From an optimization exercise on the open Yosys and OpenROAD flow, aimed at small area, a short achievable clock period and few clock cycles per item; shortcuts taken in it are not production practice. RTL that was checked went through simulation tests only; none was proved equivalent to the original. Some runs may be left out. An edit can pass the tests and still lose a function that they never use. The RTL of runs 2 and 4 to 6 was laid out without a check of its function.

### flow/config.mk
export PLATFORM = sky130hd
export DESIGN_NAME = Rsa256Wrapper
export DESIGN_NICKNAME = Rsa256Wrapper
export VERILOG_FILES = /design/flow/design.v
export SDC_FILE = /design/flow/constraint.sdc
export NUM_CORES = 8
export LEC_CHECK = 0
export CAP_MARGIN = 20
export CORE_MARGIN = 2
export CORE_UTILIZATION = 40
export SETUP_SLACK_MARGIN = 1.0
export SLEW_MARGIN = 20
### flow/constraint.sdc
create_clock -name core_clock -period 22.0 [get_ports {avm_clk}]
set_input_delay 4.4000 -clock core_clock [delete_from_list [all_inputs] [get_ports {avm_clk}]]
set_output_delay 4.4000 -clock core_clock [all_outputs]
set_load 0.01 [all_outputs]
### flow/design.v
module Montgomery(
	input		   i_clk,
	input		   i_rst,
	input 		   i_start,
	input  [255:0] i_a, 
	input  [255:0] i_b,
	input  [255:0] i_n,
	output [255:0] o_res,
	output 		   done
);
localparam S_IDLE = 0;
localparam S_COMPUTE = 1;
logic [257:0] res_r, res_w;
logic state_r, state_w;
logic done_flag_r, done_flag_w;
logic multiplyer_r, multiplyer_w;
logic [257:0] w1, w2, w3, w4;
logic [7:0] count_r, count_w;
assign o_res = res_r[255:0];
assign done = done_flag_r;
always_comb begin
	res_w = res_r;
	state_w = state_r;
	done_flag_w = done_flag_r;
	multiplyer_w = multiplyer_r; 
	count_w = count_r;
	w1 = 258'b0;
	w2 = 258'b0;
	w3 = 258'b0;
	w4 = 258'b0;
	case (state_r)
        S_IDLE : begin
            if (i_start) begin
				state_w = S_COMPUTE;
				res_w = 258'b0;
				done_flag_w = 1'b0;
				multiplyer_w = i_a[0];
				count_w = 7'b0;
			end
			else begin 
				done_flag_w = 1'b0;	
			end
        end 
        S_COMPUTE: begin
			multiplyer_w = i_a[count_r];
			w1 = multiplyer_w ? {1'b0, i_b} : 258'b0;
			w2 = w1 + res_r;
			w3 = w2[0] ? (w2 + {1'b0, i_n}) : w2;
			w4 = w3 >> 1;
			if (count_r == 8'd255) begin
				if (w4 >= {1'b0, i_n}) begin
					res_w = w4 - {1'b0, i_n};
				end
				else begin
					res_w = w4;
				end
				state_w = S_IDLE;
				done_flag_w = 1'b1;
			end
			else begin
				res_w = w4;
				count_w = count_r + 1;
			end
        end
	endcase
end
always_ff @(posedge i_clk or posedge i_rst) begin
	if (i_rst) begin
		state_r <= S_IDLE;
		res_r <= 258'b0;
		done_flag_r <= 1'b0;
		multiplyer_r <= 1'b0;
		count_r <= 8'b0;
	end
	else begin
		state_r <= state_w;
		res_r <= res_w;
		done_flag_r <= done_flag_w;
		multiplyer_r <= multiplyer_w;
		count_r <= count_w;
	end
end
endmodule
module ModuloProduct(
	input          i_clk,
	input          i_rst,
	input          i_start,
	input  [255:0] i_a, 
	input  [255:0] i_n,
	output         o_finished,
	output [255:0] o_result
);
logic state_r, state_w;
logic [7:0] count_r, count_w;
logic [256:0] res_r, res_w;
logic done_r, done_w;
logic [256:0] w1;
localparam S_IDLE = 0;
localparam S_CALC = 1;
assign o_result = res_r[255:0];
assign o_finished = done_r;
always_comb begin
	state_w = state_r;
	count_w = count_r;
	done_w = done_r;
	res_w = res_r;
	w1 = res_r << 1;
	case(state_r)
		S_IDLE: begin
			done_w = 1'b0;
			if (i_start) begin
				state_w = S_CALC;
				res_w = {1'b0,i_a};
				count_w = 8'b0;
				done_w = 1'b0;
			end
		end
		S_CALC: begin
			res_w = (w1 > i_n) ? (w1 - i_n) : w1;
			if (count_r == 8'd255) begin
				state_w = S_IDLE;
				done_w = 1'b1;
			end
			else begin
				count_w = count_r + 1;
			end
		end
	endcase
end
always_ff @(posedge i_clk or posedge i_rst) begin
	if (i_rst) begin
		state_r <= S_IDLE;
		res_r <= 257'b0;
		count_r <= 8'b0;
		done_r <= 1'b0;
	end
	else begin
		res_r <= res_w;
		state_r <= state_w;
		count_r <= count_w;
		done_r <= done_w;
	end
end
endmodule
module Rsa256Core (
	input          i_clk,
	input          i_rst,
	input          i_start,
	input  [255:0] i_a,  
	input  [255:0] i_d,  
	input  [255:0] i_n,
	output [255:0] o_a_pow_d,  
	output         o_finished
);
logic calc_product_r, calc_product_w;
logic [255:0] multiplyer_r, multiplyer_w;
logic [255:0] multiply_result_w, result_w, result_r;
logic MT1_done, MT2_done;
logic [1:0] state_r, state_w;
logic [8:0] count_r, count_w;
logic shift_finish;
logic [255:0] shift_res;
logic done_flag_r, done_flag_w;
logic calc_mont1_r, calc_mont1_w, calc_mont2_r, calc_mont2_w;
logic multiply_r, multiply_w;
logic [255:0] square_result_w;
logic [255:0] init_a_w, init_a_r;
localparam S_IDLE = 0;
localparam S_PREP = 1;
localparam S_CALC = 2;
localparam S_WAIT = 3;
Montgomery mont1( .i_clk(i_clk), .i_rst(i_rst), .i_start(calc_mont1_w), .i_a(multiplyer_r), .i_b(result_r), .i_n(i_n), .o_res(multiply_result_w), .done(MT1_done));
Montgomery mont2( .i_clk(i_clk), .i_rst(i_rst), .i_start(calc_mont2_w), .i_a(result_r), .i_b(result_r), .i_n(i_n), .o_res(square_result_w), .done(MT2_done));
ModuloProduct MP(.i_clk(i_clk), .i_rst(i_rst), .i_start(calc_product_w),  .i_a(init_a_w), .i_n(i_n), .o_finished(shift_finish), .o_result(shift_res));
assign o_a_pow_d = result_r;
assign o_finished = done_flag_r;
always_comb begin
	state_w = state_r;
	calc_product_w = calc_product_r;
	count_w = count_r;
	multiply_w = multiply_r;
	multiplyer_w = multiplyer_r;
	calc_mont1_w = calc_mont1_r;
	calc_mont2_w = calc_mont2_r;
	result_w = result_r;
	init_a_w = init_a_r;
	done_flag_w = done_flag_r;
	case(state_r)
		S_IDLE : begin
			done_flag_w = 1'b0;
			if (i_start) begin
				calc_product_w = 1'b1;
				state_w = S_PREP;
				done_flag_w = 1'b0;
				count_w = 9'd0;
				calc_mont1_w = 1'b0;
				calc_mont2_w = 1'b0;
				multiply_w = 1'b0;
				multiplyer_w = 256'd1;
				init_a_w = i_a;
				result_w = 256'b0;
			end
		end	
		S_PREP : begin
			if (shift_finish) begin
				result_w = shift_res;
				state_w = S_CALC;
				calc_product_w = 1'b0;
			end
		end	
		S_CALC : begin
			if(count_r == 9'd256) begin
				state_w = S_IDLE;
				done_flag_w = 1'b1;
				result_w = multiplyer_r; 
			end
			else begin
				count_w = count_r + 1;
				if (i_d[count_r]) begin
					state_w = S_WAIT;
					calc_mont1_w = 1'b1;
					calc_mont2_w = 1'b1;
					multiply_w = 1'b1;
				end
				else begin
					state_w = S_WAIT;
					calc_mont2_w = 1'b1;
					calc_mont1_w = 1'b0;
					multiply_w = 1'b0;
				end
			end
		end
		S_WAIT : begin
			if (multiply_r & MT1_done & MT2_done) begin
				calc_mont1_w = 1'b0;
				calc_mont2_w = 1'b0;
				result_w = square_result_w;
				multiplyer_w = multiply_result_w;
				state_w = S_CALC;
			end
			else if (~multiply_r & MT2_done) begin
				calc_mont2_w = 1'b0;
				result_w = square_result_w;
				state_w = S_CALC;
			end	
		end
	endcase
end
always_ff @(posedge i_clk or posedge i_rst) begin
	if (i_rst) begin
		state_r <= S_IDLE;
		result_r <= 257'b0;
		done_flag_r <= 1'b0;
		multiplyer_r <= 256'd1;
		calc_mont1_r <= 1'b0;
		calc_mont2_r <= 1'b0;
		calc_product_r <= 1'b0;
		count_r <= 9'd0;
		multiply_r <= 1'b0;
		init_a_r <= 256'b0;
		done_flag_r <= 1'b0;
	end
	else begin
		state_r <= state_w;
		result_r <= result_w;
		done_flag_r <= done_flag_w;
		multiplyer_r <= multiplyer_w;
		calc_mont1_r <= calc_mont1_w;
		calc_mont2_r <= calc_mont2_w;
		calc_product_r <= calc_product_w;
		count_r <= count_w;
		multiply_r <= multiply_w;
		init_a_r <= init_a_w;
	end
end
endmodule
module Rsa256Wrapper (
    input         avm_rst,
    input         avm_clk,
    output  [4:0] avm_address,  
    output        avm_read,
    input  [31:0] avm_readdata,
    output        avm_write,
    output [31:0] avm_writedata,
    input         avm_waitrequest
);
localparam RX_BASE     = 0*4;
localparam TX_BASE     = 1*4;
localparam STATUS_BASE = 2*4;
localparam TX_OK_BIT   = 6;
localparam RX_OK_BIT   = 7;
localparam RSA_DATA_LEN = 32;  
localparam S_RX_IDLE        = 0;
localparam S_TX_IDLE        = 1;
localparam S_GET_KEY        = 2;
localparam S_GET_DATA       = 3;
localparam S_WAIT_CALCULATE = 4;
localparam S_SEND_DATA      = 5;
localparam T_KEY  = 1'b0;
localparam T_DATA = 1'b1;
logic [255:0] n_r, n_w, d_r, d_w, enc_r, enc_w, dec_r, dec_w;  
logic [2:0] state_r, state_w;
logic [6:0] bytes_counter_r, bytes_counter_w;
logic [4:0] avm_address_r, avm_address_w;
logic avm_read_r, avm_read_w, avm_write_r, avm_write_w;
logic rx_type_r, rx_type_w;
logic rsa_start_r, rsa_start_w;
logic rsa_finished;
logic [255:0] rsa_dec;
assign avm_address = avm_address_r;
assign avm_read = avm_read_r;
assign avm_write = avm_write_r;
assign avm_writedata = dec_r[247-:8];
Rsa256Core rsa256_core(
    .i_clk(avm_clk),
    .i_rst(avm_rst),
    .i_start(rsa_start_r),
    .i_a(enc_r),
    .i_d(d_r),
    .i_n(n_r),
    .o_a_pow_d(rsa_dec),
    .o_finished(rsa_finished)
);
task StartRead;
    input [4:0] addr;
    begin
        avm_read_w = 1;
        avm_write_w = 0;
        avm_address_w = addr;
    end
endtask
task StartWrite;
    input [4:0] addr;
    begin
        avm_read_w = 0;
        avm_write_w = 1;
        avm_address_w = addr;
    end
endtask
always_comb begin
    n_w = n_r;
    d_w = d_r;
    enc_w = enc_r;
    dec_w = dec_r;
    avm_address_w = avm_address_r;
    avm_read_w = avm_read_r;
	avm_write_w = avm_write_r;
    state_w = state_r;
    rsa_start_w = rsa_start_r;
    bytes_counter_w = bytes_counter_r;
    rx_type_w = rx_type_r;
     case (state_r)
        S_RX_IDLE : begin
            StartRead(STATUS_BASE);
            if (!avm_waitrequest) begin
                if (avm_readdata[RX_OK_BIT]) begin
                    StartRead(RX_BASE);
                    if (rx_type_r == T_KEY)
                        state_w = S_GET_KEY;
                    else
                        state_w = S_GET_DATA;
                end
                else begin
                    state_w = S_RX_IDLE;
                end
            end
            else begin
                state_w = S_RX_IDLE;
            end
        end
        S_GET_KEY: begin
            if (!avm_waitrequest) begin
                    avm_read_w = 0;  
                    if (bytes_counter_r < RSA_DATA_LEN) begin
                        n_w = n_r << 8;
                        n_w[7:0] = avm_readdata[7:0];
                        bytes_counter_w = bytes_counter_r + 1'b1;
                        state_w = S_RX_IDLE;
                    end
                    else if (bytes_counter_r < 2 * RSA_DATA_LEN) begin  
                        d_w = d_r << 8;
                        d_w[7:0] = avm_readdata[7:0];
                        bytes_counter_w = bytes_counter_r + 1'b1;
                        state_w = S_RX_IDLE;
                    end
                    if (bytes_counter_r == (2 * RSA_DATA_LEN - 1)) begin
                        rx_type_w = T_DATA;
                        state_w = S_RX_IDLE;
                        bytes_counter_w = 0;
                    end
            end
            else begin
                state_w = S_GET_KEY;
            end
        end
        S_GET_DATA: begin
            if (!avm_waitrequest) begin
                avm_read_w = 0;
                if (bytes_counter_r < RSA_DATA_LEN) begin
                    enc_w = enc_r << 8;
                    enc_w[7:0] = avm_readdata[7:0];
                    bytes_counter_w = bytes_counter_r + 1'b1;
                    state_w = S_RX_IDLE;
                end
                if (bytes_counter_r == RSA_DATA_LEN - 1) begin
                    bytes_counter_w = 0;
                    rsa_start_w = 1'b1;  
                    state_w = S_WAIT_CALCULATE;
                end
            end
        end
        S_WAIT_CALCULATE : begin
            rsa_start_w = 1'b0;  
            if (rsa_finished) begin
                dec_w = rsa_dec;
                state_w = S_TX_IDLE;
            end
            else begin
                state_w = S_WAIT_CALCULATE;
            end
        end
        S_TX_IDLE: begin
            StartRead(STATUS_BASE);
            if (!avm_waitrequest) begin
                if (avm_readdata[TX_OK_BIT]) begin
                    StartWrite(TX_BASE);
                    state_w = S_SEND_DATA;
                end
                else begin
                    state_w = S_TX_IDLE;
                end
            end
            else begin
                state_w = S_TX_IDLE;
            end
        end
        S_SEND_DATA : begin
            if (!avm_waitrequest) begin
                avm_write_w = 0;
                if (bytes_counter_r < RSA_DATA_LEN - 2) begin
                    bytes_counter_w = bytes_counter_r + 1'b1;
                    dec_w = dec_r << 8;
                    state_w = S_TX_IDLE;
                end
                else if (bytes_counter_r == RSA_DATA_LEN - 2) begin  
                    bytes_counter_w = 0;
                    state_w = S_RX_IDLE;
                end
                else begin
                    state_w = S_SEND_DATA;
                end
            end
            else begin
                state_w = S_SEND_DATA;
            end
        end
    endcase
end
always_ff @(posedge avm_clk or posedge avm_rst) begin
    if (avm_rst) begin
        n_r <= 0;
        d_r <= 0;
        enc_r <= 0;
        dec_r <= 0;
        avm_address_r <= STATUS_BASE;
        avm_read_r <= 1;
        avm_write_r <= 0;
        state_r <= S_RX_IDLE;
        bytes_counter_r <= 0;
        rsa_start_r <= 0;
        rx_type_r <= T_KEY;
    end else begin
        n_r <= n_w;
        d_r <= d_w;
        enc_r <= enc_w;
        dec_r <= dec_w;
        avm_address_r <= avm_address_w;
        avm_read_r <= avm_read_w;
        avm_write_r <= avm_write_w;
        state_r <= state_w;
        bytes_counter_r <= bytes_counter_w;
        rsa_start_r <= rsa_start_w;
        rx_type_r <= rx_type_w;
    end
end
endmodule
### flow/run.sh
#!/bin/bash
# synth_recipe.tcl (not shown) runs the flow's synth.tcl, then flattens the netlist and writes it again
# the make line also repeats each setting of config.mk as NAME=value (left out here)
make -C /OpenROAD-flow-scripts/flow DESIGN_CONFIG=/design/flow/config.mk WORK_HOME=/design/flow/orfs CLKGATE_MAP_FILE= SYNTH_SCRIPT=/design/flow/synth_recipe.tcl finish
run_1/clk_routes.png
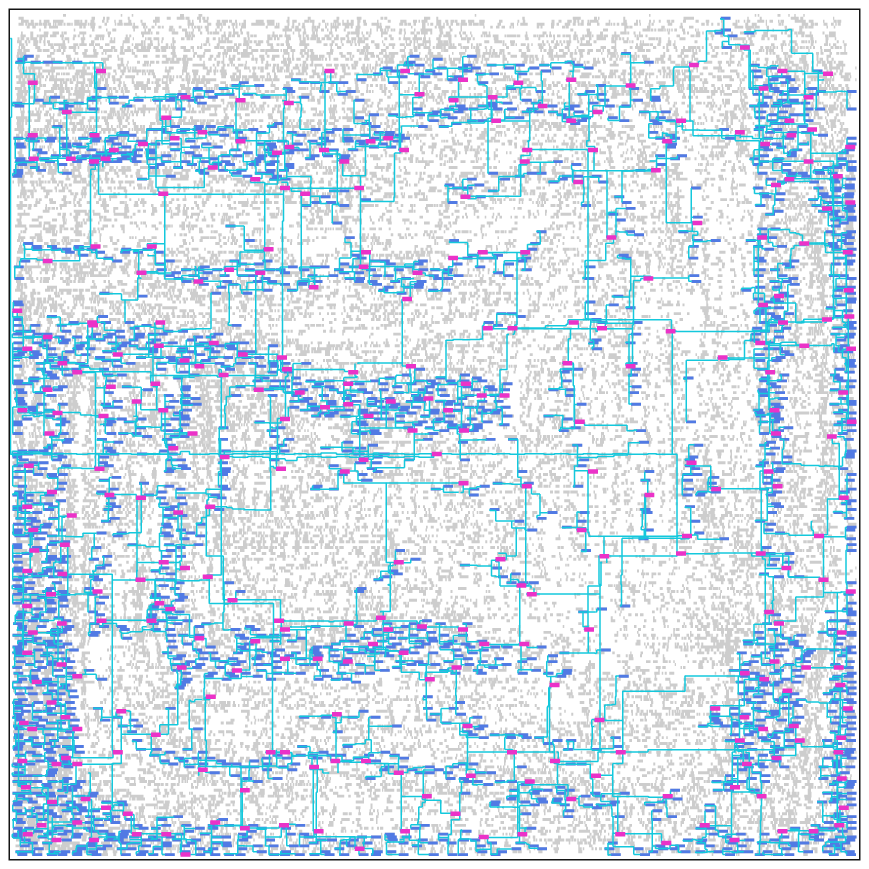
[blue] flip-flops | count: 2,618
[magenta] clock drivers | count: 329
[cyan] clock wires | length: 45.7 mm
flops lie: spread over the die

run_1/clocks.png
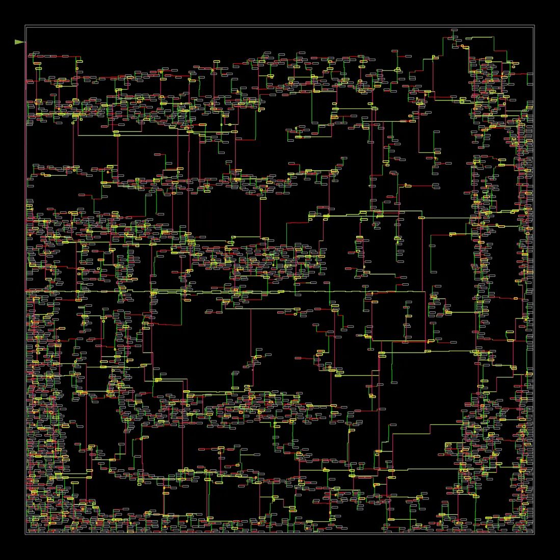
clock skew: 0.0991 ns
Clock Latency Late Sink: 1.09 ns
num sequential: 2,618
CTS Buf Count: 329

run_1/placement_by_type.png
Scale bar: 200 um. Fill, decap, tap and diode cells in gray.
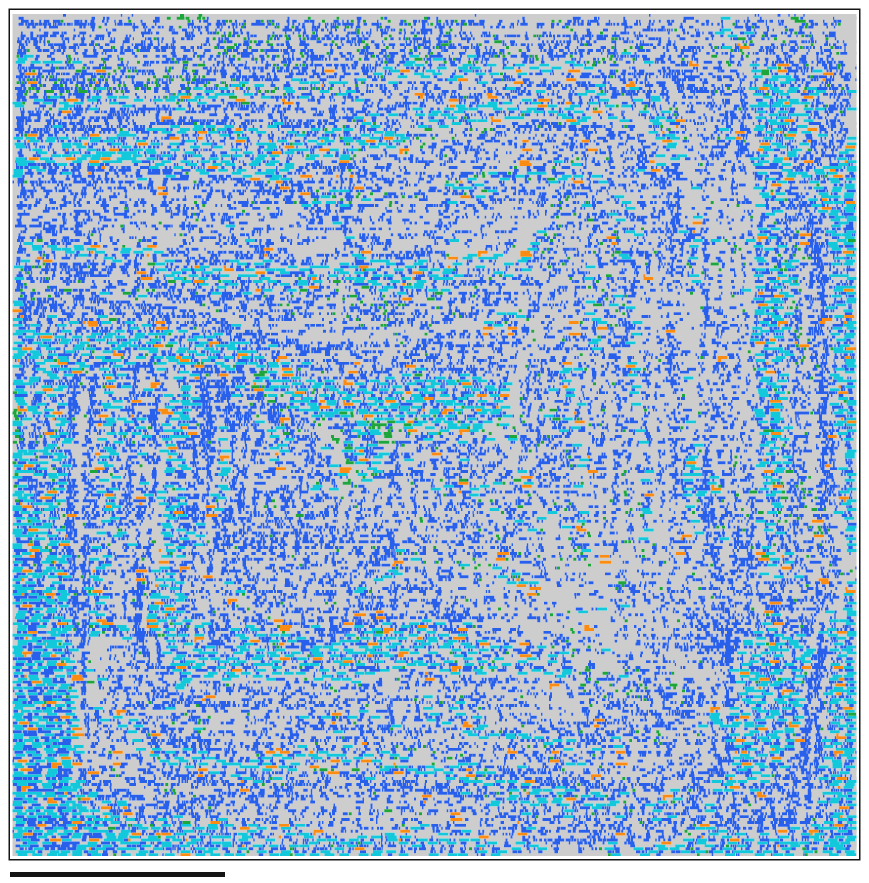
| color | class | cells | share of their area |
|---|---|---|---|
| orange | clock drivers and dummy loads | 595 | 4.4% |
| blue | combinational and other logic | 27,859 | 67% |
| green | other buffers and delay cells | 1,172 | 3.7% |
| cyan | flops | 2,618 | 25% |

==> run 1: flip-flops by register name, indices dropped and copies added (netlist names), 2 cells and up <==
register,flops
n_r,256
rsa256_core.count_r,9
rsa256_core.mont1.count_r,8
rsa256_core.result_r,256
state_r,3
rsa256_core.init_a_r,256
dec_r,248
rsa256_core.MP.res_r,256
d_r,256
rsa256_core.mont2.count_r,8
enc_r,256
rsa256_core.multiplyer_r,256
rsa256_core.state_r,2
rsa256_core.mont2.res_r,258
rsa256_core.mont1.res_r,258
rsa256_core.MP.count_r,8
bytes_counter_r,7
avm_address_r,2
==> run 1: what timing repair did <==
action,in CTS,in global routing
resized for setup,0,4
endpoints found under the setup margin,0,168
buffers inserted,0,3
==> run 1: cells by family after synthesis <==
family          Yosys count  synth area share
fa+ha+maj              1808            0.0918
compound gates        10700             0.263
mux                    1145            0.0634
flops                  2618             0.265
other cells               1         0.0000152
xor+xnor               1779            0.0632
buf+inv                3022            0.0487
simple gates          11400             0.204
==> impl_metrics.env, run 1 <==
export IMPL_status="finished clean"
export IMPL_reg2reg_depth=67
export IMPL_layout_drive_gt1_share=0.0958
export IMPL_r2r_setup_slack_ns=0.97
export IMPL_inverters=914
export IMPL_preCtsSetupSlack_ns=1.48
export IMPL_fmax_mhz=47.6
export IMPL_seq_area_sq_um=65600
export IMPL_startpoint_type="flop"
export IMPL_grt_ovfl_total=0
export IMPL_final_cell_mix="nand2_1 (5,343), a21oi_1 (3,693), nor2_1 (2,866)"
export IMPL_clockBufferDepth=4
export IMPL_wl_met2_mm=585
export IMPL_synth_largest_area_cell="dfrtp_1"
export IMPL_nonClkBufAreaFrac=0.0359
export IMPL_drv_cap=0
export IMPL_die_w_um=790
export IMPL_synth_common_cells="nand2_1 (5,348), a21oi_1 (3,703), nor2_1 (2,873)"
export IMPL_num_nets_final=33800
export IMPL_critPathCapture="rsa256_core.mont1.res_r[148]$_DFFE_PP0P_"
export IMPL_rsz0062_at_grt="no"
export IMPL_synth_ff_type="dfrtp_1"
export IMPL_use_met1=0.566
export IMPL_area_share_clock_buf_inv=0.0421
export IMPL_vias_per_cell=6.51
export IMPL_start_util=0.401
export IMPL_grt_pass1_vias=243000
export IMPL_wl_met1_mm=578
export IMPL_finalCritPeriodShare=0.956
export IMPL_critical_path_buf_inv_count=13
export IMPL_setup_tns_ns=0
export IMPL_final_area_sq_um=271000
export IMPL_io_pin_count=74
export IMPL_clock_sink_count=2618
export IMPL_worst_setup_path_type="reg -> reg"
export IMPL_core_area_sq_um=615000
export IMPL_layout_min_cycle_time_ns=21.03
export IMPL_multiInputGateArea_sq_um=170000
export IMPL_fillers=63500
export IMPL_synthArstFlopShare=1.00
export IMPL_critPathSlowestCell="o21ai_0"
export IMPL_busiest_layer="met2"
export IMPL_postLayoutSetupSlackWorst_ns=0.970
export IMPL_cp_end_kind="flop"
export IMPL_tap_cells=8120
export IMPL_synth_most_common_cell="nand2_1"
export IMPL_dominant_cells="multi-input gates"
export IMPL_buffers=1172
export IMPL_synth_avg_cell_area_sq_um=7.58
export IMPL_drv_slew=0
export IMPL_ant_nets=0
export IMPL_grt_util_met2=0.635
export IMPL_critPathLaunch="rsa256_core.mont1.count_r[0]$_DFFE_PP0P_"
export IMPL_drcViolationCount=0
export IMPL_dieHeight_um=790
export IMPL_final_common_cell="nand2_1"
export IMPL_critPathRequiredTime_ns=22.97
export IMPL_clockBufferCount=446
export IMPL_cts_root_buf="clkbuf_16"
export IMPL_synth_edf_count=0
export IMPL_routed_wl_mm=1410
export IMPL_avgRoutedWirePerCell_um=34.9
export IMPL_yosysSeqAreaShare=0.265
export IMPL_vias=263000
export IMPL_synthToLayoutAreaGrowth_pct=9.62
export IMPL_dp_hpwl_mm=1180
export IMPL_gr_usage_met3=0.110
export IMPL_cp_depth=67
export IMPL_hold_buffers=0
export IMPL_tightestPinTransition_ns=1.39
export IMPL_grt_max_degree=182
export IMPL_crit_family="compound AO/OA/AOI/OAI gates"
export IMPL_antenna_found_initial=145
export IMPL_sh_seq_area=0.242
export IMPL_hold_depth=2
export IMPL_synth_cell_types=128
export IMPL_synth_top_cells_by_area="dfrtp_1 (26%), ha_1 (9.1%), nand2_1 (8.1%)"
export IMPL_grt_pass1_wl_mm=1930
export IMPL_instances_no_fill=40500
export IMPL_worstHoldEndpoint="rsa256_core.init_a_r[50]$_DFF_PP0_"
export IMPL_whs_ns=0.469
Testbench counts for the RTL of run 1, summed over its fixed seeds: cycles 1,597,456, items 24.
## Run 2: files that changed since run 1, shown whole
==> flow/design.v <==
module Rsa256Core #(
	parameter R  = 4,
	parameter WB = 257,           
	parameter WS = 258            
)(
	input  [WS-1:0] i_sc,
	input  [WS-1:0] i_ss,
	input           i_cin,
	input  [R-1:0]  i_a,
	input  [WB-1:0] i_b,
	input  [255:0]  i_n,
	output [WS-1:0] o_sc,
	output [WS-1:0] o_ss,
	output          o_cin
);
localparam W = WS + R;        
function automatic [R-1:0] ninv(input [R-1:0] n);
	reg [R-1:0] x;
	integer i;
	begin
		x = 1;
		for (i = 0; i < 6; i = i + 1) x = x * (2 - n * x);
		ninv = -x;
	end
endfunction
wire [R-1:0] np = ninv(i_n[R-1:0]);
wire [R-1:0] ab_lo = i_a * i_b[R-1:0];
wire [R-1:0] t_lo = i_sc[R-1:0] + i_ss[R-1:0] + {{(R-1){1'b0}}, i_cin} + ab_lo;
wire [R-1:0] q    = t_lo * np;
wire [(R+2)*W-1:0] rows1;
assign rows1[0 +: W] = {{R{1'b0}}, i_sc};
assign rows1[W +: W] = {{R{1'b0}}, i_ss};
genvar j;
generate for (j = 0; j < R; j = j + 1) begin : g_pp
	assign rows1[(j+2)*W +: W] = i_a[j] ? ({{(W-WB){1'b0}}, i_b} << j) : {W{1'b0}};
end endgenerate
wire [W-1:0] u1, v1;
CsaTree #(.W(W), .N(R+2), .CIN(1)) tree1 (.rows(rows1), .cin(i_cin), .o_s(u1), .o_c(v1));
wire [(R+2)*W-1:0] rows2;
assign rows2[0 +: W] = u1;
assign rows2[W +: W] = v1;
generate for (j = 0; j < R; j = j + 1) begin : g_qn
	assign rows2[(j+2)*W +: W] = q[j] ? ({{(W-256){1'b0}}, i_n} << j) : {W{1'b0}};
end endgenerate
wire [W-1:0] u, v;
CsaTree #(.W(W), .N(R+2), .CIN(0)) tree2 (.rows(rows2), .cin(1'b0), .o_s(u), .o_c(v));
assign o_sc  = u[W-1:R];
assign o_ss  = v[W-1:R];
assign o_cin = |(u[R-1:0] | v[R-1:0]);
endmodule
module CsaTree #(
	parameter W   = 8,
	parameter N   = 3,
	parameter CIN = 0
)(
	input  [N*W-1:0] rows,
	input            cin,
	output [W-1:0]   o_s,
	output [W-1:0]   o_c
);
function automatic integer nrows(input integer n, input integer l);
	integer k, i;
	begin
		k = n;
		for (i = 0; i < l; i = i + 1) k = (k / 3) * 2 + (k % 3);
		nrows = k;
	end
endfunction
function automatic integer nlevels(input integer n);
	integer k, l, i;
	begin
		k = n;
		l = 0;
		for (i = 0; i < 32; i = i + 1) if (k > 2) begin k = (k / 3) * 2 + (k % 3); l = l + 1; end
		nlevels = l;
	end
endfunction
localparam L = nlevels(N);
wire [(L+1)*N*W-1:0] r;
genvar i, g;
generate
	assign r[0 +: N*W] = rows;
	for (i = 0; i < L; i = i + 1) begin : g_lvl
		localparam NI = nrows(N, i);
		localparam NG = NI / 3;
		for (g = 0; g < NG; g = g + 1) begin : g_grp
			wire [W-1:0] c;
			CsaRow #(.W(W)) row (
				.x(r[(i*N + 3*g)*W +: W]),
				.y(r[(i*N + 3*g + 1)*W +: W]),
				.z(r[(i*N + 3*g + 2)*W +: W]),
				.s(r[((i+1)*N + 2*g)*W +: W]),
				.c(c)
			);
			if (CIN && i == 0 && g == 0) begin : g_cin
				assign r[((i+1)*N + 2*g + 1)*W +: W] = {c[W-2:0], cin};
			end else begin : g_nocin
				assign r[((i+1)*N + 2*g + 1)*W +: W] = {c[W-2:0], 1'b0};
			end
		end
		for (g = 3 * NG; g < NI; g = g + 1) begin : g_pass
			assign r[((i+1)*N + 2*NG + g - 3*NG)*W +: W] = r[(i*N + g)*W +: W];
		end
		for (g = NI - NG; g < N; g = g + 1) begin : g_fill
			assign r[((i+1)*N + g)*W +: W] = {W{1'b0}};
		end
	end
endgenerate
assign o_s = r[(L*N)*W +: W];
assign o_c = r[(L*N + 1)*W +: W];
endmodule
module CsaRow #(
	parameter W = 8
)(
	input  [W-1:0] x,
	input  [W-1:0] y,
	input  [W-1:0] z,
	output [W-1:0] s,
	output [W-1:0] c
);
assign s = x ^ y ^ z;
assign c = (x & y) | (x & z) | (y & z);
endmodule
module Rsa256Wrapper (
    input         avm_rst,
    input         avm_clk,
    output  [4:0] avm_address,
    output        avm_read,
    input  [31:0] avm_readdata,
    output        avm_write,
    output [31:0] avm_writedata,
    input         avm_waitrequest
);
localparam R  = 4;                  
localparam M  = (258 + R - 1) / R;  
localparam K  = R * M;              
localparam WX = K;                  
localparam RX_BASE     = 5'd0;
localparam TX_BASE     = 5'd4;
localparam STATUS_BASE = 5'd8;
localparam S_RXS   = 0;    
localparam S_RXD   = 1;    
localparam S_WAIT  = 2;    
localparam S_DBLA  = 3;    
localparam S_DBLB  = 4;    
localparam S_SCAN  = 5;    
localparam S_MONT  = 6;    
localparam S_CONV  = 7;    
localparam S_FINAL = 8;    
localparam S_FINA  = 9;    
localparam S_FINB  = 10;   
localparam S_TXS   = 11;   
localparam S_TXD   = 12;   
localparam NS      = 13;
localparam OP_SQR = 2'd0;
localparam OP_MUL = 2'd1;
localparam OP_FIN = 2'd2;
logic [NS-1:0] st;
logic         rd_r, wr_r;
logic [4:0]   addr_r;
logic [8:0]   cnt;
logic [8:0]   bitcnt;
logic         keyed, started, mulflag;
logic [1:0]   op;
logic         shp, shk;       
logic [255:0] N, D, Cm;
logic [256:0] X;
logic [7:0]   txb, rxb;
logic [R-1:0] ad;
logic [257:0] Sc, Ss;
logic         cin;
assign avm_address   = addr_r;
assign avm_read      = rd_r;
assign avm_write     = wr_r;
assign avm_writedata = {24'd0, txb};
wire done = !avm_waitrequest;
wire [256:0] B = (op == OP_MUL) ? {1'b0, Cm} :
                 (op == OP_SQR) ? X : 257'd1;
wire [257:0] t_sc, t_ss;
wire         t_cin;
Rsa256Core #(.R(R), .WB(257), .WS(258)) step (
    .i_sc(Sc), .i_ss(Ss), .i_cin(cin), .i_a(ad), .i_b(B), .i_n(N),
    .o_sc(t_sc), .o_ss(t_ss), .o_cin(t_cin)
);
wire [257:0] sum = Sc + Ss + {257'd0, cin};
wire         ge  = ~sum[257];
logic [256:0] X_next;
always_comb begin
    X_next = X;
    if (shp) X_next = {1'b0, X[247:0], rxb};
    if (st[S_CONV]) X_next = sum[256:0];
    if (st[S_DBLB] || st[S_FINB]) X_next = ge ? sum[256:0] : Sc[256:0];
end
wire [WX-1:0] Xp = {{(WX-257){1'b0}}, X};
wire [6:0]    didx = st[S_MONT] ? cnt[6:0] + 7'd1 : 7'd0;
logic [R-1:0] xdig;
always_comb begin
    xdig = '0;
    for (int i = 0; i < M; i++)
        if (didx == i) xdig = Xp[i*R +: R];
end
always_ff @(posedge avm_clk) begin
    X   <= X_next;
    rxb <= avm_readdata[7:0];
    ad  <= st[S_CONV] ? sum[R-1:0] : xdig;
    if (shp || st[S_FINB]) txb <= X_next[247:240];
    if (st[S_MONT]) begin
        Sc  <= t_sc;
        Ss  <= t_ss;
        cin <= t_cin;
    end else if (st[S_DBLA]) begin
        Sc  <= {1'b0, X[255:0], 1'b0};
        Ss  <= ~{2'b0, N};
        cin <= 1'b1;
    end else if (st[S_FINA]) begin
        Sc  <= {1'b0, X};
        Ss  <= ~{2'b0, N};
        cin <= 1'b1;
    end else begin
        Sc  <= 258'd0;
        Ss  <= 258'd0;
        cin <= st[S_FINAL] && !started;
    end
    if (shk) begin
        D <= {D[247:0], X[255:248]};
        N <= {N[247:0], D[255:248]};
    end else if (st[S_SCAN] && bitcnt != 9'd256) begin
        D <= {D[254:0], D[255]};
    end
    if (st[S_SCAN] && !started)
        Cm <= X[255:0];
end
always_ff @(posedge avm_clk or posedge avm_rst) begin
    if (avm_rst) begin
        st      <= 1 << S_RXS;
        rd_r    <= 1'b1;
        wr_r    <= 1'b0;
        addr_r  <= STATUS_BASE;
        cnt     <= 9'd0;
        bitcnt  <= 9'd0;
        keyed   <= 1'b0;
        started <= 1'b0;
        mulflag <= 1'b0;
        op      <= OP_SQR;
        shp     <= 1'b0;
        shk     <= 1'b0;
    end else begin
        shp <= (st[S_RXD] || st[S_TXD]) && done;
        shk <= st[S_RXD] && done && !keyed;
        if (st[S_RXS] && done && avm_readdata[7]) begin
            addr_r <= RX_BASE;
            st     <= 1 << S_RXD;
        end
        if (st[S_RXD] && done) begin
            cnt <= cnt + 9'd1;
            if (cnt == (keyed ? 9'd31 : 9'd95)) begin
                rd_r  <= 1'b0;
                keyed <= 1'b1;
                cnt   <= 9'd0;
                st    <= 1 << S_WAIT;
            end else begin
                addr_r <= STATUS_BASE;
                st     <= 1 << S_RXS;
            end
        end
        if (st[S_WAIT]) st <= 1 << S_DBLA;
        if (st[S_DBLA]) st <= 1 << S_DBLB;
        if (st[S_DBLB]) begin
            cnt <= cnt + 9'd1;
            if (cnt == K - 1) begin
                cnt     <= 9'd0;
                bitcnt  <= 9'd0;
                started <= 1'b0;
                st      <= 1 << S_SCAN;
            end else begin
                st      <= 1 << S_DBLA;
            end
        end
        if (st[S_SCAN]) begin
            if (bitcnt == 9'd256) begin
                st <= 1 << S_FINAL;
            end else begin
                bitcnt <= bitcnt + 9'd1;
                if (!started) begin
                    started <= D[255];
                end else begin
                    mulflag <= D[255];
                    op      <= OP_SQR;
                    cnt     <= 9'd0;
                    st      <= 1 << S_MONT;
                end
            end
        end
        if (st[S_MONT]) begin
            cnt <= cnt + 9'd1;
            if (cnt == M - 1) begin
                cnt <= 9'd0;
                st  <= 1 << S_CONV;
            end
        end
        if (st[S_CONV]) begin
            if (op == OP_SQR && mulflag) begin
                op <= OP_MUL;
                st <= 1 << S_MONT;
            end else if (op == OP_FIN) begin
                st <= 1 << S_FINA;
            end else begin
                st <= 1 << S_SCAN;
            end
        end
        if (st[S_FINAL]) begin
            op <= OP_FIN;
            st <= started ? (1 << S_MONT) : (1 << S_CONV);
        end
        if (st[S_FINA]) st <= 1 << S_FINB;
        if (st[S_FINB]) begin
            rd_r   <= 1'b1;
            addr_r <= STATUS_BASE;
            cnt    <= 9'd0;
            st     <= 1 << S_TXS;
        end
        if (st[S_TXS] && done && avm_readdata[6]) begin
            rd_r   <= 1'b0;
            wr_r   <= 1'b1;
            addr_r <= TX_BASE;
            st     <= 1 << S_TXD;
        end
        if (st[S_TXD] && done) begin
            wr_r   <= 1'b0;
            rd_r   <= 1'b1;
            addr_r <= STATUS_BASE;
            cnt    <= cnt + 9'd1;
            if (cnt == 9'd30) begin
                cnt <= 9'd0;
                st  <= 1 << S_RXS;
            end else begin
                st  <= 1 << S_TXS;
            end
        end
    end
end
endmodule
==> flow/config.mk <==
export PLATFORM = sky130hd
export DESIGN_NAME = Rsa256Wrapper
export DESIGN_NICKNAME = Rsa256Wrapper
export VERILOG_FILES = /design/flow/design.v
export SDC_FILE = /design/flow/constraint.sdc
export NUM_CORES = 8
export LEC_CHECK = 0
export CAP_MARGIN = 20
export CORE_MARGIN = 2
export CORE_UTILIZATION = 40
export SETUP_SLACK_MARGIN = 1.0
export SLEW_MARGIN = 20
export SYNTH_HIERARCHICAL = 1
run_2/wires.png
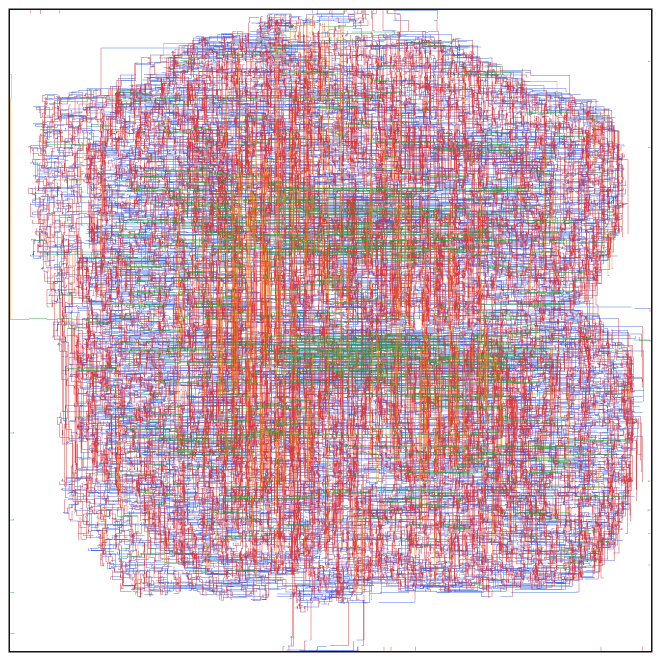
| color | layer | wire length |
|---|---|---|
| green | metal 3 | 37.7 mm |
| blue | metal 1 | 209 mm |
| purple | metal 5 | 14.7 um |
| orange | metal 4 | 23.3 mm |
| red | metal 2 | 214 mm |

run_2/placement_by_type.png
Scale bar: 200 um. Fill, decap, tap and diode cells in gray.
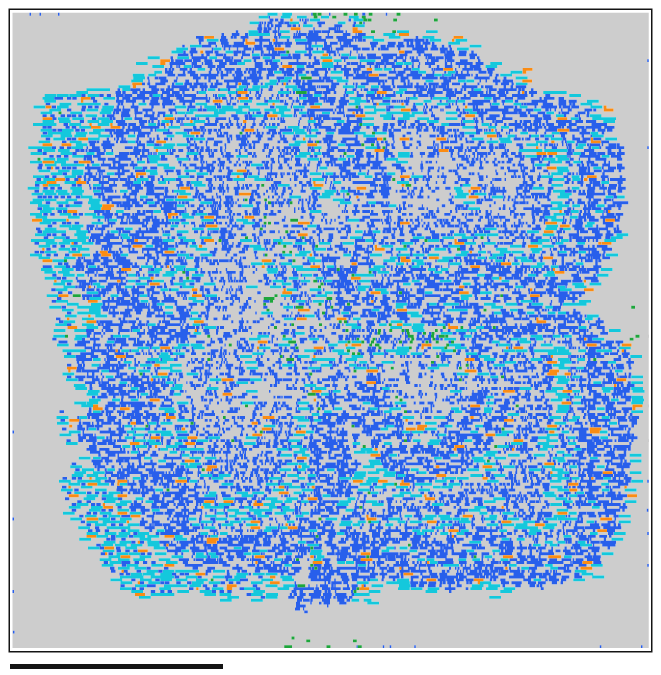
Core Util, Final: 0.433
# rows: 219
Seq/total area: 0.277
Final Cell Area: 154,000 sq um

==> impl_metrics.env, run 2 <==
export IMPL_hold_buffers=0
export IMPL_wl_met1_mm=209
export IMPL_synth_top_cells_by_area="fa_1 (30%), edfxtp_1 (22%), dfxtp_1 (7.5%)"
export IMPL_reg2reg_depth=37
export IMPL_clockBufferDepth=4
export IMPL_synth_cell_types=102
export IMPL_vias=106000
export IMPL_grt_pass1_wl_mm=732
export IMPL_synth_common_cells="fa_1 (2,104), and2_1 (1,575), nand2_1 (1,463)"
export IMPL_critPathSlowestCell="buf_4"
export IMPL_layout_min_cycle_time_ns=11.74
export IMPL_cts_setup_buffers=0
export IMPL_gr_usage_met3=0.0491
export IMPL_synth_ff_type="edfxtp_1"
export IMPL_fmax_mhz=85.2
export IMPL_critical_path_buf_inv_count=6
export IMPL_drv_slew=0
export IMPL_yosysSeqAreaShare=0.299
export IMPL_ant_nets=0
export IMPL_startpoint_type="flop"
export IMPL_drcViolationCount=0
export IMPL_clk_latency_ns=0.97
export IMPL_worstHoldEndpoint="N[3]$_DFFE_PP_"
export IMPL_final_common_cell="fa_1"
export IMPL_wl_met2_mm=214
export IMPL_port_buffer_count=25
export IMPL_busiest_layer="met2"
export IMPL_synth_xor_area_frac=0.0177
export IMPL_core_area_sq_um=355000
export IMPL_cp_end_kind="flop"
export IMPL_status="finished clean"
export IMPL_crit_path_max_incr_delay_ns=0.77
export IMPL_use_met1=0.370
export IMPL_finalCritPeriodShare=0.534
export IMPL_finalHoldViolCount=0
export IMPL_routed_wl_mm=483
export IMPL_io_pin_count=74
export IMPL_synth_simple_gate_area_share=0.164
export IMPL_grt_ovfl_total=0
export IMPL_synth_most_common_cell="fa_1"
export IMPL_critPathCapture="Sc[254]$_DFF_P_"
export IMPL_synth_fa_ha_area_frac=0.320
export IMPL_cp_common_cell="ha_1"
export IMPL_synthMuxAreaShare=0.0415
export IMPL_hp_start="D[251]$_DFFE_PP_"
export IMPL_dp_hpwl_mm=353
export IMPL_die_w_um=601
export IMPL_synthToLayoutAreaGrowth_pct=8.03
export IMPL_wl_met3_mm=37.7
export IMPL_r2r_setup_slack_ns=10.26
export IMPL_vias_per_cell=5.89
export IMPL_num_nets_final=15500
export IMPL_start_util=0.401
export IMPL_drv_cap=0
export IMPL_synth_largest_type_area_fraction=0.295
export IMPL_grt_max_degree=192
export IMPL_final_cell_mix="fa_1 (2,104), and2_1 (1,574), nand2_1 (1,461)"
export IMPL_clock_sink_count=1607
export IMPL_critPathLaunch="N[1]$_DFFE_PP_"
export IMPL_cp_depth=37
export IMPL_grt_util_met2=0.405
export IMPL_avgRoutedWirePerCell_um=26.9
export IMPL_critPathRequiredTime_ns=22.74
export IMPL_synth_largest_area_cell="fa_1"
export IMPL_cts_resized=0
export IMPL_synthArstFlopShare=0.0280
export IMPL_grt_pass1_vias=109000
export IMPL_antenna_found_initial=27
export IMPL_tightestPinTransition_ns=1.32
export IMPL_crit_path_max_fanout=56
export IMPL_worst_setup_path_type="reg -> reg"
export IMPL_synth_edf_count=1025
export IMPL_cts_root_buf="clkbuf_16"
export IMPL_crit_family="adder cells"
export IMPL_synth_compound_area_share=0.128
export IMPL_cts_made_buffers=205
export IMPL_layout_drive_gt1_share=0.0661
export IMPL_synth_top_family_by_area="adder cells"
export IMPL_finClkSkew_ns=0.103
export IMPL_dieHeight_um=601
export IMPL_setup_violations=0
export IMPL_setup_tns_ns=0
export IMPL_rsz0062_at_grt="no"
export IMPL_synth_avg_cell_area_sq_um=10.6
export IMPL_hold_depth=0
export IMPL_largest_registers="Sc: 258 flops, Ss: 258 flops, X: 257 flops"
run_2/power_grid.png
Pins as bars on the die edge.
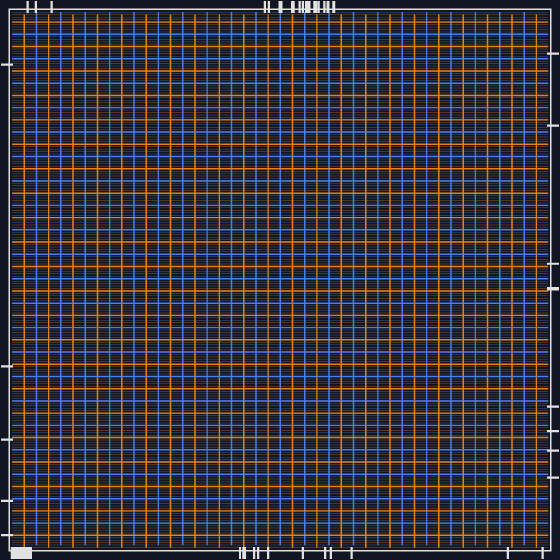
| color | net |
|---|---|
| orange | VSS |
| blue | VDD |
met1 rails: 220
met4 straps: 43
met5 straps: 43

==> run 2: cell types whose count changed after synthesis, sizes merged, moves of 816 or more <==
cell	change
nand4	-816
o21ai	-2181
edfxtp	+1025
clkbuf	-1065
nand2	-3887
and2	+1002
dfrtp	-2573
nor2	-1987
fa	+2097
a21oi	-2930
ha	-1519
xnor2	-943
==> run 2: area by class of cell <==
type / count / area (sq um)
clock inverter: 111 / 1210
fill: 33900 / 201000
timing repair buffer: 200 / 1710
multi-input combinational: 10900 / 96300
antenna: 19 / 47.5
clock buffer: 270 / 5680
inverter: 107 / 402
tap: 4751 / 5940
sequential: 1607 / 42700
==> run 2: metrics by stage <==
step                cell area (sq um)  instances  hold slack, ns  worst slack (ns)
floorplan                      143000      13600           0.406              8.64
global placement               147000      17600           0.433             10.36
detailed placement             147000      17600           0.435             10.29
CTS                            154000      18000           0.450             10.27
global route                   154000      18000           0.462              9.62
finish                         154000      18000           0.444             10.26
run_2/clocks.png
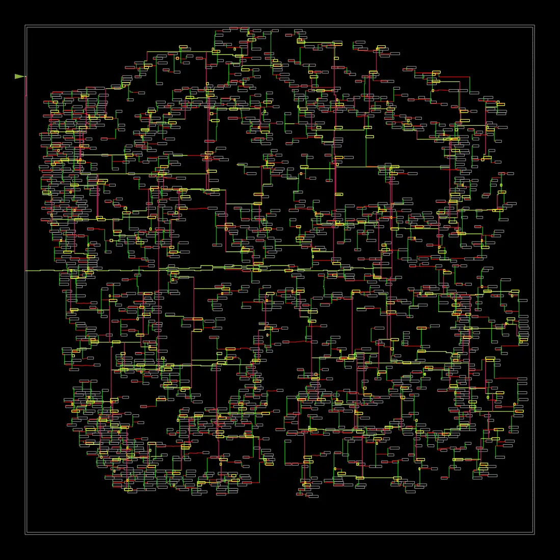

## Run 3: files that changed since run 2, shown whole
==> flow/design.v <==
module Rsa256Core #(
	parameter R  = 4,
	parameter WB = 257,           
	parameter WS = 258            
)(
	input  [WS-1:0] i_sc,
	input  [WS-1:0] i_ss,
	input           i_cin,
	input  [R-1:0]  i_a,
	input  [WB-1:0] i_b,
	input  [255:0]  i_n,
	output [WS-1:0] o_sc,
	output [WS-1:0] o_ss,
	output          o_cin
);
localparam W = WS + R;        
function automatic [R-1:0] ninv(input [R-1:0] n);
	reg [R-1:0] x;
	integer i;
	begin
		x = 1;
		for (i = 0; i < 6; i = i + 1) x = x * (2 - n * x);
		ninv = -x;
	end
endfunction
wire [R-1:0] np = ninv(i_n[R-1:0]);
wire [R-1:0] ab_lo = i_a * i_b[R-1:0];
wire [R-1:0] t_lo = i_sc[R-1:0] + i_ss[R-1:0] + {{(R-1){1'b0}}, i_cin} + ab_lo;
wire [R-1:0] q    = t_lo * np;
wire [(R+2)*W-1:0] rows1;
assign rows1[0 +: W] = {{R{1'b0}}, i_sc};
assign rows1[W +: W] = {{R{1'b0}}, i_ss};
genvar j;
generate for (j = 0; j < R; j = j + 1) begin : g_pp
	assign rows1[(j+2)*W +: W] = i_a[j] ? ({{(W-WB){1'b0}}, i_b} << j) : {W{1'b0}};
end endgenerate
wire [W-1:0] u1, v1;
CsaTree #(.W(W), .N(R+2), .CIN(1)) tree1 (.rows(rows1), .cin(i_cin), .o_s(u1), .o_c(v1));
wire [(R+2)*W-1:0] rows2;
assign rows2[0 +: W] = u1;
assign rows2[W +: W] = v1;
generate for (j = 0; j < R; j = j + 1) begin : g_qn
	assign rows2[(j+2)*W +: W] = q[j] ? ({{(W-256){1'b0}}, i_n} << j) : {W{1'b0}};
end endgenerate
wire [W-1:0] u, v;
CsaTree #(.W(W), .N(R+2), .CIN(0)) tree2 (.rows(rows2), .cin(1'b0), .o_s(u), .o_c(v));
assign o_sc  = u[W-1:R];
assign o_ss  = v[W-1:R];
assign o_cin = |(u[R-1:0] | v[R-1:0]);
endmodule
module CsaTree #(
	parameter W   = 8,
	parameter N   = 3,
	parameter CIN = 0
)(
	input  [N*W-1:0] rows,
	input            cin,
	output [W-1:0]   o_s,
	output [W-1:0]   o_c
);
function automatic integer nrows(input integer n, input integer l);
	integer k, i;
	begin
		k = n;
		for (i = 0; i < l; i = i + 1) k = (k / 3) * 2 + (k % 3);
		nrows = k;
	end
endfunction
function automatic integer nlevels(input integer n);
	integer k, l, i;
	begin
		k = n;
		l = 0;
		for (i = 0; i < 32; i = i + 1) if (k > 2) begin k = (k / 3) * 2 + (k % 3); l = l + 1; end
		nlevels = l;
	end
endfunction
localparam L = nlevels(N);
wire [(L+1)*N*W-1:0] r;
genvar i, g;
generate
	assign r[0 +: N*W] = rows;
	for (i = 0; i < L; i = i + 1) begin : g_lvl
		localparam NI = nrows(N, i);
		localparam NG = NI / 3;
		for (g = 0; g < NG; g = g + 1) begin : g_grp
			wire [W-1:0] x = r[(i*N + 3*g)*W +: W];
			wire [W-1:0] y = r[(i*N + 3*g + 1)*W +: W];
			wire [W-1:0] z = r[(i*N + 3*g + 2)*W +: W];
			wire [W-1:0] c = (x & y) | (x & z) | (y & z);
			assign r[((i+1)*N + 2*g)*W +: W] = x ^ y ^ z;
			if (CIN && i == 0 && g == 0) begin : g_cin
				assign r[((i+1)*N + 2*g + 1)*W +: W] = {c[W-2:0], cin};
			end else begin : g_nocin
				assign r[((i+1)*N + 2*g + 1)*W +: W] = {c[W-2:0], 1'b0};
			end
		end
		for (g = 3 * NG; g < NI; g = g + 1) begin : g_pass
			assign r[((i+1)*N + 2*NG + g - 3*NG)*W +: W] = r[(i*N + g)*W +: W];
		end
		for (g = NI - NG; g < N; g = g + 1) begin : g_fill
			assign r[((i+1)*N + g)*W +: W] = {W{1'b0}};
		end
	end
endgenerate
assign o_s = r[(L*N)*W +: W];
assign o_c = r[(L*N + 1)*W +: W];
endmodule
module Rsa256Wrapper (
    input         avm_rst,
    input         avm_clk,
    output  [4:0] avm_address,
    output        avm_read,
    input  [31:0] avm_readdata,
    output        avm_write,
    output [31:0] avm_writedata,
    input         avm_waitrequest
);
localparam R = 4;                  
localparam M = (258 + R - 1) / R;  
localparam K = R * M;              
localparam RX_BASE     = 5'd0;
localparam TX_BASE     = 5'd4;
localparam STATUS_BASE = 5'd8;
localparam S_RXS  = 4'd0;    
localparam S_RXD  = 4'd1;    
localparam S_DBL  = 4'd2;    
localparam S_SCAN = 4'd3;    
localparam S_MONT = 4'd4;    
localparam S_CONV = 4'd5;    
localparam S_FINAL= 4'd6;    
localparam S_FIN  = 4'd7;    
localparam S_TXS  = 4'd8;    
localparam S_TXD  = 4'd9;    
localparam OP_SQR = 2'd0;
localparam OP_MUL = 2'd1;
localparam OP_FIN = 2'd2;
logic [3:0]   state;
logic         rd_r, wr_r;
logic [4:0]   addr_r;
logic [8:0]   cnt;
logic [8:0]   bitcnt;
logic         keyed, started, mulflag;
logic [1:0]   op;
logic [255:0] N, D, Cm;
logic [256:0] X, A;
logic [257:0] Sc, Ss;
logic         cin;
assign avm_address   = addr_r;
assign avm_read      = rd_r;
assign avm_write     = wr_r;
assign avm_writedata = {24'd0, X[247:240]};
wire done = !avm_waitrequest;
wire [256:0] B = (op == OP_MUL) ? {1'b0, Cm} :
                 (op == OP_SQR) ? X : 257'd1;
wire [257:0] t_sc, t_ss;
wire         t_cin;
Rsa256Core #(.R(R), .WB(257), .WS(258)) step (
    .i_sc(Sc), .i_ss(Ss), .i_cin(cin), .i_a(A[R-1:0]), .i_b(B), .i_n(N),
    .o_sc(t_sc), .o_ss(t_ss), .o_cin(t_cin)
);
wire         conv = (state == S_CONV);
wire         dbl  = (state == S_DBL);
wire [258:0] opP  = conv ? {1'b0, Sc} : dbl ? {2'b0, X[255:0], 1'b0} : {2'b0, X};
wire [258:0] opQ  = conv ? {1'b0, Ss} : ~{3'b0, N};
wire [258:0] sum  = opP + opQ + {258'd0, conv ? cin : 1'b1};
wire         ge   = ~sum[258];    
wire         shift_in = (state == S_RXD || state == S_TXD) && done;
logic [256:0] X_next;
always_comb begin
    X_next = X;
    case (state)
        S_RXD, S_TXD: if (done) X_next = {1'b0, X[247:0], avm_readdata[7:0]};
        S_DBL:   X_next = ge ? sum[256:0] : {X[255:0], 1'b0};
        S_CONV:  X_next = sum[256:0];
        S_FIN:   if (ge) X_next = sum[256:0];
        default: ;
    endcase
end
always_ff @(posedge avm_clk) begin
    X <= X_next;
    A <= (state == S_MONT) ? (A >> R) : X_next;
    if (state == S_MONT) begin
        Sc  <= t_sc;
        Ss  <= t_ss;
        cin <= t_cin;
    end else begin
        Sc  <= 258'd0;
        Ss  <= 258'd0;
        cin <= (state == S_FINAL) && !started;
    end
    if (state == S_RXD && done && !keyed) begin
        D <= {D[247:0], X[255:248]};
        N <= {N[247:0], D[255:248]};
    end else if (state == S_SCAN && bitcnt != 9'd256) begin
        D <= {D[254:0], D[255]};
    end
    if (state == S_SCAN && !started)
        Cm <= X[255:0];
end
always_ff @(posedge avm_clk or posedge avm_rst) begin
    if (avm_rst) begin
        state   <= S_RXS;
        rd_r    <= 1'b1;
        wr_r    <= 1'b0;
        addr_r  <= STATUS_BASE;
        cnt     <= 9'd0;
        bitcnt  <= 9'd0;
        keyed   <= 1'b0;
        started <= 1'b0;
        mulflag <= 1'b0;
        op      <= OP_SQR;
    end else begin
        case (state)
            S_RXS: if (done && avm_readdata[7]) begin
                addr_r <= RX_BASE;
                state  <= S_RXD;
            end
            S_RXD: if (done) begin
                cnt <= cnt + 9'd1;
                if (cnt == (keyed ? 9'd31 : 9'd95)) begin
                    rd_r  <= 1'b0;
                    keyed <= 1'b1;
                    cnt   <= 9'd0;
                    state <= S_DBL;
                end else begin
                    addr_r <= STATUS_BASE;
                    state  <= S_RXS;
                end
            end
            S_DBL: begin
                cnt <= cnt + 9'd1;
                if (cnt == K - 1) begin
                    cnt     <= 9'd0;
                    bitcnt  <= 9'd0;
                    started <= 1'b0;
                    state   <= S_SCAN;
                end
            end
            S_SCAN: begin
                if (bitcnt == 9'd256) begin
                    state <= S_FINAL;
                end else begin
                    bitcnt <= bitcnt + 9'd1;
                    if (!started) begin
                        started <= D[255];
                    end else begin
                        mulflag <= D[255];
                        op      <= OP_SQR;
                        cnt     <= 9'd0;
                        state   <= S_MONT;
                    end
                end
            end
            S_MONT: begin
                cnt <= cnt + 9'd1;
                if (cnt == M - 1) begin
                    cnt   <= 9'd0;
                    state <= S_CONV;
                end
            end
            S_CONV: begin
                if (op == OP_SQR && mulflag) begin
                    op    <= OP_MUL;
                    state <= S_MONT;
                end else if (op == OP_FIN) begin
                    state <= S_FIN;
                end else begin
                    state <= S_SCAN;
                end
            end
            S_FINAL: begin
                op <= OP_FIN;
                state <= started ? S_MONT : S_CONV;
            end
            S_FIN: begin
                rd_r   <= 1'b1;
                addr_r <= STATUS_BASE;
                cnt    <= 9'd0;
                state  <= S_TXS;
            end
            S_TXS: if (done && avm_readdata[6]) begin
                rd_r   <= 1'b0;
                wr_r   <= 1'b1;
                addr_r <= TX_BASE;
                state  <= S_TXD;
            end
            S_TXD: if (done) begin
                wr_r   <= 1'b0;
                rd_r   <= 1'b1;
                addr_r <= STATUS_BASE;
                cnt    <= cnt + 9'd1;
                if (cnt == 9'd30) begin
                    cnt   <= 9'd0;
                    state <= S_RXS;
                end else begin
                    state <= S_TXS;
                end
            end
            default: state <= S_RXS;
        endcase
    end
end
endmodule
==> flow/config.mk <==
export PLATFORM = sky130hd
export DESIGN_NAME = Rsa256Wrapper
export DESIGN_NICKNAME = Rsa256Wrapper
export VERILOG_FILES = /design/flow/design.v
export SDC_FILE = /design/flow/constraint.sdc
export NUM_CORES = 8
export LEC_CHECK = 0
export CAP_MARGIN = 20
export CORE_MARGIN = 2
export CORE_UTILIZATION = 40
export SETUP_SLACK_MARGIN = 1.0
export SLEW_MARGIN = 20
run_3/clocks.png
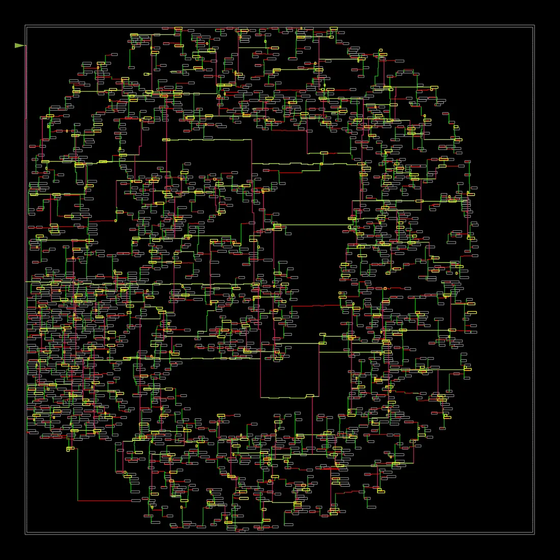
clock buf count: 301

run_3/wires.png
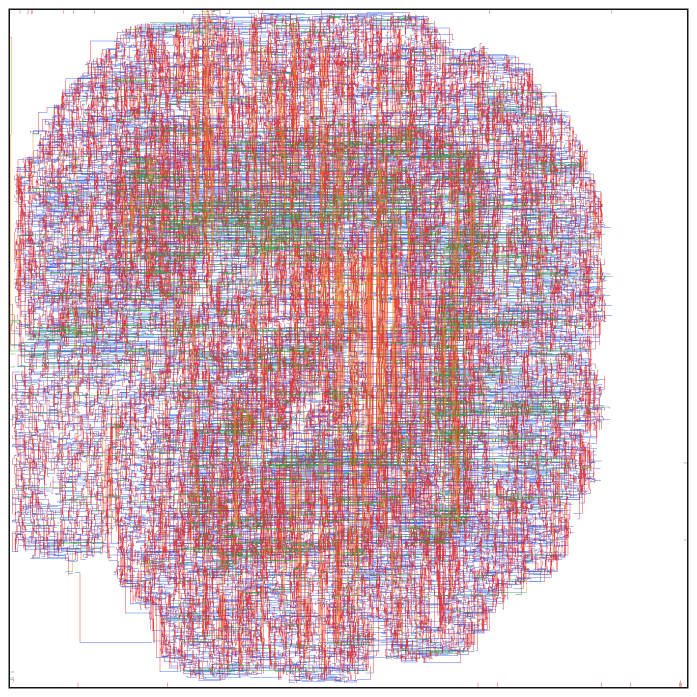
| color | layer | wire length |
|---|---|---|
| orange | metal 4 | 26.1 mm |
| purple | metal 5 | 108 um |
| blue | metal 1 | 232 mm |
| green | metal 3 | 43.3 mm |
| red | metal 2 | 241 mm |

run_3/placement_by_type.png
Scale bar: 200 um. Fill, decap, tap and diode cells in gray.
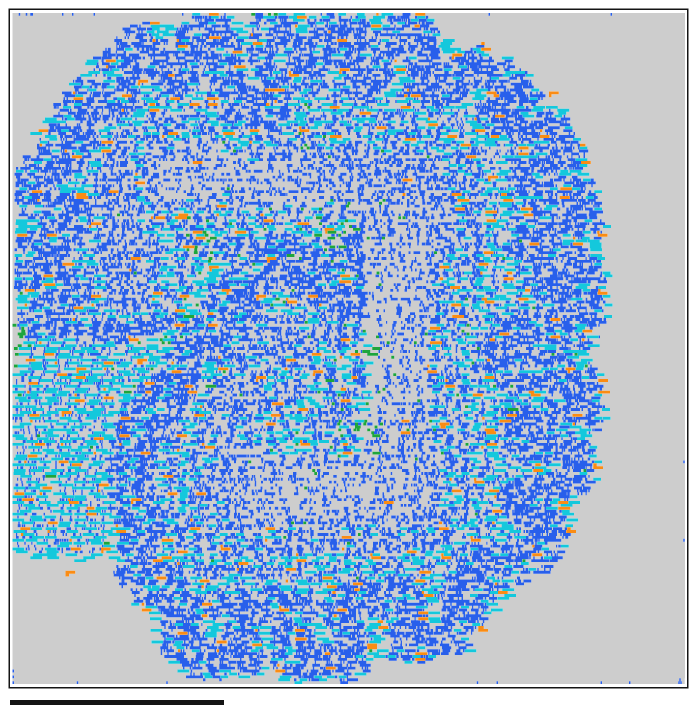
| color | class | cells | share of their area |
|---|---|---|---|
| blue | combinational and other logic | 14,877 | 67% |
| orange | clock drivers and dummy loads | 414 | 4.6% |
| cyan | flops | 1,830 | 27% |
| green | other buffers and delay cells | 202 | 1.1% |

==> impl_metrics.env, run 3 <==
export IMPL_hp_start="A[250]$_DFF_P_"
export IMPL_dp_hpwl_mm=393
export IMPL_synth_top_cells_by_area="fa_1 (26%), edfxtp_1 (15%), dfxtp_1 (13%)"
export IMPL_synth_common_cells="nand2_1 (3,478), fa_1 (2,056), inv_1 (1,926)"
export IMPL_cts_resized=0
export IMPL_synth_largest_type_area_fraction=0.259
export IMPL_critPathLaunch="state[0]$_DFFE_PP0P_"
export IMPL_instances_no_fill=22600
export IMPL_synth_cell_types=100
export IMPL_drv_cap=0
export IMPL_synthMuxAreaShare=0.0349
export IMPL_largest_registers="Sc: 258 flops, Ss: 258 flops"
export IMPL_place_inst=22100
export IMPL_critical_path_buf_inv_count=7
export IMPL_start_util=0.401
export IMPL_layout_min_cycle_time_ns=10.94
export IMPL_rsz0062_at_grt="no"
export IMPL_synthToLayoutAreaGrowth_pct=7.39
export IMPL_synth_top_family_by_area="adder cells"
export IMPL_synthArstFlopShare=0.0169
export IMPL_clock_sink_count=1830
export IMPL_clk_latency_ns=0.99
export IMPL_setup_tns_ns=0
export IMPL_synth_most_common_cell="nand2_1"
export IMPL_hold_buffers=0
export IMPL_cts_setup_buffers=0
export IMPL_cp_depth=24
export IMPL_drcViolationCount=0
export IMPL_fmax_mhz=91.4
export IMPL_status="finished clean"
export IMPL_num_nets_final=19500
export IMPL_grt_pass1_wl_mm=827
export IMPL_port_buffer_count=22
export IMPL_yosysSeqAreaShare=0.280
export IMPL_crit_path_max_incr_delay_ns=0.91
export IMPL_crit_family="buffers and inverters"
export IMPL_dieHeight_um=634
export IMPL_drv_slew=0
export IMPL_cts_made_buffers=220
export IMPL_critPathRequiredTime_ns=22.79
export IMPL_crit_path_max_fanout=75
export IMPL_synth_ff_type="dfxtp_1"
export IMPL_antenna_found_initial=20
export IMPL_synth_simple_gate_area_share=0.195
export IMPL_final_area_sq_um=170000
export IMPL_finalCritPeriodShare=0.497
export IMPL_hold_depth=2
export IMPL_cts_root_buf="clkbuf_16"
export IMPL_grt_max_degree=218
export IMPL_reg2reg_depth=24
export IMPL_synth_fa_ha_area_frac=0.283
export IMPL_final_cell_mix="nand2_1 (3,467), fa_1 (2,056), inv_1 (1,925)"
export IMPL_startpoint_type="flop"
export IMPL_die_w_um=634
export IMPL_worstHoldEndpoint="A[246]$_DFF_P_"
export IMPL_avgRoutedWirePerCell_um=24.0
export IMPL_synth_edf_count=768
export IMPL_fin_util=0.431
export IMPL_critPathCapture="A[216]$_DFF_P_"
export IMPL_dpl_instance_area_sq_um=163000
export IMPL_layout_drive_gt1_share=0.0498
export IMPL_synth_xor_area_frac=0.0158
export IMPL_synth_largest_area_cell="fa_1"
export IMPL_finalHoldViolCount=0
export IMPL_grt_ovfl_total=0
export IMPL_setup_violations=0
export IMPL_synth_avg_cell_area_sq_um=8.91
export IMPL_grt_pass1_vias=129000
export IMPL_routed_wl_mm=543
export IMPL_clockBufferDepth=4
Testbench counts for the RTL of run 3, summed over its fixed seeds: cycles 626,740, items 24.
[run 3: cell count changes after synthesis, sizes merged, moves of 129 or more]
cell,delta
a221oi,-148
and3,+326
a31oi,+129
and2,-524
dfxtp,+494
clkbuf,+152
edfxtp,-257
a21boi,-217
nand2,+2015
inv,+1825
[run 3: through the flow]
step	hold slack, ns	setup WS, ns
CTS	0.423	11.49
finish	0.431	11.06
global route	0.428	10.88
floorplan	0.401	8.77
global placement	0.416	11.54
detailed placement	0.415	11.58
[run 3: routing by layer]
layer,share of wire,global-route usage,up-vias
met2,0.44,0.417,5277
met5,0.00020,0,-
met4,0.048,0.113,18
met3,0.080,0.0437,1100
li1,-,-,56800
met1,0.43,0.372,64200
[run 3: cell type report]
| class | instances | area (sq um) |
|---|---|---|
| Multi-Input combinational cell | 12900 | 103000 |
| Tap cell | 5242 | 6560 |
| Fill cell | 39000 | 225000 |
| Clock buffer | 301 | 6230 |
| Clock inverter | 113 | 1260 |
| Sequential cell | 1830 | 44500 |
| Inverter | 1931 | 7260 |
| Antenna cell | 8 | 20.0 |
| Timing Repair Buffer | 202 | 1790 |
run_3/power_grid.png
Pins as bars on the die edge.
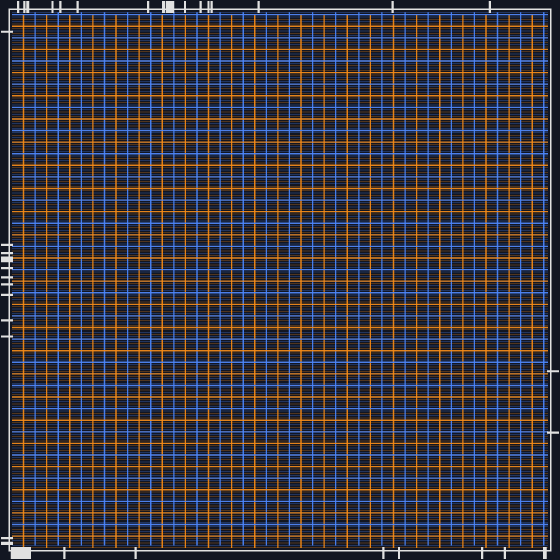

--- run 4 (changed files replaced; the others as in run 3) ---
removed: flow/run.sh
==> flow/design.v <==
module Rsa256Core #(
	parameter R  = 6,
	parameter WB = 257,           
	parameter WS = 258            
)(
	input  [WS-1:0] i_scf,
	input  [WS-1:0] i_ssf,
	input           i_cin,
	input  [R-1:0]  i_a,          
	input  [R-1:0]  i_abnp,       
	input  [R-1:0]  i_np,         
	input  [WB-1:0] i_b,
	input  [255:0]  i_n,
	output [WS-1:0] o_scf,
	output [WS-1:0] o_ssf,
	output          o_cin
);
localparam W = WS + R;        
wire [R-1:0] sc_lo = ~i_scf[R-1:0];
wire [R-1:0] ss_lo = ~i_ssf[R-1:0];
wire [(2*R+2)*R-1:0] qrows;
genvar j;
generate for (j = 0; j < R; j = j + 1) begin : g_qpp
	assign qrows[j*R +: R]     = sc_lo[j] ? (i_np << j) : {R{1'b0}};
	assign qrows[(R+j)*R +: R] = ss_lo[j] ? (i_np << j) : {R{1'b0}};
end endgenerate
assign qrows[2*R*R +: R]     = i_cin ? i_np : {R{1'b0}};
assign qrows[(2*R+1)*R +: R] = i_abnp;
wire [R-1:0] qs, qc, q;
CsaTree #(.W(R), .N(2*R+2), .CIN(0), .FILL(0)) qtree (.rows(qrows), .cin(1'b0), .o_s(qs), .o_c(qc));
BkAdd #(.W(R)) qadd (.a(qs), .b(qc), .ci(1'b0), .s(q), .co());
wire [(R+2)*W-1:0] rows1;
assign rows1[0 +: W] = {{R{1'b1}}, i_scf};
assign rows1[W +: W] = {{R{1'b1}}, i_ssf};
generate for (j = 0; j < R; j = j + 1) begin : g_pp
	wire [WB-1:0] pp = ~(i_b & {WB{i_a[j]}});
	if (j == 0) begin : g0
		assign rows1[(j+2)*W +: W] = {{(W-WB){1'b1}}, pp};
	end else begin : gj
		assign rows1[(j+2)*W +: W] = {{(W-WB-j){1'b1}}, pp, {j{1'b1}}};
	end
end endgenerate
wire [W-1:0] u1, v1;
CsaTree #(.W(W), .N(R+2), .CIN(1), .FILL(1)) tree1 (.rows(rows1), .cin(~i_cin), .o_s(u1), .o_c(v1));
wire [(R+2)*W-1:0] rows2;
generate for (j = 0; j < R; j = j + 1) begin : g_qn
	wire [255:0] pp = ~(i_n & {256{q[j]}});
	if (j == 0) begin : g0
		assign rows2[j*W +: W] = {{(W-256){1'b1}}, pp};
	end else begin : gj
		assign rows2[j*W +: W] = {{(W-256-j){1'b1}}, pp, {j{1'b1}}};
	end
end endgenerate
assign rows2[R*W +: W]     = u1;
assign rows2[(R+1)*W +: W] = v1;
wire [W-1:0] u, v;
CsaTree #(.W(W), .N(R+2), .CIN(0), .FILL(1)) tree2 (.rows(rows2), .cin(1'b1), .o_s(u), .o_c(v));
assign o_scf = u[W-1:R];
assign o_ssf = v[W-1:R];
assign o_cin = ~&{u[R-1:0], v[R-1:0]};
endmodule
module CsaTree #(
	parameter W    = 8,
	parameter N    = 3,
	parameter CIN  = 0,
	parameter FILL = 0
)(
	input  [N*W-1:0] rows,
	input            cin,
	output [W-1:0]   o_s,
	output [W-1:0]   o_c
);
function automatic integer nrows(input integer n, input integer l);
	integer k, i;
	begin
		k = n;
		for (i = 0; i < l; i = i + 1) k = (k / 3) * 2 + (k % 3);
		nrows = k;
	end
endfunction
function automatic integer nlevels(input integer n);
	integer k, l, i;
	begin
		k = n;
		l = 0;
		for (i = 0; i < 32; i = i + 1) if (k > 2) begin k = (k / 3) * 2 + (k % 3); l = l + 1; end
		nlevels = l;
	end
endfunction
localparam L = nlevels(N);
wire [(L+1)*N*W-1:0] r;
genvar i, g;
generate
	assign r[0 +: N*W] = rows;
	for (i = 0; i < L; i = i + 1) begin : g_lvl
		localparam NI = nrows(N, i);
		localparam NG = NI / 3;
		for (g = 0; g < NI - 3 * NG; g = g + 1) begin : g_pass
			assign r[((i+1)*N + g)*W +: W] = r[(i*N + 3*NG + g)*W +: W];
		end
		for (g = 0; g < NG; g = g + 1) begin : g_grp
			wire [W-1:0] c;
			CsaRow #(.W(W)) row (
				.x(r[(i*N + 3*g)*W +: W]),
				.y(r[(i*N + 3*g + 1)*W +: W]),
				.z(r[(i*N + 3*g + 2)*W +: W]),
				.s(r[((i+1)*N + NI - 3*NG + 2*g)*W +: W]),
				.c(c)
			);
			if (CIN && i == 0 && g == 0) begin : g_cin
				assign r[((i+1)*N + NI - 3*NG + 2*g + 1)*W +: W] = {c[W-2:0], cin};
			end else begin : g_nocin
				assign r[((i+1)*N + NI - 3*NG + 2*g + 1)*W +: W] = {c[W-2:0], FILL[0]};
			end
		end
		for (g = NI - NG; g < N; g = g + 1) begin : g_fill
			assign r[((i+1)*N + g)*W +: W] = {W{1'b0}};
		end
	end
endgenerate
assign o_s = r[(L*N)*W +: W];
assign o_c = r[(L*N + 1)*W +: W];
endmodule
module CsaRow #(
	parameter W = 8
)(
	input  [W-1:0] x,
	input  [W-1:0] y,
	input  [W-1:0] z,
	output [W-1:0] s,
	output [W-1:0] c
);
assign s = x ^ y ^ z;
assign c = (x & y) | (x & z) | (y & z);
endmodule
module BkAdd #(
	parameter W = 8
)(
	input  [W-1:0] a,
	input  [W-1:0] b,
	input          ci,
	output [W-1:0] s,
	output         co
);
localparam L = $clog2(W + 1);
wire [(2*L)*(W+1)-1:0] g;
wire [(2*L)*(W+1)-1:0] p;
assign g[0 +: W+1] = {a & b, ci};
assign p[0 +: W+1] = {a ^ b, 1'b0};
genvar lv, j;
generate
	for (lv = 0; lv < L; lv = lv + 1) begin : up
		for (j = 0; j <= W; j = j + 1) begin : b
			if ((j + 1) % (2 << lv) == 0) begin : op
				assign g[(lv+1)*(W+1) + j] = g[lv*(W+1) + j] | (p[lv*(W+1) + j] & g[lv*(W+1) + j - (1 << lv)]);
				assign p[(lv+1)*(W+1) + j] = p[lv*(W+1) + j] & p[lv*(W+1) + j - (1 << lv)];
			end else begin : pass
				assign g[(lv+1)*(W+1) + j] = g[lv*(W+1) + j];
				assign p[(lv+1)*(W+1) + j] = p[lv*(W+1) + j];
			end
		end
	end
	for (lv = L - 2; lv >= 0; lv = lv - 1) begin : dn
		for (j = 0; j <= W; j = j + 1) begin : b
			if ((j + 1) % (2 << lv) == (1 << lv) && j + 1 > (2 << lv)) begin : op
				assign g[(2*L-1-lv)*(W+1) + j] = g[(2*L-2-lv)*(W+1) + j] | (p[(2*L-2-lv)*(W+1) + j] & g[(2*L-2-lv)*(W+1) + j - (1 << lv)]);
				assign p[(2*L-1-lv)*(W+1) + j] = p[(2*L-2-lv)*(W+1) + j] & p[(2*L-2-lv)*(W+1) + j - (1 << lv)];
			end else begin : pass
				assign g[(2*L-1-lv)*(W+1) + j] = g[(2*L-2-lv)*(W+1) + j];
				assign p[(2*L-1-lv)*(W+1) + j] = p[(2*L-2-lv)*(W+1) + j];
			end
		end
	end
endgenerate
wire [W:0] c = g[(2*L-1)*(W+1) +: W+1];
assign s  = p[W:1] ^ c[W-1:0];
assign co = c[W];
endmodule
module MulLo #(
	parameter W = 6
)(
	input  [W-1:0] a,
	input  [W-1:0] b,
	output [W-1:0] p
);
wire [(W+1)*W-1:0] rows;
genvar j;
generate for (j = 0; j < W; j = j + 1) begin : g_pp
	assign rows[j*W +: W] = a[j] ? (b << j) : {W{1'b0}};
end endgenerate
assign rows[W*W +: W] = {W{1'b0}};
wire [W-1:0] s, c;
CsaTree #(.W(W), .N(W+1), .CIN(0), .FILL(0)) tree (.rows(rows), .cin(1'b0), .o_s(s), .o_c(c));
BkAdd #(.W(W)) add (.a(s), .b(c), .ci(1'b0), .s(p), .co());
endmodule
module Rsa256Wrapper (
    input         avm_rst,
    input         avm_clk,
    output  [4:0] avm_address,
    output        avm_read,
    input  [31:0] avm_readdata,
    output        avm_write,
    output [31:0] avm_writedata,
    input         avm_waitrequest
);
localparam R  = 6;                  
localparam M  = (258 + R - 1) / R;  
localparam K  = R * M;              
localparam RX_BASE     = 5'd0;
localparam TX_BASE     = 5'd4;
localparam STATUS_BASE = 5'd8;
localparam S_RXS   = 0;    
localparam S_RXD   = 1;    
localparam S_WAIT  = 2;    
localparam S_DBLA  = 3;    
localparam S_DBLB  = 4;    
localparam S_SCAN  = 5;    
localparam S_MONT  = 6;    
localparam S_CONV  = 7;    
localparam S_FINAL = 8;    
localparam S_FINA  = 9;    
localparam S_FINB  = 10;   
localparam S_TXS   = 11;   
localparam S_TXD   = 12;   
localparam NS      = 13;
logic [NS-1:0] st;
logic         rd_r, wr_r;
logic [4:0]   addr_r;
logic [8:0]   cnt;
logic [8:0]   bitcnt;
logic         keyed, started, mulflag;
logic         op_sqr, op_mul, op_fin;    
logic         shp, shk;                  
logic [255:0] N, D;
logic [K-1:0] Cm;                        
logic [256:0] X;
logic [7:0]   txb, rxb;
logic [R-1:0] ad, abnp, np, npp;
logic [257:0] Scf, Ssf;                  
logic         cin;
assign avm_address   = addr_r;
assign avm_read      = rd_r;
assign avm_write     = wr_r;
assign avm_writedata = {24'd0, txb};
wire done = !avm_waitrequest;
wire [257:0] t_scf, t_ssf;
wire         t_cin;
Rsa256Core #(.R(R), .WB(257), .WS(258)) step (
    .i_scf(Scf), .i_ssf(Ssf), .i_cin(cin), .i_a(ad), .i_abnp(abnp), .i_np(np),
    .i_b(X), .i_n(N),
    .o_scf(t_scf), .o_ssf(t_ssf), .o_cin(t_cin)
);
wire [257:0] nsum;
BkAdd #(.W(258)) add (.a(Scf), .b(Ssf), .ci(~cin), .s(nsum), .co());
wire [257:0] sum = ~nsum;
wire         ge  = ~sum[257];
logic [256:0] X_next;
always_comb begin
    X_next = X;
    if (shp) X_next = {1'b0, X[247:0], rxb};
    if (st[S_CONV]) X_next = sum[256:0];
    if (st[S_DBLB] || st[S_FINB]) X_next = ge ? sum[256:0] : ~Scf[256:0];
end
wire [K-1:0]  Xp = {{(K-257){1'b0}}, X};
wire [6:0]    didx = cnt[6:0] + 7'd1;
logic [R-1:0] xdig;
always_comb begin
    xdig = '0;
    for (int i = 1; i < M; i++)
        if (didx == i) xdig = Xp[i*R +: R];
end
logic [R-1:0] ad_next;
always_comb begin
    ad_next = '0;
    if (st[S_MONT] && op_sqr) ad_next = xdig;
    if (st[S_MONT] && op_mul) ad_next = Cm[2*R-1:R];
    if (st[S_CONV])  ad_next = Cm[R-1:0];
    if (st[S_SCAN])  ad_next = X[R-1:0];
    if (st[S_FINAL]) ad_next = {{(R-1){1'b0}}, 1'b1};
end
wire [R-1:0] b_lo = st[S_CONV] ? sum[R-1:0] : X[R-1:0];
wire [R-1:0] bnp, abnp_next;
MulLo #(.W(R)) mul_bnp (.a(b_lo), .b(np), .p(bnp));
MulLo #(.W(R)) mul_abnp (.a(ad_next), .b(bnp), .p(abnp_next));
wire [R-1:0] n_lo = N[R-1:0];
wire [4:0]   nj = cnt[4:0];
always_ff @(posedge avm_clk) begin
    X    <= X_next;
    rxb  <= avm_readdata[7:0];
    ad   <= ad_next;
    abnp <= abnp_next;
    if (shp || st[S_FINB]) txb <= X_next[247:240];
    if (st[S_MONT]) begin
        Scf <= t_scf;
        Ssf <= t_ssf;
        cin <= t_cin;
    end else if (st[S_DBLA]) begin
        Scf <= ~{1'b0, X[255:0], 1'b0};
        Ssf <= {2'b0, N};
        cin <= 1'b1;
    end else if (st[S_FINA]) begin
        Scf <= ~{1'b0, X};
        Ssf <= {2'b0, N};
        cin <= 1'b1;
    end else begin
        Scf <= '1;
        Ssf <= '1;
        cin <= st[S_FINAL] && !started;
    end
    if (shk) begin
        D <= {D[247:0], X[255:248]};
        N <= {N[247:0], D[255:248]};
    end else if (st[S_SCAN] && bitcnt != 9'd256) begin
        D <= {D[254:0], D[255]};
    end
    if (st[S_SCAN] && !started)
        Cm <= Xp;
    else if (st[S_MONT] && op_mul)
        Cm <= {Cm[R-1:0], Cm[K-1:R]};
    if (st[S_DBLA] && cnt == 9'd0) begin
        np  <= {{(R-1){1'b0}}, 1'b1};
        npp <= n_lo;
    end else if (st[S_DBLB] && cnt < R && !npp[nj]) begin
        np[nj] <= 1'b1;
        npp    <= npp + (n_lo << nj);
    end
end
always_ff @(posedge avm_clk or posedge avm_rst) begin
    if (avm_rst) begin
        st      <= 1 << S_RXS;
        rd_r    <= 1'b1;
        wr_r    <= 1'b0;
        addr_r  <= STATUS_BASE;
        cnt     <= 9'd0;
        bitcnt  <= 9'd0;
        keyed   <= 1'b0;
        started <= 1'b0;
        mulflag <= 1'b0;
        op_sqr  <= 1'b0;
        op_mul  <= 1'b0;
        op_fin  <= 1'b0;
        shp     <= 1'b0;
        shk     <= 1'b0;
    end else begin
        shp <= (st[S_RXD] || st[S_TXD]) && done;
        shk <= st[S_RXD] && done && !keyed;
        if (st[S_RXS] && done && avm_readdata[7]) begin
            addr_r <= RX_BASE;
            st     <= 1 << S_RXD;
        end
        if (st[S_RXD] && done) begin
            cnt <= cnt + 9'd1;
            if (cnt == (keyed ? 9'd31 : 9'd95)) begin
                rd_r  <= 1'b0;
                keyed <= 1'b1;
                cnt   <= 9'd0;
                st    <= 1 << S_WAIT;
            end else begin
                addr_r <= STATUS_BASE;
                st     <= 1 << S_RXS;
            end
        end
        if (st[S_WAIT]) st <= 1 << S_DBLA;
        if (st[S_DBLA]) st <= 1 << S_DBLB;
        if (st[S_DBLB]) begin
            cnt <= cnt + 9'd1;
            if (cnt == K - 1) begin
                cnt     <= 9'd0;
                bitcnt  <= 9'd0;
                started <= 1'b0;
                st      <= 1 << S_SCAN;
            end else begin
                st      <= 1 << S_DBLA;
            end
        end
        if (st[S_SCAN]) begin
            if (bitcnt == 9'd256) begin
                st <= 1 << S_FINAL;
            end else begin
                bitcnt <= bitcnt + 9'd1;
                if (!started) begin
                    started <= D[255];
                end else begin
                    mulflag <= D[255];
                    op_sqr  <= 1'b1;
                    op_mul  <= 1'b0;
                    op_fin  <= 1'b0;
                    cnt     <= 9'd0;
                    st      <= 1 << S_MONT;
                end
            end
        end
        if (st[S_MONT]) begin
            cnt <= cnt + 9'd1;
            if (cnt == M - 1) begin
                cnt <= 9'd0;
                st  <= 1 << S_CONV;
            end
        end
        if (st[S_CONV]) begin
            if (op_sqr && mulflag) begin
                op_sqr <= 1'b0;
                op_mul <= 1'b1;
                st     <= 1 << S_MONT;
            end else if (op_fin) begin
                st <= 1 << S_FINA;
            end else begin
                st <= 1 << S_SCAN;
            end
        end
        if (st[S_FINAL]) begin
            op_sqr <= 1'b0;
            op_mul <= 1'b0;
            op_fin <= 1'b1;
            st     <= started ? (1 << S_MONT) : (1 << S_CONV);
        end
        if (st[S_FINA]) st <= 1 << S_FINB;
        if (st[S_FINB]) begin
            rd_r   <= 1'b1;
            addr_r <= STATUS_BASE;
            cnt    <= 9'd0;
            st     <= 1 << S_TXS;
        end
        if (st[S_TXS] && done && avm_readdata[6]) begin
            rd_r   <= 1'b0;
            wr_r   <= 1'b1;
            addr_r <= TX_BASE;
            st     <= 1 << S_TXD;
        end
        if (st[S_TXD] && done) begin
            wr_r   <= 1'b0;
            rd_r   <= 1'b1;
            addr_r <= STATUS_BASE;
            cnt    <= cnt + 9'd1;
            if (cnt == 9'd30) begin
                cnt <= 9'd0;
                st  <= 1 << S_RXS;
            end else begin
                st  <= 1 << S_TXS;
            end
        end
    end
end
endmodule
==> flow/flow/run.sh <==
#!/bin/bash
# Standard synthesis, then the standard ORFS layout steps with repair_timing
# aiming at a shorter period than the constraint (which stays as it is).
set -euo pipefail
MARGIN=16.5
bash standard.sh synth > synth.log 2>&1
bash standard.sh SETUP_SLACK_MARGIN=$MARGIN floorplan place cts route finish > layout.log 2>&1
==> flow/standard.sh <==
#!/bin/bash
# synth_recipe.tcl (not shown) runs the flow's synth.tcl, then flattens the netlist and writes it again
# the make line also repeats each setting of config.mk as NAME=value (left out here)
make -C /OpenROAD-flow-scripts/flow DESIGN_CONFIG=/design/flow/config.mk WORK_HOME=/design/flow/orfs CLKGATE_MAP_FILE= SYNTH_SCRIPT=/design/flow/synth_recipe.tcl "${@:-finish}"
==> flow/config.mk <==
export PLATFORM = sky130hd
export DESIGN_NAME = Rsa256Wrapper
export DESIGN_NICKNAME = Rsa256Wrapper
export VERILOG_FILES = /design/flow/design.v
export SDC_FILE = /design/flow/constraint.sdc
export NUM_CORES = 8
export LEC_CHECK = 0
export CAP_MARGIN = 20
export CORE_MARGIN = 2
export CORE_UTILIZATION = 40
export SETUP_SLACK_MARGIN = 1.0
export SLEW_MARGIN = 20
export SYNTH_HIERARCHICAL = 1
run_4/power_grid.png
Pins as bars on the die edge.
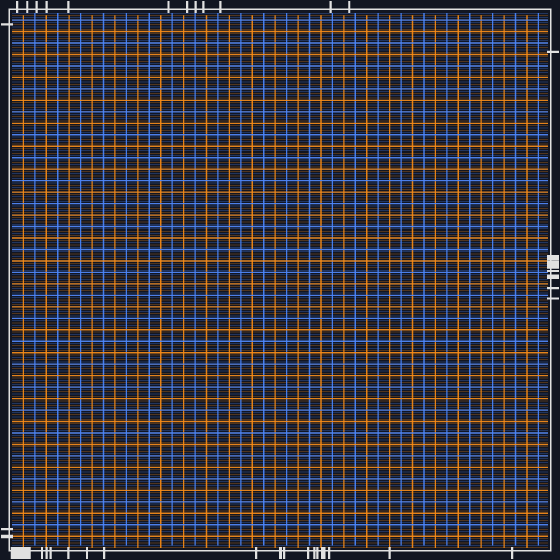
area of the core: 403,000 sq um
Die Y-Extent: 640 um

run_4/clocks.png
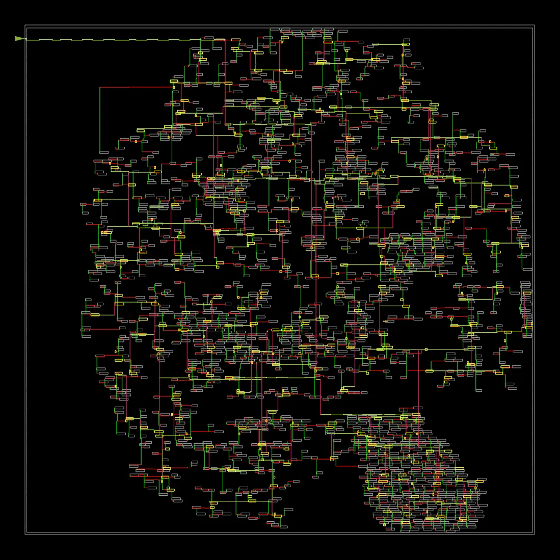
clock buf count: 258
CTS Buf Count: 204
clock skew: 0.0633 ns
Clock Latency Late Sink: 0.96 ns

==> impl_metrics.env, run 4 <==
export IMPL_whs_ns=0.447
export IMPL_finalCritPeriodShare=0.357
export IMPL_setup_violations=0
export IMPL_clockBufferDepth=4
export IMPL_vias_per_cell=5.79
export IMPL_avgRoutedWirePerCell_um=27.5
export IMPL_largest_registers="Cm: 258 flops, Scf: 258 flops, Ssf: 258 flops"
export IMPL_dpl_instance_area_sq_um=169000
export IMPL_setup_tns_ns=0
export IMPL_status="finished clean"
export IMPL_diodes=13
export IMPL_antenna_found_initial=22
export IMPL_postLayoutSetupSlackWorst_ns=14.14
export IMPL_netlist_area_sq_um=162000
export IMPL_place_inst=19500
export IMPL_multiInputGateArea_sq_um=120000
export IMPL_routed_top_layer="met5"
export IMPL_min_path_type="reg -> reg"
export IMPL_drcViolationCount=0
export IMPL_port_buffer_count=25
export IMPL_slew_headroom=0.167
export IMPL_cp_arrival_ns=8.63
export IMPL_gp_congestion=0.892
export IMPL_inverters=557
export IMPL_n_sequential_cell=1630
export IMPL_rsz0062_at_grt="yes"
export IMPL_busiest_layer="met2"
export IMPL_instances_no_fill=20300
export IMPL_grt_util_met2=0.398
export IMPL_drv_slew=0
export IMPL_grt_pass1_vias=123000
export IMPL_dominant_cells="multi-input gates"
export IMPL_wl_met1_mm=220
export IMPL_cts_root_buf="clkbuf_16"
export IMPL_cts_tree="done"
export IMPL_grt_pass1_wl_mm=813
export IMPL_wl_met3_mm=59.5
export IMPL_fin_util=0.469
export IMPL_critPathRequiredTime_ns=22.77
export IMPL_seq_area_sq_um=43300
export IMPL_vias=117000
export IMPL_synthToLayoutAreaGrowth_pct=16.7
export IMPL_buffers=609
export IMPL_fmax_mhz=127
export IMPL_gr_usage_met3=0.0612
export IMPL_clk_pin_slew_worst_paths_ns=0.06
export IMPL_routed_wl_mm=557
export IMPL_cp_common_cell="fa_2"
export IMPL_critical_path_buf_inv_count=8
export IMPL_crit_path_max_incr_delay_ns=0.57
export IMPL_grt_max_degree=195
export IMPL_synth_warnings=7
export IMPL_tap_cells=5405
export IMPL_dp_hpwl_mm=338
export IMPL_synthCells=14400
export IMPL_finalHoldViolCount=0
export IMPL_fillers=36200
export IMPL_multi_input_area_share=0.637
export IMPL_tightestPinTransition_ns=1.24
export IMPL_drv_cap=0
export IMPL_die_w_um=640
export IMPL_nonClkBufAreaFrac=0.0501
export IMPL_synth_avg_cell_area_sq_um=11.2
export IMPL_firstDrtPassIters=6
export IMPL_cp_end_kind="flop"
export IMPL_htree_num_levels=4
export IMPL_nMultiInputCombCells=11700
export IMPL_num_nets_final=18400
export IMPL_use_met1=0.366
export IMPL_first_iter_violations=13200
export IMPL_final_cell_mix="nand2_1 (3,873), fa_1 (2,878), edfxtp_1 (1,032)"
export IMPL_grt_ovfl_total=0
export IMPL_ant_nets=0
export IMPL_crit_family="adder cells"
export IMPL_io_pin_count=74
export IMPL_final_common_cell="nand2_1"
export IMPL_grt_total_usage=0.265
export IMPL_area_share_clock_buf_inv=0.0357
export IMPL_startpoint_type="flop"
export IMPL_hold_buffers=0
export IMPL_layout_drive_gt1_share=0.223
export IMPL_dieArea_sq_um=410000
export IMPL_preCtsSetupSlack_ns=12.66
export IMPL_critPathSlowestCell="fa_2"
export IMPL_clock_sink_count=1630
export IMPL_worst_setup_path_type="reg -> reg"
export IMPL_layout_min_cycle_time_ns=7.86
export IMPL_start_util=0.402
export IMPL_sh_seq_area=0.229
export IMPL_wl_met2_mm=246
export IMPL_crit_path_max_fanout=6
run_4/placement_by_type.png
Scale bar: 200 um. Fill, decap, tap and diode cells in gray.
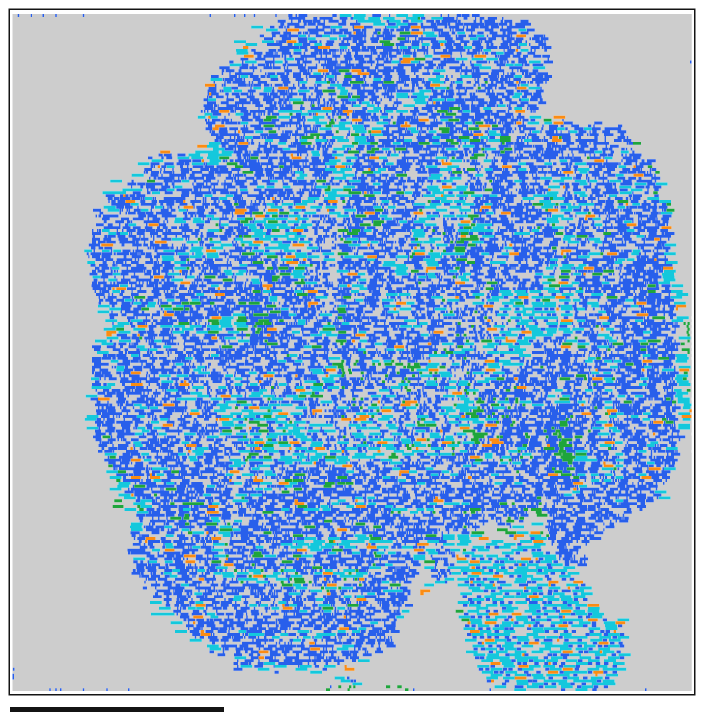
# rows: 233
Final Cell Area: 189,000 sq um

[run 4: path summary, 6_finish.rpt]
kind | slack [ns] | depth (start not counted) | endpoint | startpoint
worst max-delay path | 14.14 | 26 | Scf[120]$_DFF_P_ | np[1]$_SDFFE_PP0P_
worst min-delay path | 0.45 | 0 | N[6]$_DFFE_PP_ | D[254]$_DFFE_PP_
worst max register to register | 14.14 | 26 | Scf[120]$_DFF_P_ | np[1]$_SDFFE_PP0P_
worst min register to register | 0.45 | 0 | N[6]$_DFFE_PP_ | D[254]$_DFFE_PP_
max in group asynchronous | 17.39 | 3 | st[9]$_DFF_PP0_ | avm_rst
min in group asynchronous | 3.91 | 3 | addr_r[0]$_DFF_PP0_ | avm_rst
[run 4: repair_timing]
action                                   CTS  global route
gates resized for setup                 1004           986
pin swaps                                168           416
endpoints found under the setup margin   815           807
buffers inserted                         163            80
cloned                                   105            53
--- run 5 (changed files replaced; the others as in run 4) ---
==> flow/design.v <==
module Rsa256Core #(
	parameter R  = 6,
	parameter NT = 262,           
	parameter WB = 263,           
	parameter WS = 264            
)(
	input  [WS-1:0] i_scf,
	input  [WS-1:0] i_ssf,
	input           i_cin,
	input  [R-1:0]  i_a,          
	input  [R-1:0]  i_ab,         
	input  [WB-1:0] i_b,
	input  [NT-1:0] i_nt,
	output [WS-1:0] o_scf,
	output [WS-1:0] o_ssf,
	output          o_cin
);
localparam W = WS + R;        
wire [R-1:0] q0s, q0c, q;
wire [3*R-1:0] q0rows = {~i_scf[R-1:0], ~i_ssf[R-1:0], i_ab};
CsaTree #(.W(R), .N(3), .CIN(1), .FILL(0)) qtree (.rows(q0rows), .cin(i_cin), .o_s(q0s), .o_c(q0c));
BkAdd #(.W(R)) qadd (.a(q0s), .b(q0c), .ci(1'b0), .s(q), .co());
wire [(R+2)*W-1:0] rows1;
assign rows1[0 +: W] = {{R{1'b1}}, i_scf};
assign rows1[W +: W] = {{R{1'b1}}, i_ssf};
genvar j;
generate for (j = 0; j < R; j = j + 1) begin : g_pp
	wire [WB-1:0] pp = ~(i_b & {WB{i_a[j]}});
	if (j == 0) begin : g0
		assign rows1[(j+2)*W +: W] = {{(W-WB){1'b1}}, pp};
	end else begin : gj
		assign rows1[(j+2)*W +: W] = {{(W-WB-j){1'b1}}, pp, {j{1'b1}}};
	end
end endgenerate
wire [W-1:0] u1, v1;
CsaTree #(.W(W), .N(R+2), .CIN(1), .FILL(1)) tree1 (.rows(rows1), .cin(~i_cin), .o_s(u1), .o_c(v1));
wire [(R+2)*W-1:0] rows2;
generate for (j = 0; j < R; j = j + 1) begin : g_qn
	wire [NT-1:0] pp = ~(i_nt & {NT{q[j]}});
	if (j == 0) begin : g0
		assign rows2[j*W +: W] = {{(W-NT){1'b1}}, pp};
	end else begin : gj
		assign rows2[j*W +: W] = {{(W-NT-j){1'b1}}, pp, {j{1'b1}}};
	end
end endgenerate
assign rows2[R*W +: W]     = u1;
assign rows2[(R+1)*W +: W] = v1;
wire [W-1:0] u, v;
CsaTree #(.W(W), .N(R+2), .CIN(0), .FILL(1)) tree2 (.rows(rows2), .cin(1'b1), .o_s(u), .o_c(v));
assign o_scf = u[W-1:R];
assign o_ssf = v[W-1:R];
assign o_cin = ~&{u[R-1:0], v[R-1:0]};
endmodule
module CsaTree #(
	parameter W    = 8,
	parameter N    = 3,
	parameter CIN  = 0,
	parameter FILL = 0
)(
	input  [N*W-1:0] rows,
	input            cin,
	output [W-1:0]   o_s,
	output [W-1:0]   o_c
);
function automatic integer nrows(input integer n, input integer l);
	integer k, i;
	begin
		k = n;
		for (i = 0; i < l; i = i + 1) k = (k / 3) * 2 + (k % 3);
		nrows = k;
	end
endfunction
function automatic integer nlevels(input integer n);
	integer k, l, i;
	begin
		k = n;
		l = 0;
		for (i = 0; i < 32; i = i + 1) if (k > 2) begin k = (k / 3) * 2 + (k % 3); l = l + 1; end
		nlevels = l;
	end
endfunction
localparam L = nlevels(N);
wire [(L+1)*N*W-1:0] r;
genvar i, g;
generate
	assign r[0 +: N*W] = rows;
	for (i = 0; i < L; i = i + 1) begin : g_lvl
		localparam NI = nrows(N, i);
		localparam NG = NI / 3;
		for (g = 0; g < NI - 3 * NG; g = g + 1) begin : g_pass
			assign r[((i+1)*N + g)*W +: W] = r[(i*N + 3*NG + g)*W +: W];
		end
		for (g = 0; g < NG; g = g + 1) begin : g_grp
			wire [W-1:0] c;
			CsaRow #(.W(W)) row (
				.x(r[(i*N + 3*g)*W +: W]),
				.y(r[(i*N + 3*g + 1)*W +: W]),
				.z(r[(i*N + 3*g + 2)*W +: W]),
				.s(r[((i+1)*N + NI - 3*NG + 2*g)*W +: W]),
				.c(c)
			);
			if (CIN && i == 0 && g == 0) begin : g_cin
				assign r[((i+1)*N + NI - 3*NG + 2*g + 1)*W +: W] = {c[W-2:0], cin};
			end else begin : g_nocin
				assign r[((i+1)*N + NI - 3*NG + 2*g + 1)*W +: W] = {c[W-2:0], FILL[0]};
			end
		end
		for (g = NI - NG; g < N; g = g + 1) begin : g_fill
			assign r[((i+1)*N + g)*W +: W] = {W{1'b0}};
		end
	end
endgenerate
assign o_s = r[(L*N)*W +: W];
assign o_c = r[(L*N + 1)*W +: W];
endmodule
module CsaRow #(
	parameter W = 8
)(
	input  [W-1:0] x,
	input  [W-1:0] y,
	input  [W-1:0] z,
	output [W-1:0] s,
	output [W-1:0] c
);
assign s = x ^ y ^ z;
assign c = (x & y) | (x & z) | (y & z);
endmodule
module BkAdd #(
	parameter W = 8
)(
	input  [W-1:0] a,
	input  [W-1:0] b,
	input          ci,
	output [W-1:0] s,
	output         co
);
localparam L = $clog2(W + 1);
wire [(2*L)*(W+1)-1:0] g;
wire [(2*L)*(W+1)-1:0] p;
assign g[0 +: W+1] = {a & b, ci};
assign p[0 +: W+1] = {a ^ b, 1'b0};
genvar lv, j;
generate
	for (lv = 0; lv < L; lv = lv + 1) begin : up
		for (j = 0; j <= W; j = j + 1) begin : b
			if ((j + 1) % (2 << lv) == 0) begin : op
				assign g[(lv+1)*(W+1) + j] = g[lv*(W+1) + j] | (p[lv*(W+1) + j] & g[lv*(W+1) + j - (1 << lv)]);
				assign p[(lv+1)*(W+1) + j] = p[lv*(W+1) + j] & p[lv*(W+1) + j - (1 << lv)];
			end else begin : pass
				assign g[(lv+1)*(W+1) + j] = g[lv*(W+1) + j];
				assign p[(lv+1)*(W+1) + j] = p[lv*(W+1) + j];
			end
		end
	end
	for (lv = L - 2; lv >= 0; lv = lv - 1) begin : dn
		for (j = 0; j <= W; j = j + 1) begin : b
			if ((j + 1) % (2 << lv) == (1 << lv) && j + 1 > (2 << lv)) begin : op
				assign g[(2*L-1-lv)*(W+1) + j] = g[(2*L-2-lv)*(W+1) + j] | (p[(2*L-2-lv)*(W+1) + j] & g[(2*L-2-lv)*(W+1) + j - (1 << lv)]);
				assign p[(2*L-1-lv)*(W+1) + j] = p[(2*L-2-lv)*(W+1) + j] & p[(2*L-2-lv)*(W+1) + j - (1 << lv)];
			end else begin : pass
				assign g[(2*L-1-lv)*(W+1) + j] = g[(2*L-2-lv)*(W+1) + j];
				assign p[(2*L-1-lv)*(W+1) + j] = p[(2*L-2-lv)*(W+1) + j];
			end
		end
	end
endgenerate
wire [W:0] c = g[(2*L-1)*(W+1) +: W+1];
assign s  = p[W:1] ^ c[W-1:0];
assign co = c[W];
endmodule
module MulLo #(
	parameter W = 6
)(
	input  [W-1:0] a,
	input  [W-1:0] b,
	output [W-1:0] p
);
wire [(W+1)*W-1:0] rows;
genvar j;
generate for (j = 0; j < W; j = j + 1) begin : g_pp
	assign rows[j*W +: W] = a[j] ? (b << j) : {W{1'b0}};
end endgenerate
assign rows[W*W +: W] = {W{1'b0}};
wire [W-1:0] s, c;
CsaTree #(.W(W), .N(W+1), .CIN(0), .FILL(0)) tree (.rows(rows), .cin(1'b0), .o_s(s), .o_c(c));
BkAdd #(.W(W)) add (.a(s), .b(c), .ci(1'b0), .s(p), .co());
endmodule
module Rsa256Wrapper (
    input         avm_rst,
    input         avm_clk,
    output  [4:0] avm_address,
    output        avm_read,
    input  [31:0] avm_readdata,
    output        avm_write,
    output [31:0] avm_writedata,
    input         avm_waitrequest
);
localparam R  = 6;                           
localparam NT = 256 + R;                     
localparam WB = NT + 1;                      
localparam WS = NT + 2;                      
localparam M  = (WS + R - 1) / R;            
localparam K  = R * M;                       
localparam RX_BASE     = 5'd0;
localparam TX_BASE     = 5'd4;
localparam STATUS_BASE = 5'd8;
localparam S_RXS   = 0;    
localparam S_RXD   = 1;    
localparam S_WAIT  = 2;    
localparam S_NT0   = 3;    
localparam S_NTA   = 4;    
localparam S_NTB   = 5;    
localparam S_DBLA  = 6;    
localparam S_DBLB  = 7;    
localparam S_SCAN  = 8;    
localparam S_MONT  = 9;    
localparam S_CONV  = 10;   
localparam S_FINAL = 11;   
localparam S_TXS   = 12;   
localparam S_TXD   = 13;   
localparam NS      = 14;
logic [NS-1:0] st;
logic         rd_r, wr_r;
logic [4:0]   addr_r;
logic [8:0]   cnt;
logic [8:0]   bitcnt;
logic         keyed, started, mulflag, fr;
logic         op_sqr, op_mul, op_fin;    
logic         shp, shk;                  
logic [255:0] N, D;
logic [256:0] Q;                         
logic [K-1:0] Cm;                        
logic [WB-1:0] X;
logic [7:0]   txb, rxb;
logic [R-1:0] ad, ab;
logic [WS-1:0] Scf, Ssf;                 
logic         cin;
assign avm_address   = addr_r;
assign avm_read      = rd_r;
assign avm_write     = wr_r;
assign avm_writedata = {24'd0, txb};
wire done = !avm_waitrequest;
wire [NT-1:0] Nt = {Q[NT-R:0], {(R-1){1'b1}}};
wire [WS-1:0] t_scf, t_ssf;
wire          t_cin;
Rsa256Core #(.R(R), .NT(NT), .WB(WB), .WS(WS)) step (
    .i_scf(Scf), .i_ssf(Ssf), .i_cin(cin), .i_a(ad), .i_ab(ab),
    .i_b(X), .i_nt(Nt),
    .o_scf(t_scf), .o_ssf(t_ssf), .o_cin(t_cin)
);
wire [WS-1:0] nsum;
BkAdd #(.W(WS)) add (.a(Scf), .b(Ssf), .ci(~cin), .s(nsum), .co());
wire [WS-1:0] sum = ~nsum;
wire          ge  = ~sum[WS-1];
logic [WB-1:0] X_next;
always_comb begin
    X_next = X;
    if (shp) X_next = {{(WB-256){1'b0}}, X[247:0], rxb};
    if (st[S_CONV]) X_next = sum[WB-1:0];
    if (st[S_DBLB]) X_next = ge ? sum[WB-1:0] : ~Scf[WB-1:0];
end
wire [K-1:0]  Xp = {{(K-WB){1'b0}}, X};
wire [6:0]    didx = cnt[6:0] + 7'd1;
logic [R-1:0] xdig;
always_comb begin
    xdig = '0;
    for (int i = 1; i < M; i++)
        if (didx == i) xdig = Xp[i*R +: R];
end
wire conv_mul = op_sqr && mulflag;       
logic [R-1:0] ad_next;
always_comb begin
    ad_next = '0;
    if (st[S_MONT] && op_sqr) ad_next = xdig;
    if (st[S_MONT] && op_mul) ad_next = Cm[2*R-1:R];
    if (st[S_CONV])  ad_next = conv_mul ? Cm[R-1:0] : sum[R-1:0];
    if (st[S_SCAN])  ad_next = X[R-1:0];
    if (st[S_FINAL]) ad_next = {{(R-1){1'b0}}, 1'b1};
end
wire [R-1:0] b_lo = st[S_CONV] ? sum[R-1:0] : X[R-1:0];
wire [R-1:0] ab_next;
MulLo #(.W(R)) mul_ab (.a(ad_next), .b(b_lo), .p(ab_next));
wire ntlast = (cnt == R - 1);
always_ff @(posedge avm_clk) begin
    X   <= X_next;
    rxb <= avm_readdata[7:0];
    ad  <= ad_next;
    ab  <= ab_next;
    if (shp || (st[S_DBLB] && fr)) txb <= X_next[R+247 -: 8];
    if (st[S_MONT]) begin
        Scf <= t_scf;
        Ssf <= t_ssf;
        cin <= t_cin;
    end else if (st[S_DBLA]) begin
        Scf <= ~{X[WS-2:0], 1'b0};
        Ssf <= fr ? {{(WS-256-R){1'b0}}, N, {R{1'b0}}} : {{(WS-256){1'b0}}, N};
        cin <= 1'b1;
    end else if (st[S_NTA]) begin
        Scf <= ~{{(WS-257){1'b0}}, Q};
        Ssf <= Q[0] ? '1 : ~{{(WS-256){1'b0}}, N};
        cin <= 1'b0;
    end else begin
        Scf <= '1;
        Ssf <= '1;
        cin <= st[S_FINAL] && !started;
    end
    if (st[S_NT0])
        Q <= {2'b0, N[255:1]};
    else if (st[S_NTB])
        Q <= ntlast ? sum[256:0] : {1'b0, sum[256:1]};
    if (shk) begin
        D <= {D[247:0], X[255:248]};
        N <= {N[247:0], D[255:248]};
    end else if ((st[S_SCAN] || (st[S_CONV] && !conv_mul && !op_fin)) && bitcnt != 9'd256) begin
        D <= {D[254:0], D[255]};
    end
    if (st[S_SCAN] && !started)
        Cm <= Xp;
    else if (st[S_MONT] && op_mul)
        Cm <= {Cm[R-1:0], Cm[K-1:R]};
end
always_ff @(posedge avm_clk or posedge avm_rst) begin
    if (avm_rst) begin
        st      <= 1 << S_RXS;
        rd_r    <= 1'b1;
        wr_r    <= 1'b0;
        addr_r  <= STATUS_BASE;
        cnt     <= 9'd0;
        bitcnt  <= 9'd0;
        keyed   <= 1'b0;
        started <= 1'b0;
        mulflag <= 1'b0;
        fr      <= 1'b0;
        op_sqr  <= 1'b0;
        op_mul  <= 1'b0;
        op_fin  <= 1'b0;
        shp     <= 1'b0;
        shk     <= 1'b0;
    end else begin
        shp <= (st[S_RXD] || st[S_TXD]) && done;
        shk <= st[S_RXD] && done && !keyed;
        if (st[S_RXS] && done && avm_readdata[7]) begin
            addr_r <= RX_BASE;
            st     <= 1 << S_RXD;
        end
        if (st[S_RXD] && done) begin
            cnt <= cnt + 9'd1;
            if (cnt == (keyed ? 9'd31 : 9'd95)) begin
                rd_r  <= 1'b0;
                keyed <= 1'b1;
                cnt   <= 9'd0;
                st    <= 1 << S_WAIT;
            end else begin
                addr_r <= STATUS_BASE;
                st     <= 1 << S_RXS;
            end
        end
        if (st[S_WAIT]) begin
            cnt <= 9'd1;
            st  <= 1 << S_NT0;
        end
        if (st[S_NT0]) st <= 1 << S_NTA;
        if (st[S_NTA]) st <= 1 << S_NTB;
        if (st[S_NTB]) begin
            cnt <= cnt + 9'd1;
            if (ntlast) begin
                cnt <= 9'd0;
                fr  <= 1'b0;
                st  <= 1 << S_DBLA;
            end else begin
                st  <= 1 << S_NTA;
            end
        end
        if (st[S_DBLA]) st <= 1 << S_DBLB;
        if (st[S_DBLB]) begin
            cnt <= cnt + 9'd1;
            if (fr && cnt == R - 1) begin
                cnt    <= 9'd0;
                rd_r   <= 1'b1;
                addr_r <= STATUS_BASE;
                st     <= 1 << S_TXS;
            end else if (!fr && cnt == K - 1) begin
                cnt     <= 9'd0;
                bitcnt  <= 9'd0;
                started <= 1'b0;
                st      <= 1 << S_SCAN;
            end else begin
                st      <= 1 << S_DBLA;
            end
        end
        if (st[S_SCAN]) begin
            if (bitcnt == 9'd256) begin
                st <= 1 << S_FINAL;
            end else begin
                bitcnt <= bitcnt + 9'd1;
                if (!started) begin
                    started <= D[255];
                end else begin
                    mulflag <= D[255];
                    op_sqr  <= 1'b1;
                    op_mul  <= 1'b0;
                    op_fin  <= 1'b0;
                    cnt     <= 9'd0;
                    st      <= 1 << S_MONT;
                end
            end
        end
        if (st[S_MONT]) begin
            cnt <= cnt + 9'd1;
            if (cnt == M - 1) begin
                cnt <= 9'd0;
                st  <= 1 << S_CONV;
            end
        end
        if (st[S_CONV]) begin
            if (conv_mul) begin
                op_sqr <= 1'b0;
                op_mul <= 1'b1;
                st     <= 1 << S_MONT;
            end else if (op_fin) begin
                fr <= 1'b1;
                st <= 1 << S_DBLA;
            end else if (bitcnt == 9'd256) begin
                st <= 1 << S_FINAL;
            end else begin
                bitcnt  <= bitcnt + 9'd1;
                mulflag <= D[255];
                op_sqr  <= 1'b1;
                op_mul  <= 1'b0;
                st      <= 1 << S_MONT;
            end
        end
        if (st[S_FINAL]) begin
            op_sqr <= 1'b0;
            op_mul <= 1'b0;
            op_fin <= 1'b1;
            st     <= started ? (1 << S_MONT) : (1 << S_CONV);
        end
        if (st[S_TXS] && done && avm_readdata[6]) begin
            rd_r   <= 1'b0;
            wr_r   <= 1'b1;
            addr_r <= TX_BASE;
            st     <= 1 << S_TXD;
        end
        if (st[S_TXD] && done) begin
            wr_r   <= 1'b0;
            rd_r   <= 1'b1;
            addr_r <= STATUS_BASE;
            cnt    <= cnt + 9'd1;
            if (cnt == 9'd30) begin
                cnt <= 9'd0;
                st  <= 1 << S_RXS;
            end else begin
                st  <= 1 << S_TXS;
            end
        end
    end
end
endmodule
run_5/clk_routes.png
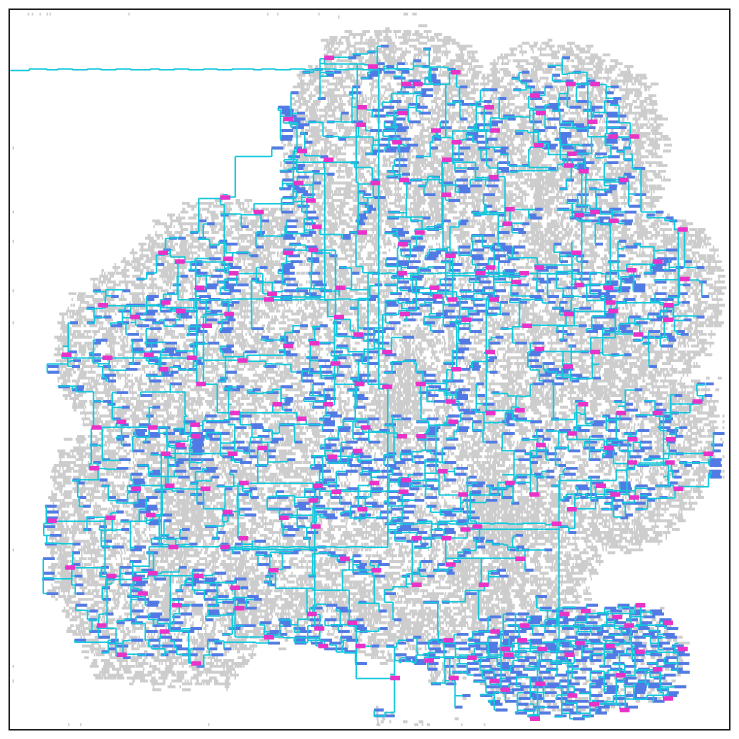
[blue] flip-flops | count: 1,901
[cyan] clock wires | length: 32.4 mm
[magenta] clock drivers | count: 237
flops lie: spread over the die

run_5/placement_by_type.png
Scale bar: 200 um. Fill, decap, tap and diode cells in gray.
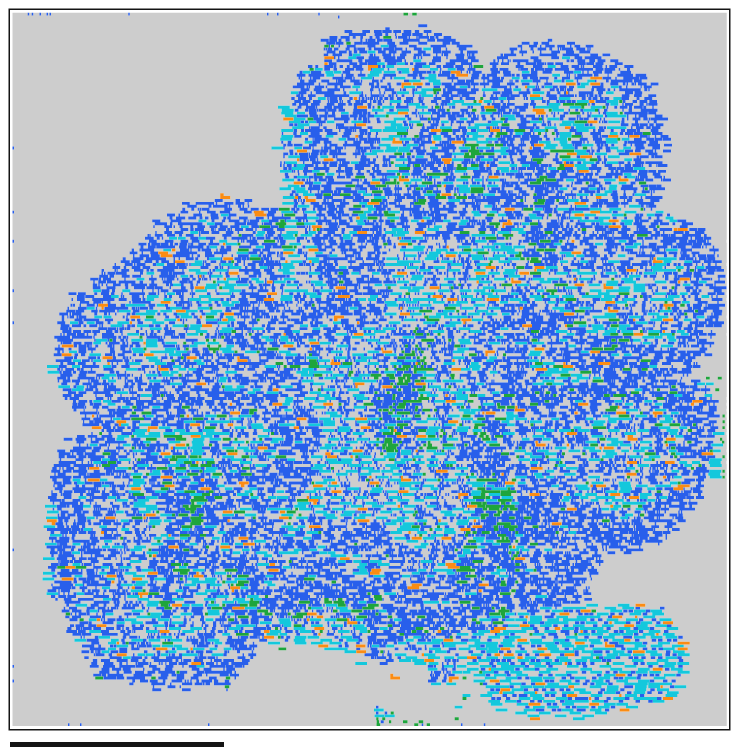
| color | class | cells | share of their area |
|---|---|---|---|
| blue | combinational and other logic | 13,371 | 64% |
| cyan | flops | 1,901 | 26% |
| orange | clock drivers and dummy loads | 442 | 4.0% |
| green | other buffers and delay cells | 819 | 6.0% |

run_5/wires.png
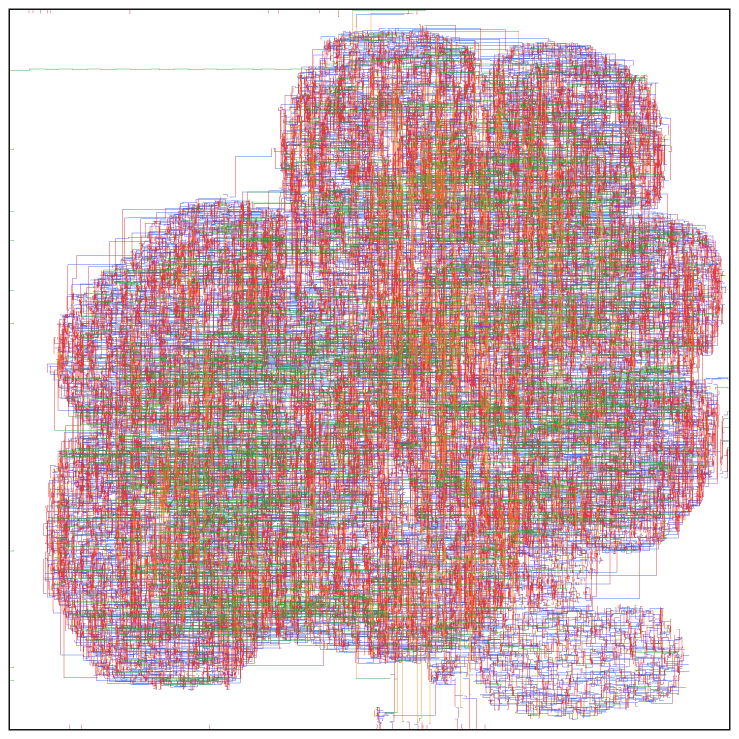
total track usage: 0.296
Detailed Route WL: 682 mm

==> impl_metrics.env, run 5 <==
export IMPL_r2r_setup_slack_ns=15.61
export IMPL_cts_setup_buffers=292
export IMPL_instances_no_fill=22500
export IMPL_grt_pass1_wl_mm=987
export IMPL_clk_pin_slew_worst_paths_ns=0.07
export IMPL_setup_violations=0
export IMPL_ant_nets=0
export IMPL_startpoint_type="flop"
export IMPL_avgRoutedWirePerCell_um=30.3
export IMPL_crit_path_max_fanout=7
export IMPL_finalCritPeriodShare=0.291
export IMPL_synthToLayoutAreaGrowth_pct=16.3
export IMPL_synthCells=16100
export IMPL_cts_tree="done"
export IMPL_clk_latency_ns=1.04
export IMPL_layout_drive_gt1_share=0.161
export IMPL_critPathRequiredTime_ns=22.94
export IMPL_first_iter_violations=17300
export IMPL_critPathSlowestCell="dfrtp_4"
export IMPL_synth_avg_cell_area_sq_um=11.1
export IMPL_critPathCapture="ab[5]$_DFF_P_"
export IMPL_firstDrtPassIters=14
export IMPL_cts_resized=1620
export IMPL_final_area_sq_um=207000
export IMPL_critPathLaunch="cnt[0]$_DFF_PP0_"
export IMPL_min_path_type="reg -> reg"
export IMPL_gp_congestion=0.909
export IMPL_status="finished with violations"
export IMPL_reg2reg_depth=22
export IMPL_synth_warnings=7
export IMPL_cp_common_cell="fa_1"
export IMPL_tightestPinTransition_ns=1.75
export IMPL_finalHoldViolCount=0
export IMPL_grt_max_degree=143
export IMPL_grt_ovfl_total=0
export IMPL_drv_cap=0
export IMPL_setup_tns_ns=0
export IMPL_failed_checks="max-slew violations"
export IMPL_num_rows=245
export IMPL_final_cell_mix="nand2_1 (4,931), fa_1 (2,878), edfxtp_1 (1,293)"
export IMPL_final_common_cell="nand2_1"
export IMPL_drv_slew=78
export IMPL_critical_path_buf_inv_count=4
export IMPL_cp_arrival_ns=7.33
export IMPL_fmax_mhz=156
export IMPL_die_w_um=672
export IMPL_cts_made_buffers=237
[run 5: worst min path at each step]
stage | from | to | slack [ns] | cells past startpoint
floorplan | D[248]$_DFFE_PP_ | N[0]$_DFFE_PP_ | 0.42 | 0
global placement | D[248]$_DFFE_PP_ | N[0]$_DFFE_PP_ | 0.43 | 0
detailed placement | D[249]$_DFFE_PP_ | N[1]$_DFFE_PP_ | 0.44 | 0
CTS | Cm[123]$_DFFE_PP_ | Cm[117]$_DFFE_PP_ | 0.43 | 2
global route | D[249]$_DFFE_PP_ | N[1]$_DFFE_PP_ | 0.46 | 0
finish | Cm[123]$_DFFE_PP_ | Cm[117]$_DFFE_PP_ | 0.41 | 2
[run 5: area by class of cell]
class                   instances  area, sq um
diodes                         11         27.5
clock buffers                 304         6450
clock inverters               138         1550
fillers                     40200       237000
inverters                     277         1160
multi-input cells           13100       127000
flip-flops and latches       1901        51300
well taps                    5928         7420
repair buffers                819        12100
repair inverters               19          415
[run 5: metal layers]
metal | vias up | global-route usage | part of all wire
li1 | 54900 | - | -
met2 | 9144 | 0.441 | 0.43
met5 | - | 0 | 0.00012
met3 | 1937 | 0.0921 | 0.13
met4 | 12 | 0.150 | 0.063
met1 | 71800 | 0.389 | 0.37
--- run 6 (diff from run 5) ---
--- a/flow/design.v
+++ b/flow/design.v
@@ -177,3 +177,3 @@
 );
-wire [(W+1)*W-1:0] rows;
+wire [W*W-1:0] rows;
 genvar j;
@@ -182,5 +182,4 @@
 end endgenerate
-assign rows[W*W +: W] = {W{1'b0}};
 wire [W-1:0] s, c;
-CsaTree #(.W(W), .N(W+1), .CIN(0), .FILL(0)) tree (.rows(rows), .cin(1'b0), .o_s(s), .o_c(c));
+CsaTree #(.W(W), .N(W), .CIN(0), .FILL(0)) tree (.rows(rows), .cin(1'b0), .o_s(s), .o_c(c));
 BkAdd #(.W(W)) add (.a(s), .b(c), .ci(1'b0), .s(p), .co());
@@ -222,4 +221,6 @@
 logic [NS-1:0] st;
-logic         rd_r, wr_r;
+logic         rd_r, wr_r;            
 logic [4:0]   addr_r;
+logic         rd_n, wr_n;
+logic [4:0]   addr_n;
 logic [8:0]   cnt;
@@ -234,3 +235,3 @@
 logic [7:0]   txb, rxb;
-logic [R-1:0] ad, ab;
+logic [R-1:0] ad, ab, dn;               
 logic [WS-1:0] Scf, Ssf;                 
@@ -262,3 +263,3 @@
 wire [K-1:0]  Xp = {{(K-WB){1'b0}}, X};
-wire [6:0]    didx = cnt[6:0] + 7'd1;
+wire [6:0]    didx = cnt[6:0] + 7'd2;
 logic [R-1:0] xdig;
@@ -266,5 +267,6 @@
     xdig = '0;
-    for (int i = 1; i < M; i++)
+    for (int i = 2; i < M; i++)
         if (didx == i) xdig = Xp[i*R +: R];
 end
+wire [R-1:0] dn_next = st[S_MONT] ? xdig : st[S_CONV] ? sum[2*R-1:R] : X[2*R-1:R];
 wire conv_mul = op_sqr && mulflag;       
@@ -273,3 +275,3 @@
     ad_next = '0;
-    if (st[S_MONT] && op_sqr) ad_next = xdig;
+    if (st[S_MONT] && op_sqr) ad_next = dn;
     if (st[S_MONT] && op_mul) ad_next = Cm[2*R-1:R];
@@ -288,2 +290,3 @@
     ab  <= ab_next;
+    dn  <= dn_next;
     if (shp || (st[S_DBLB] && fr)) txb <= X_next[R+247 -: 8];
@@ -321,2 +324,31 @@
 end
+always_comb begin
+    rd_n   = rd_r;
+    wr_n   = wr_r;
+    addr_n = addr_r;
+    if (st[S_RXS] && done && avm_readdata[7]) addr_n = RX_BASE;
+    if (st[S_RXD] && done) begin
+        if (cnt == (keyed ? 9'd31 : 9'd95)) rd_n = 1'b0;
+        else addr_n = STATUS_BASE;
+    end
+    if (st[S_DBLB] && fr && cnt == R - 1) begin
+        rd_n   = 1'b1;
+        addr_n = STATUS_BASE;
+    end
+    if (st[S_TXS] && done && avm_readdata[6]) begin
+        rd_n   = 1'b0;
+        wr_n   = 1'b1;
+        addr_n = TX_BASE;
+    end
+    if (st[S_TXD] && done) begin
+        rd_n   = 1'b1;
+        wr_n   = 1'b0;
+        addr_n = STATUS_BASE;
+    end
+end
+always_ff @(posedge avm_clk) begin
+    rd_r   <= avm_rst ? 1'b1 : rd_n;
+    wr_r   <= avm_rst ? 1'b0 : wr_n;
+    addr_r <= avm_rst ? STATUS_BASE : addr_n;
+end
 always_ff @(posedge avm_clk or posedge avm_rst) begin
@@ -324,5 +356,2 @@
         st      <= 1 << S_RXS;
-        rd_r    <= 1'b1;
-        wr_r    <= 1'b0;
-        addr_r  <= STATUS_BASE;
         cnt     <= 9'd0;
@@ -342,3 +371,2 @@
         if (st[S_RXS] && done && avm_readdata[7]) begin
-            addr_r <= RX_BASE;
             st     <= 1 << S_RXD;
@@ -348,3 +376,2 @@
             if (cnt == (keyed ? 9'd31 : 9'd95)) begin
-                rd_r  <= 1'b0;
                 keyed <= 1'b1;
@@ -353,3 +380,2 @@
             end else begin
-                addr_r <= STATUS_BASE;
                 st     <= 1 << S_RXS;
@@ -378,4 +404,2 @@
                 cnt    <= 9'd0;
-                rd_r   <= 1'b1;
-                addr_r <= STATUS_BASE;
                 st     <= 1 << S_TXS;
@@ -439,5 +463,2 @@
         if (st[S_TXS] && done && avm_readdata[6]) begin
-            rd_r   <= 1'b0;
-            wr_r   <= 1'b1;
-            addr_r <= TX_BASE;
             st     <= 1 << S_TXD;
@@ -445,5 +466,2 @@
         if (st[S_TXD] && done) begin
-            wr_r   <= 1'b0;
-            rd_r   <= 1'b1;
-            addr_r <= STATUS_BASE;
             cnt    <= cnt + 9'd1;
==> flow/flow/run.sh (replaced) <==
#!/bin/bash
# Standard synthesis, then the standard ORFS layout steps with repair_timing
# aiming at a shorter period than the constraint (which stays as it is).
set -euo pipefail
MARGIN=16
bash standard.sh synth > synth.log 2>&1
bash standard.sh SETUP_SLACK_MARGIN=$MARGIN SKIP_BUFFER_REMOVAL=1 floorplan place cts route finish > layout.log 2>&1
run_6/power_grid.png
Pins as bars on the die edge.
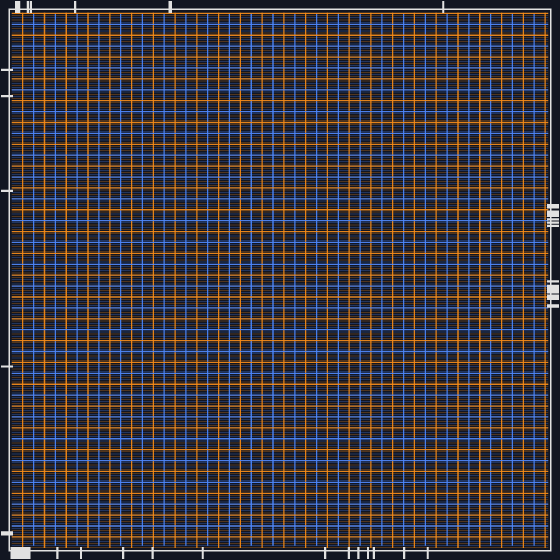
| color | net |
|---|---|
| blue | VDD |
| orange | VSS |
met4 straps: 49
met5 straps: 49
met1 rails: 246
rows: 245

run_6/placement_by_type.png
Scale bar: 200 um. Fill, decap, tap and diode cells in gray.
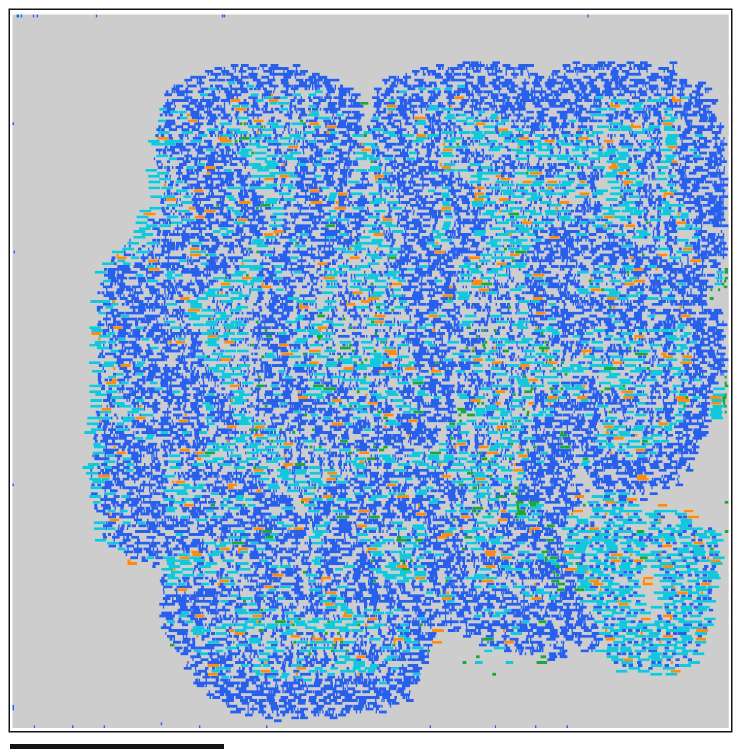
| color | class | cells | share of their area |
|---|---|---|---|
| cyan | flops | 1,907 | 28% |
| orange | clock drivers and dummy loads | 439 | 4.3% |
| blue | combinational and other logic | 13,428 | 66% |
| green | other buffers and delay cells | 275 | 1.7% |

run_6/clocks.png
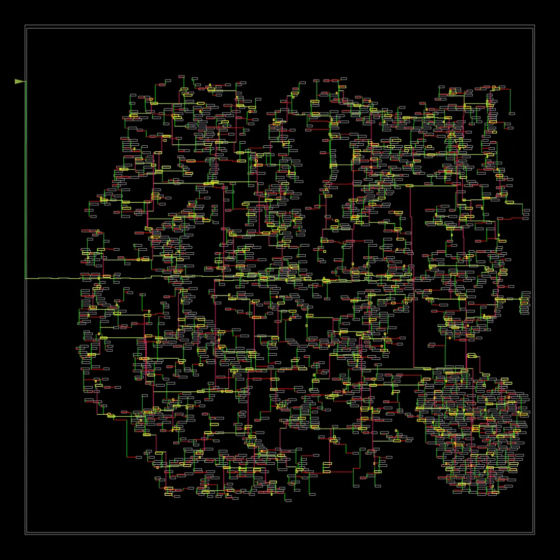
Clock Latency Late Sink: 1.03 ns
clock buf count: 292
CTS Buf Count: 232
num sequential: 1,907

==> impl_metrics.env, run 6 <==
export IMPL_multiInputGateArea_sq_um=123000
export IMPL_nonClkBufAreaFrac=0.0162
export IMPL_avgRoutedWirePerCell_um=27.7
export IMPL_status="finished clean"
export IMPL_cts_tree="done"
export IMPL_min_path_type="reg -> reg"
export IMPL_diodes=10
export IMPL_synth_avg_cell_area_sq_um=11.1
export IMPL_r2r_setup_slack_ns=16.01
export IMPL_setup_tns_ns=0
export IMPL_routed_wl_mm=610
export IMPL_tap_cells=5928
export IMPL_critPathSlowestCell="clkdlybuf4s50_1"
export IMPL_dominant_cells="multi-input gates"
export IMPL_worstHoldEndpoint="N[0]$_DFFE_PP_"
export IMPL_fmax_mhz=167
export IMPL_wl_met1_mm=241
export IMPL_gr_usage_met3=0.0625
export IMPL_routed_top_layer="met5"
export IMPL_firstDrtPassIters=7
export IMPL_synth_warnings=7
export IMPL_tightestPinTransition_ns=1.27
export IMPL_num_rows=245
export IMPL_critical_path_buf_inv_count=1
export IMPL_busiest_layer="met2"
export IMPL_area_share_clock_buf_inv=0.0414
export IMPL_reg2reg_from="Scf[56]$_DFF_P_"
export IMPL_setup_violations=0
export IMPL_ant_nets=0
export IMPL_final_cell_mix="nand2_1 (5,175), fa_1 (3,407), edfxtp_1 (1,293)"
export IMPL_hold_depth=0
export IMPL_fillers=41700
export IMPL_seq_area_sq_um=51400
export IMPL_synthToLayoutAreaGrowth_pct=8.33
export IMPL_clk_pin_slew_worst_paths_ns=0.06
export IMPL_buffers=275
export IMPL_grt_pass1_wl_mm=914
export IMPL_grt_util_met2=0.416
export IMPL_finalCritPeriodShare=0.272
export IMPL_sh_seq_area=0.265
export IMPL_critPathRequiredTime_ns=22.91
export IMPL_final_area_sq_um=194000
export IMPL_drv_cap=0
export IMPL_nMultiInputCombCells=13200
export IMPL_wl_met3_mm=61.9
export IMPL_gp_congestion=0.924
export IMPL_reg2reg_depth=18
export IMPL_die_w_um=673
export IMPL_instances_no_fill=22000
export IMPL_cp_arrival_ns=6.91
export IMPL_inverters=268
export IMPL_multi_input_area_share=0.633
export IMPL_startpoint_type="primary input"
export IMPL_grt_ovfl_total=0
export IMPL_wl_met2_mm=277
export IMPL_finalHoldViolCount=0
[run 6: what timing repair did]
item | in CTS | in global routing
pin swaps | 6 | 3
cloned | 13 | 8
resized for setup | 159 | 40
setup endpoints to repair | 834 | 429
setup buffers | 20 | 11
[run 6: worst max path at each step]
stage / startpoint / end / slack, ns / cells past startpoint
2_1_floorplan: avm_waitrequest / st[3]$_DFF_PP0_ / 16.02 / 7
3_3_place_gp: ad[1]$_DFF_P_ / Scf[78]$_DFF_P_ / 14.44 / 12
3_5_place_dp: ad[1]$_DFF_P_ / Scf[53]$_DFF_P_ / 14.40 / 12
4_1_cts: Scf[32]$_DFF_P_ / X[126]$_DFFE_PP_ / 16.01 / 16
5_1_grt: ad[4]$_DFF_P_ / Scf[52]$_DFF_P_ / 15.97 / 11
6_report: avm_readdata[6] / st[3]$_DFF_PP0_ / 16.01 / 6

what the ideal ports hide:
The results above use ideal ports. As a check the final layouts listed here were re-extracted and re-timed, cells and wires unchanged.
Step 1: set_driving_cell puts a clkbuf_16 on avm_clk and a buf_2 on each other input, an assumption about the parent block.
Step 2 also shifts input and output timing later by t, the mid clock arrival at the registers, as if the neighbouring blocks saw the same clock.
Three values: ideal, step 1, step 2; two values: the first two.
| run | shift t [ns] | setup slack, ns | hold WS [ns] | worst setup path after step 2 | cell pins on the clock port's net |
|---|---|---|---|---|---|
| run 1 | 1.179 | 0.970 / 0.970 / 0.970 | 0.469 / 0.469 / 0.469 | register to register | 1 |
| run 2 | 1.017 | 10.256 / 10.256 / 10.256 | 0.444 / 0.444 / 0.444 | register to register | 1 |
| run 3 | 1.046 | 11.057 / 11.057 / 11.057 | 0.431 / 0.431 / 0.431 | register to register | 1 |
| run 4 | 1.059 | 14.139 / 14.139 / 14.139 | 0.447 / 0.447 / 0.447 | register to register | 1 |
| run 5 | 1.102 | 15.609 / 15.562 / 15.282 | 0.409 / 0.409 / 0.409 | input to register | 1 |
| run 6 | 1.093 | 16.010 / 15.912 / 14.991 | 0.411 / 0.411 / 0.411 | input to register | 1 |
The setup slack of run 6, which loses most, moves by -0.098 ns with the drivers and by -1.019 ns with both steps.
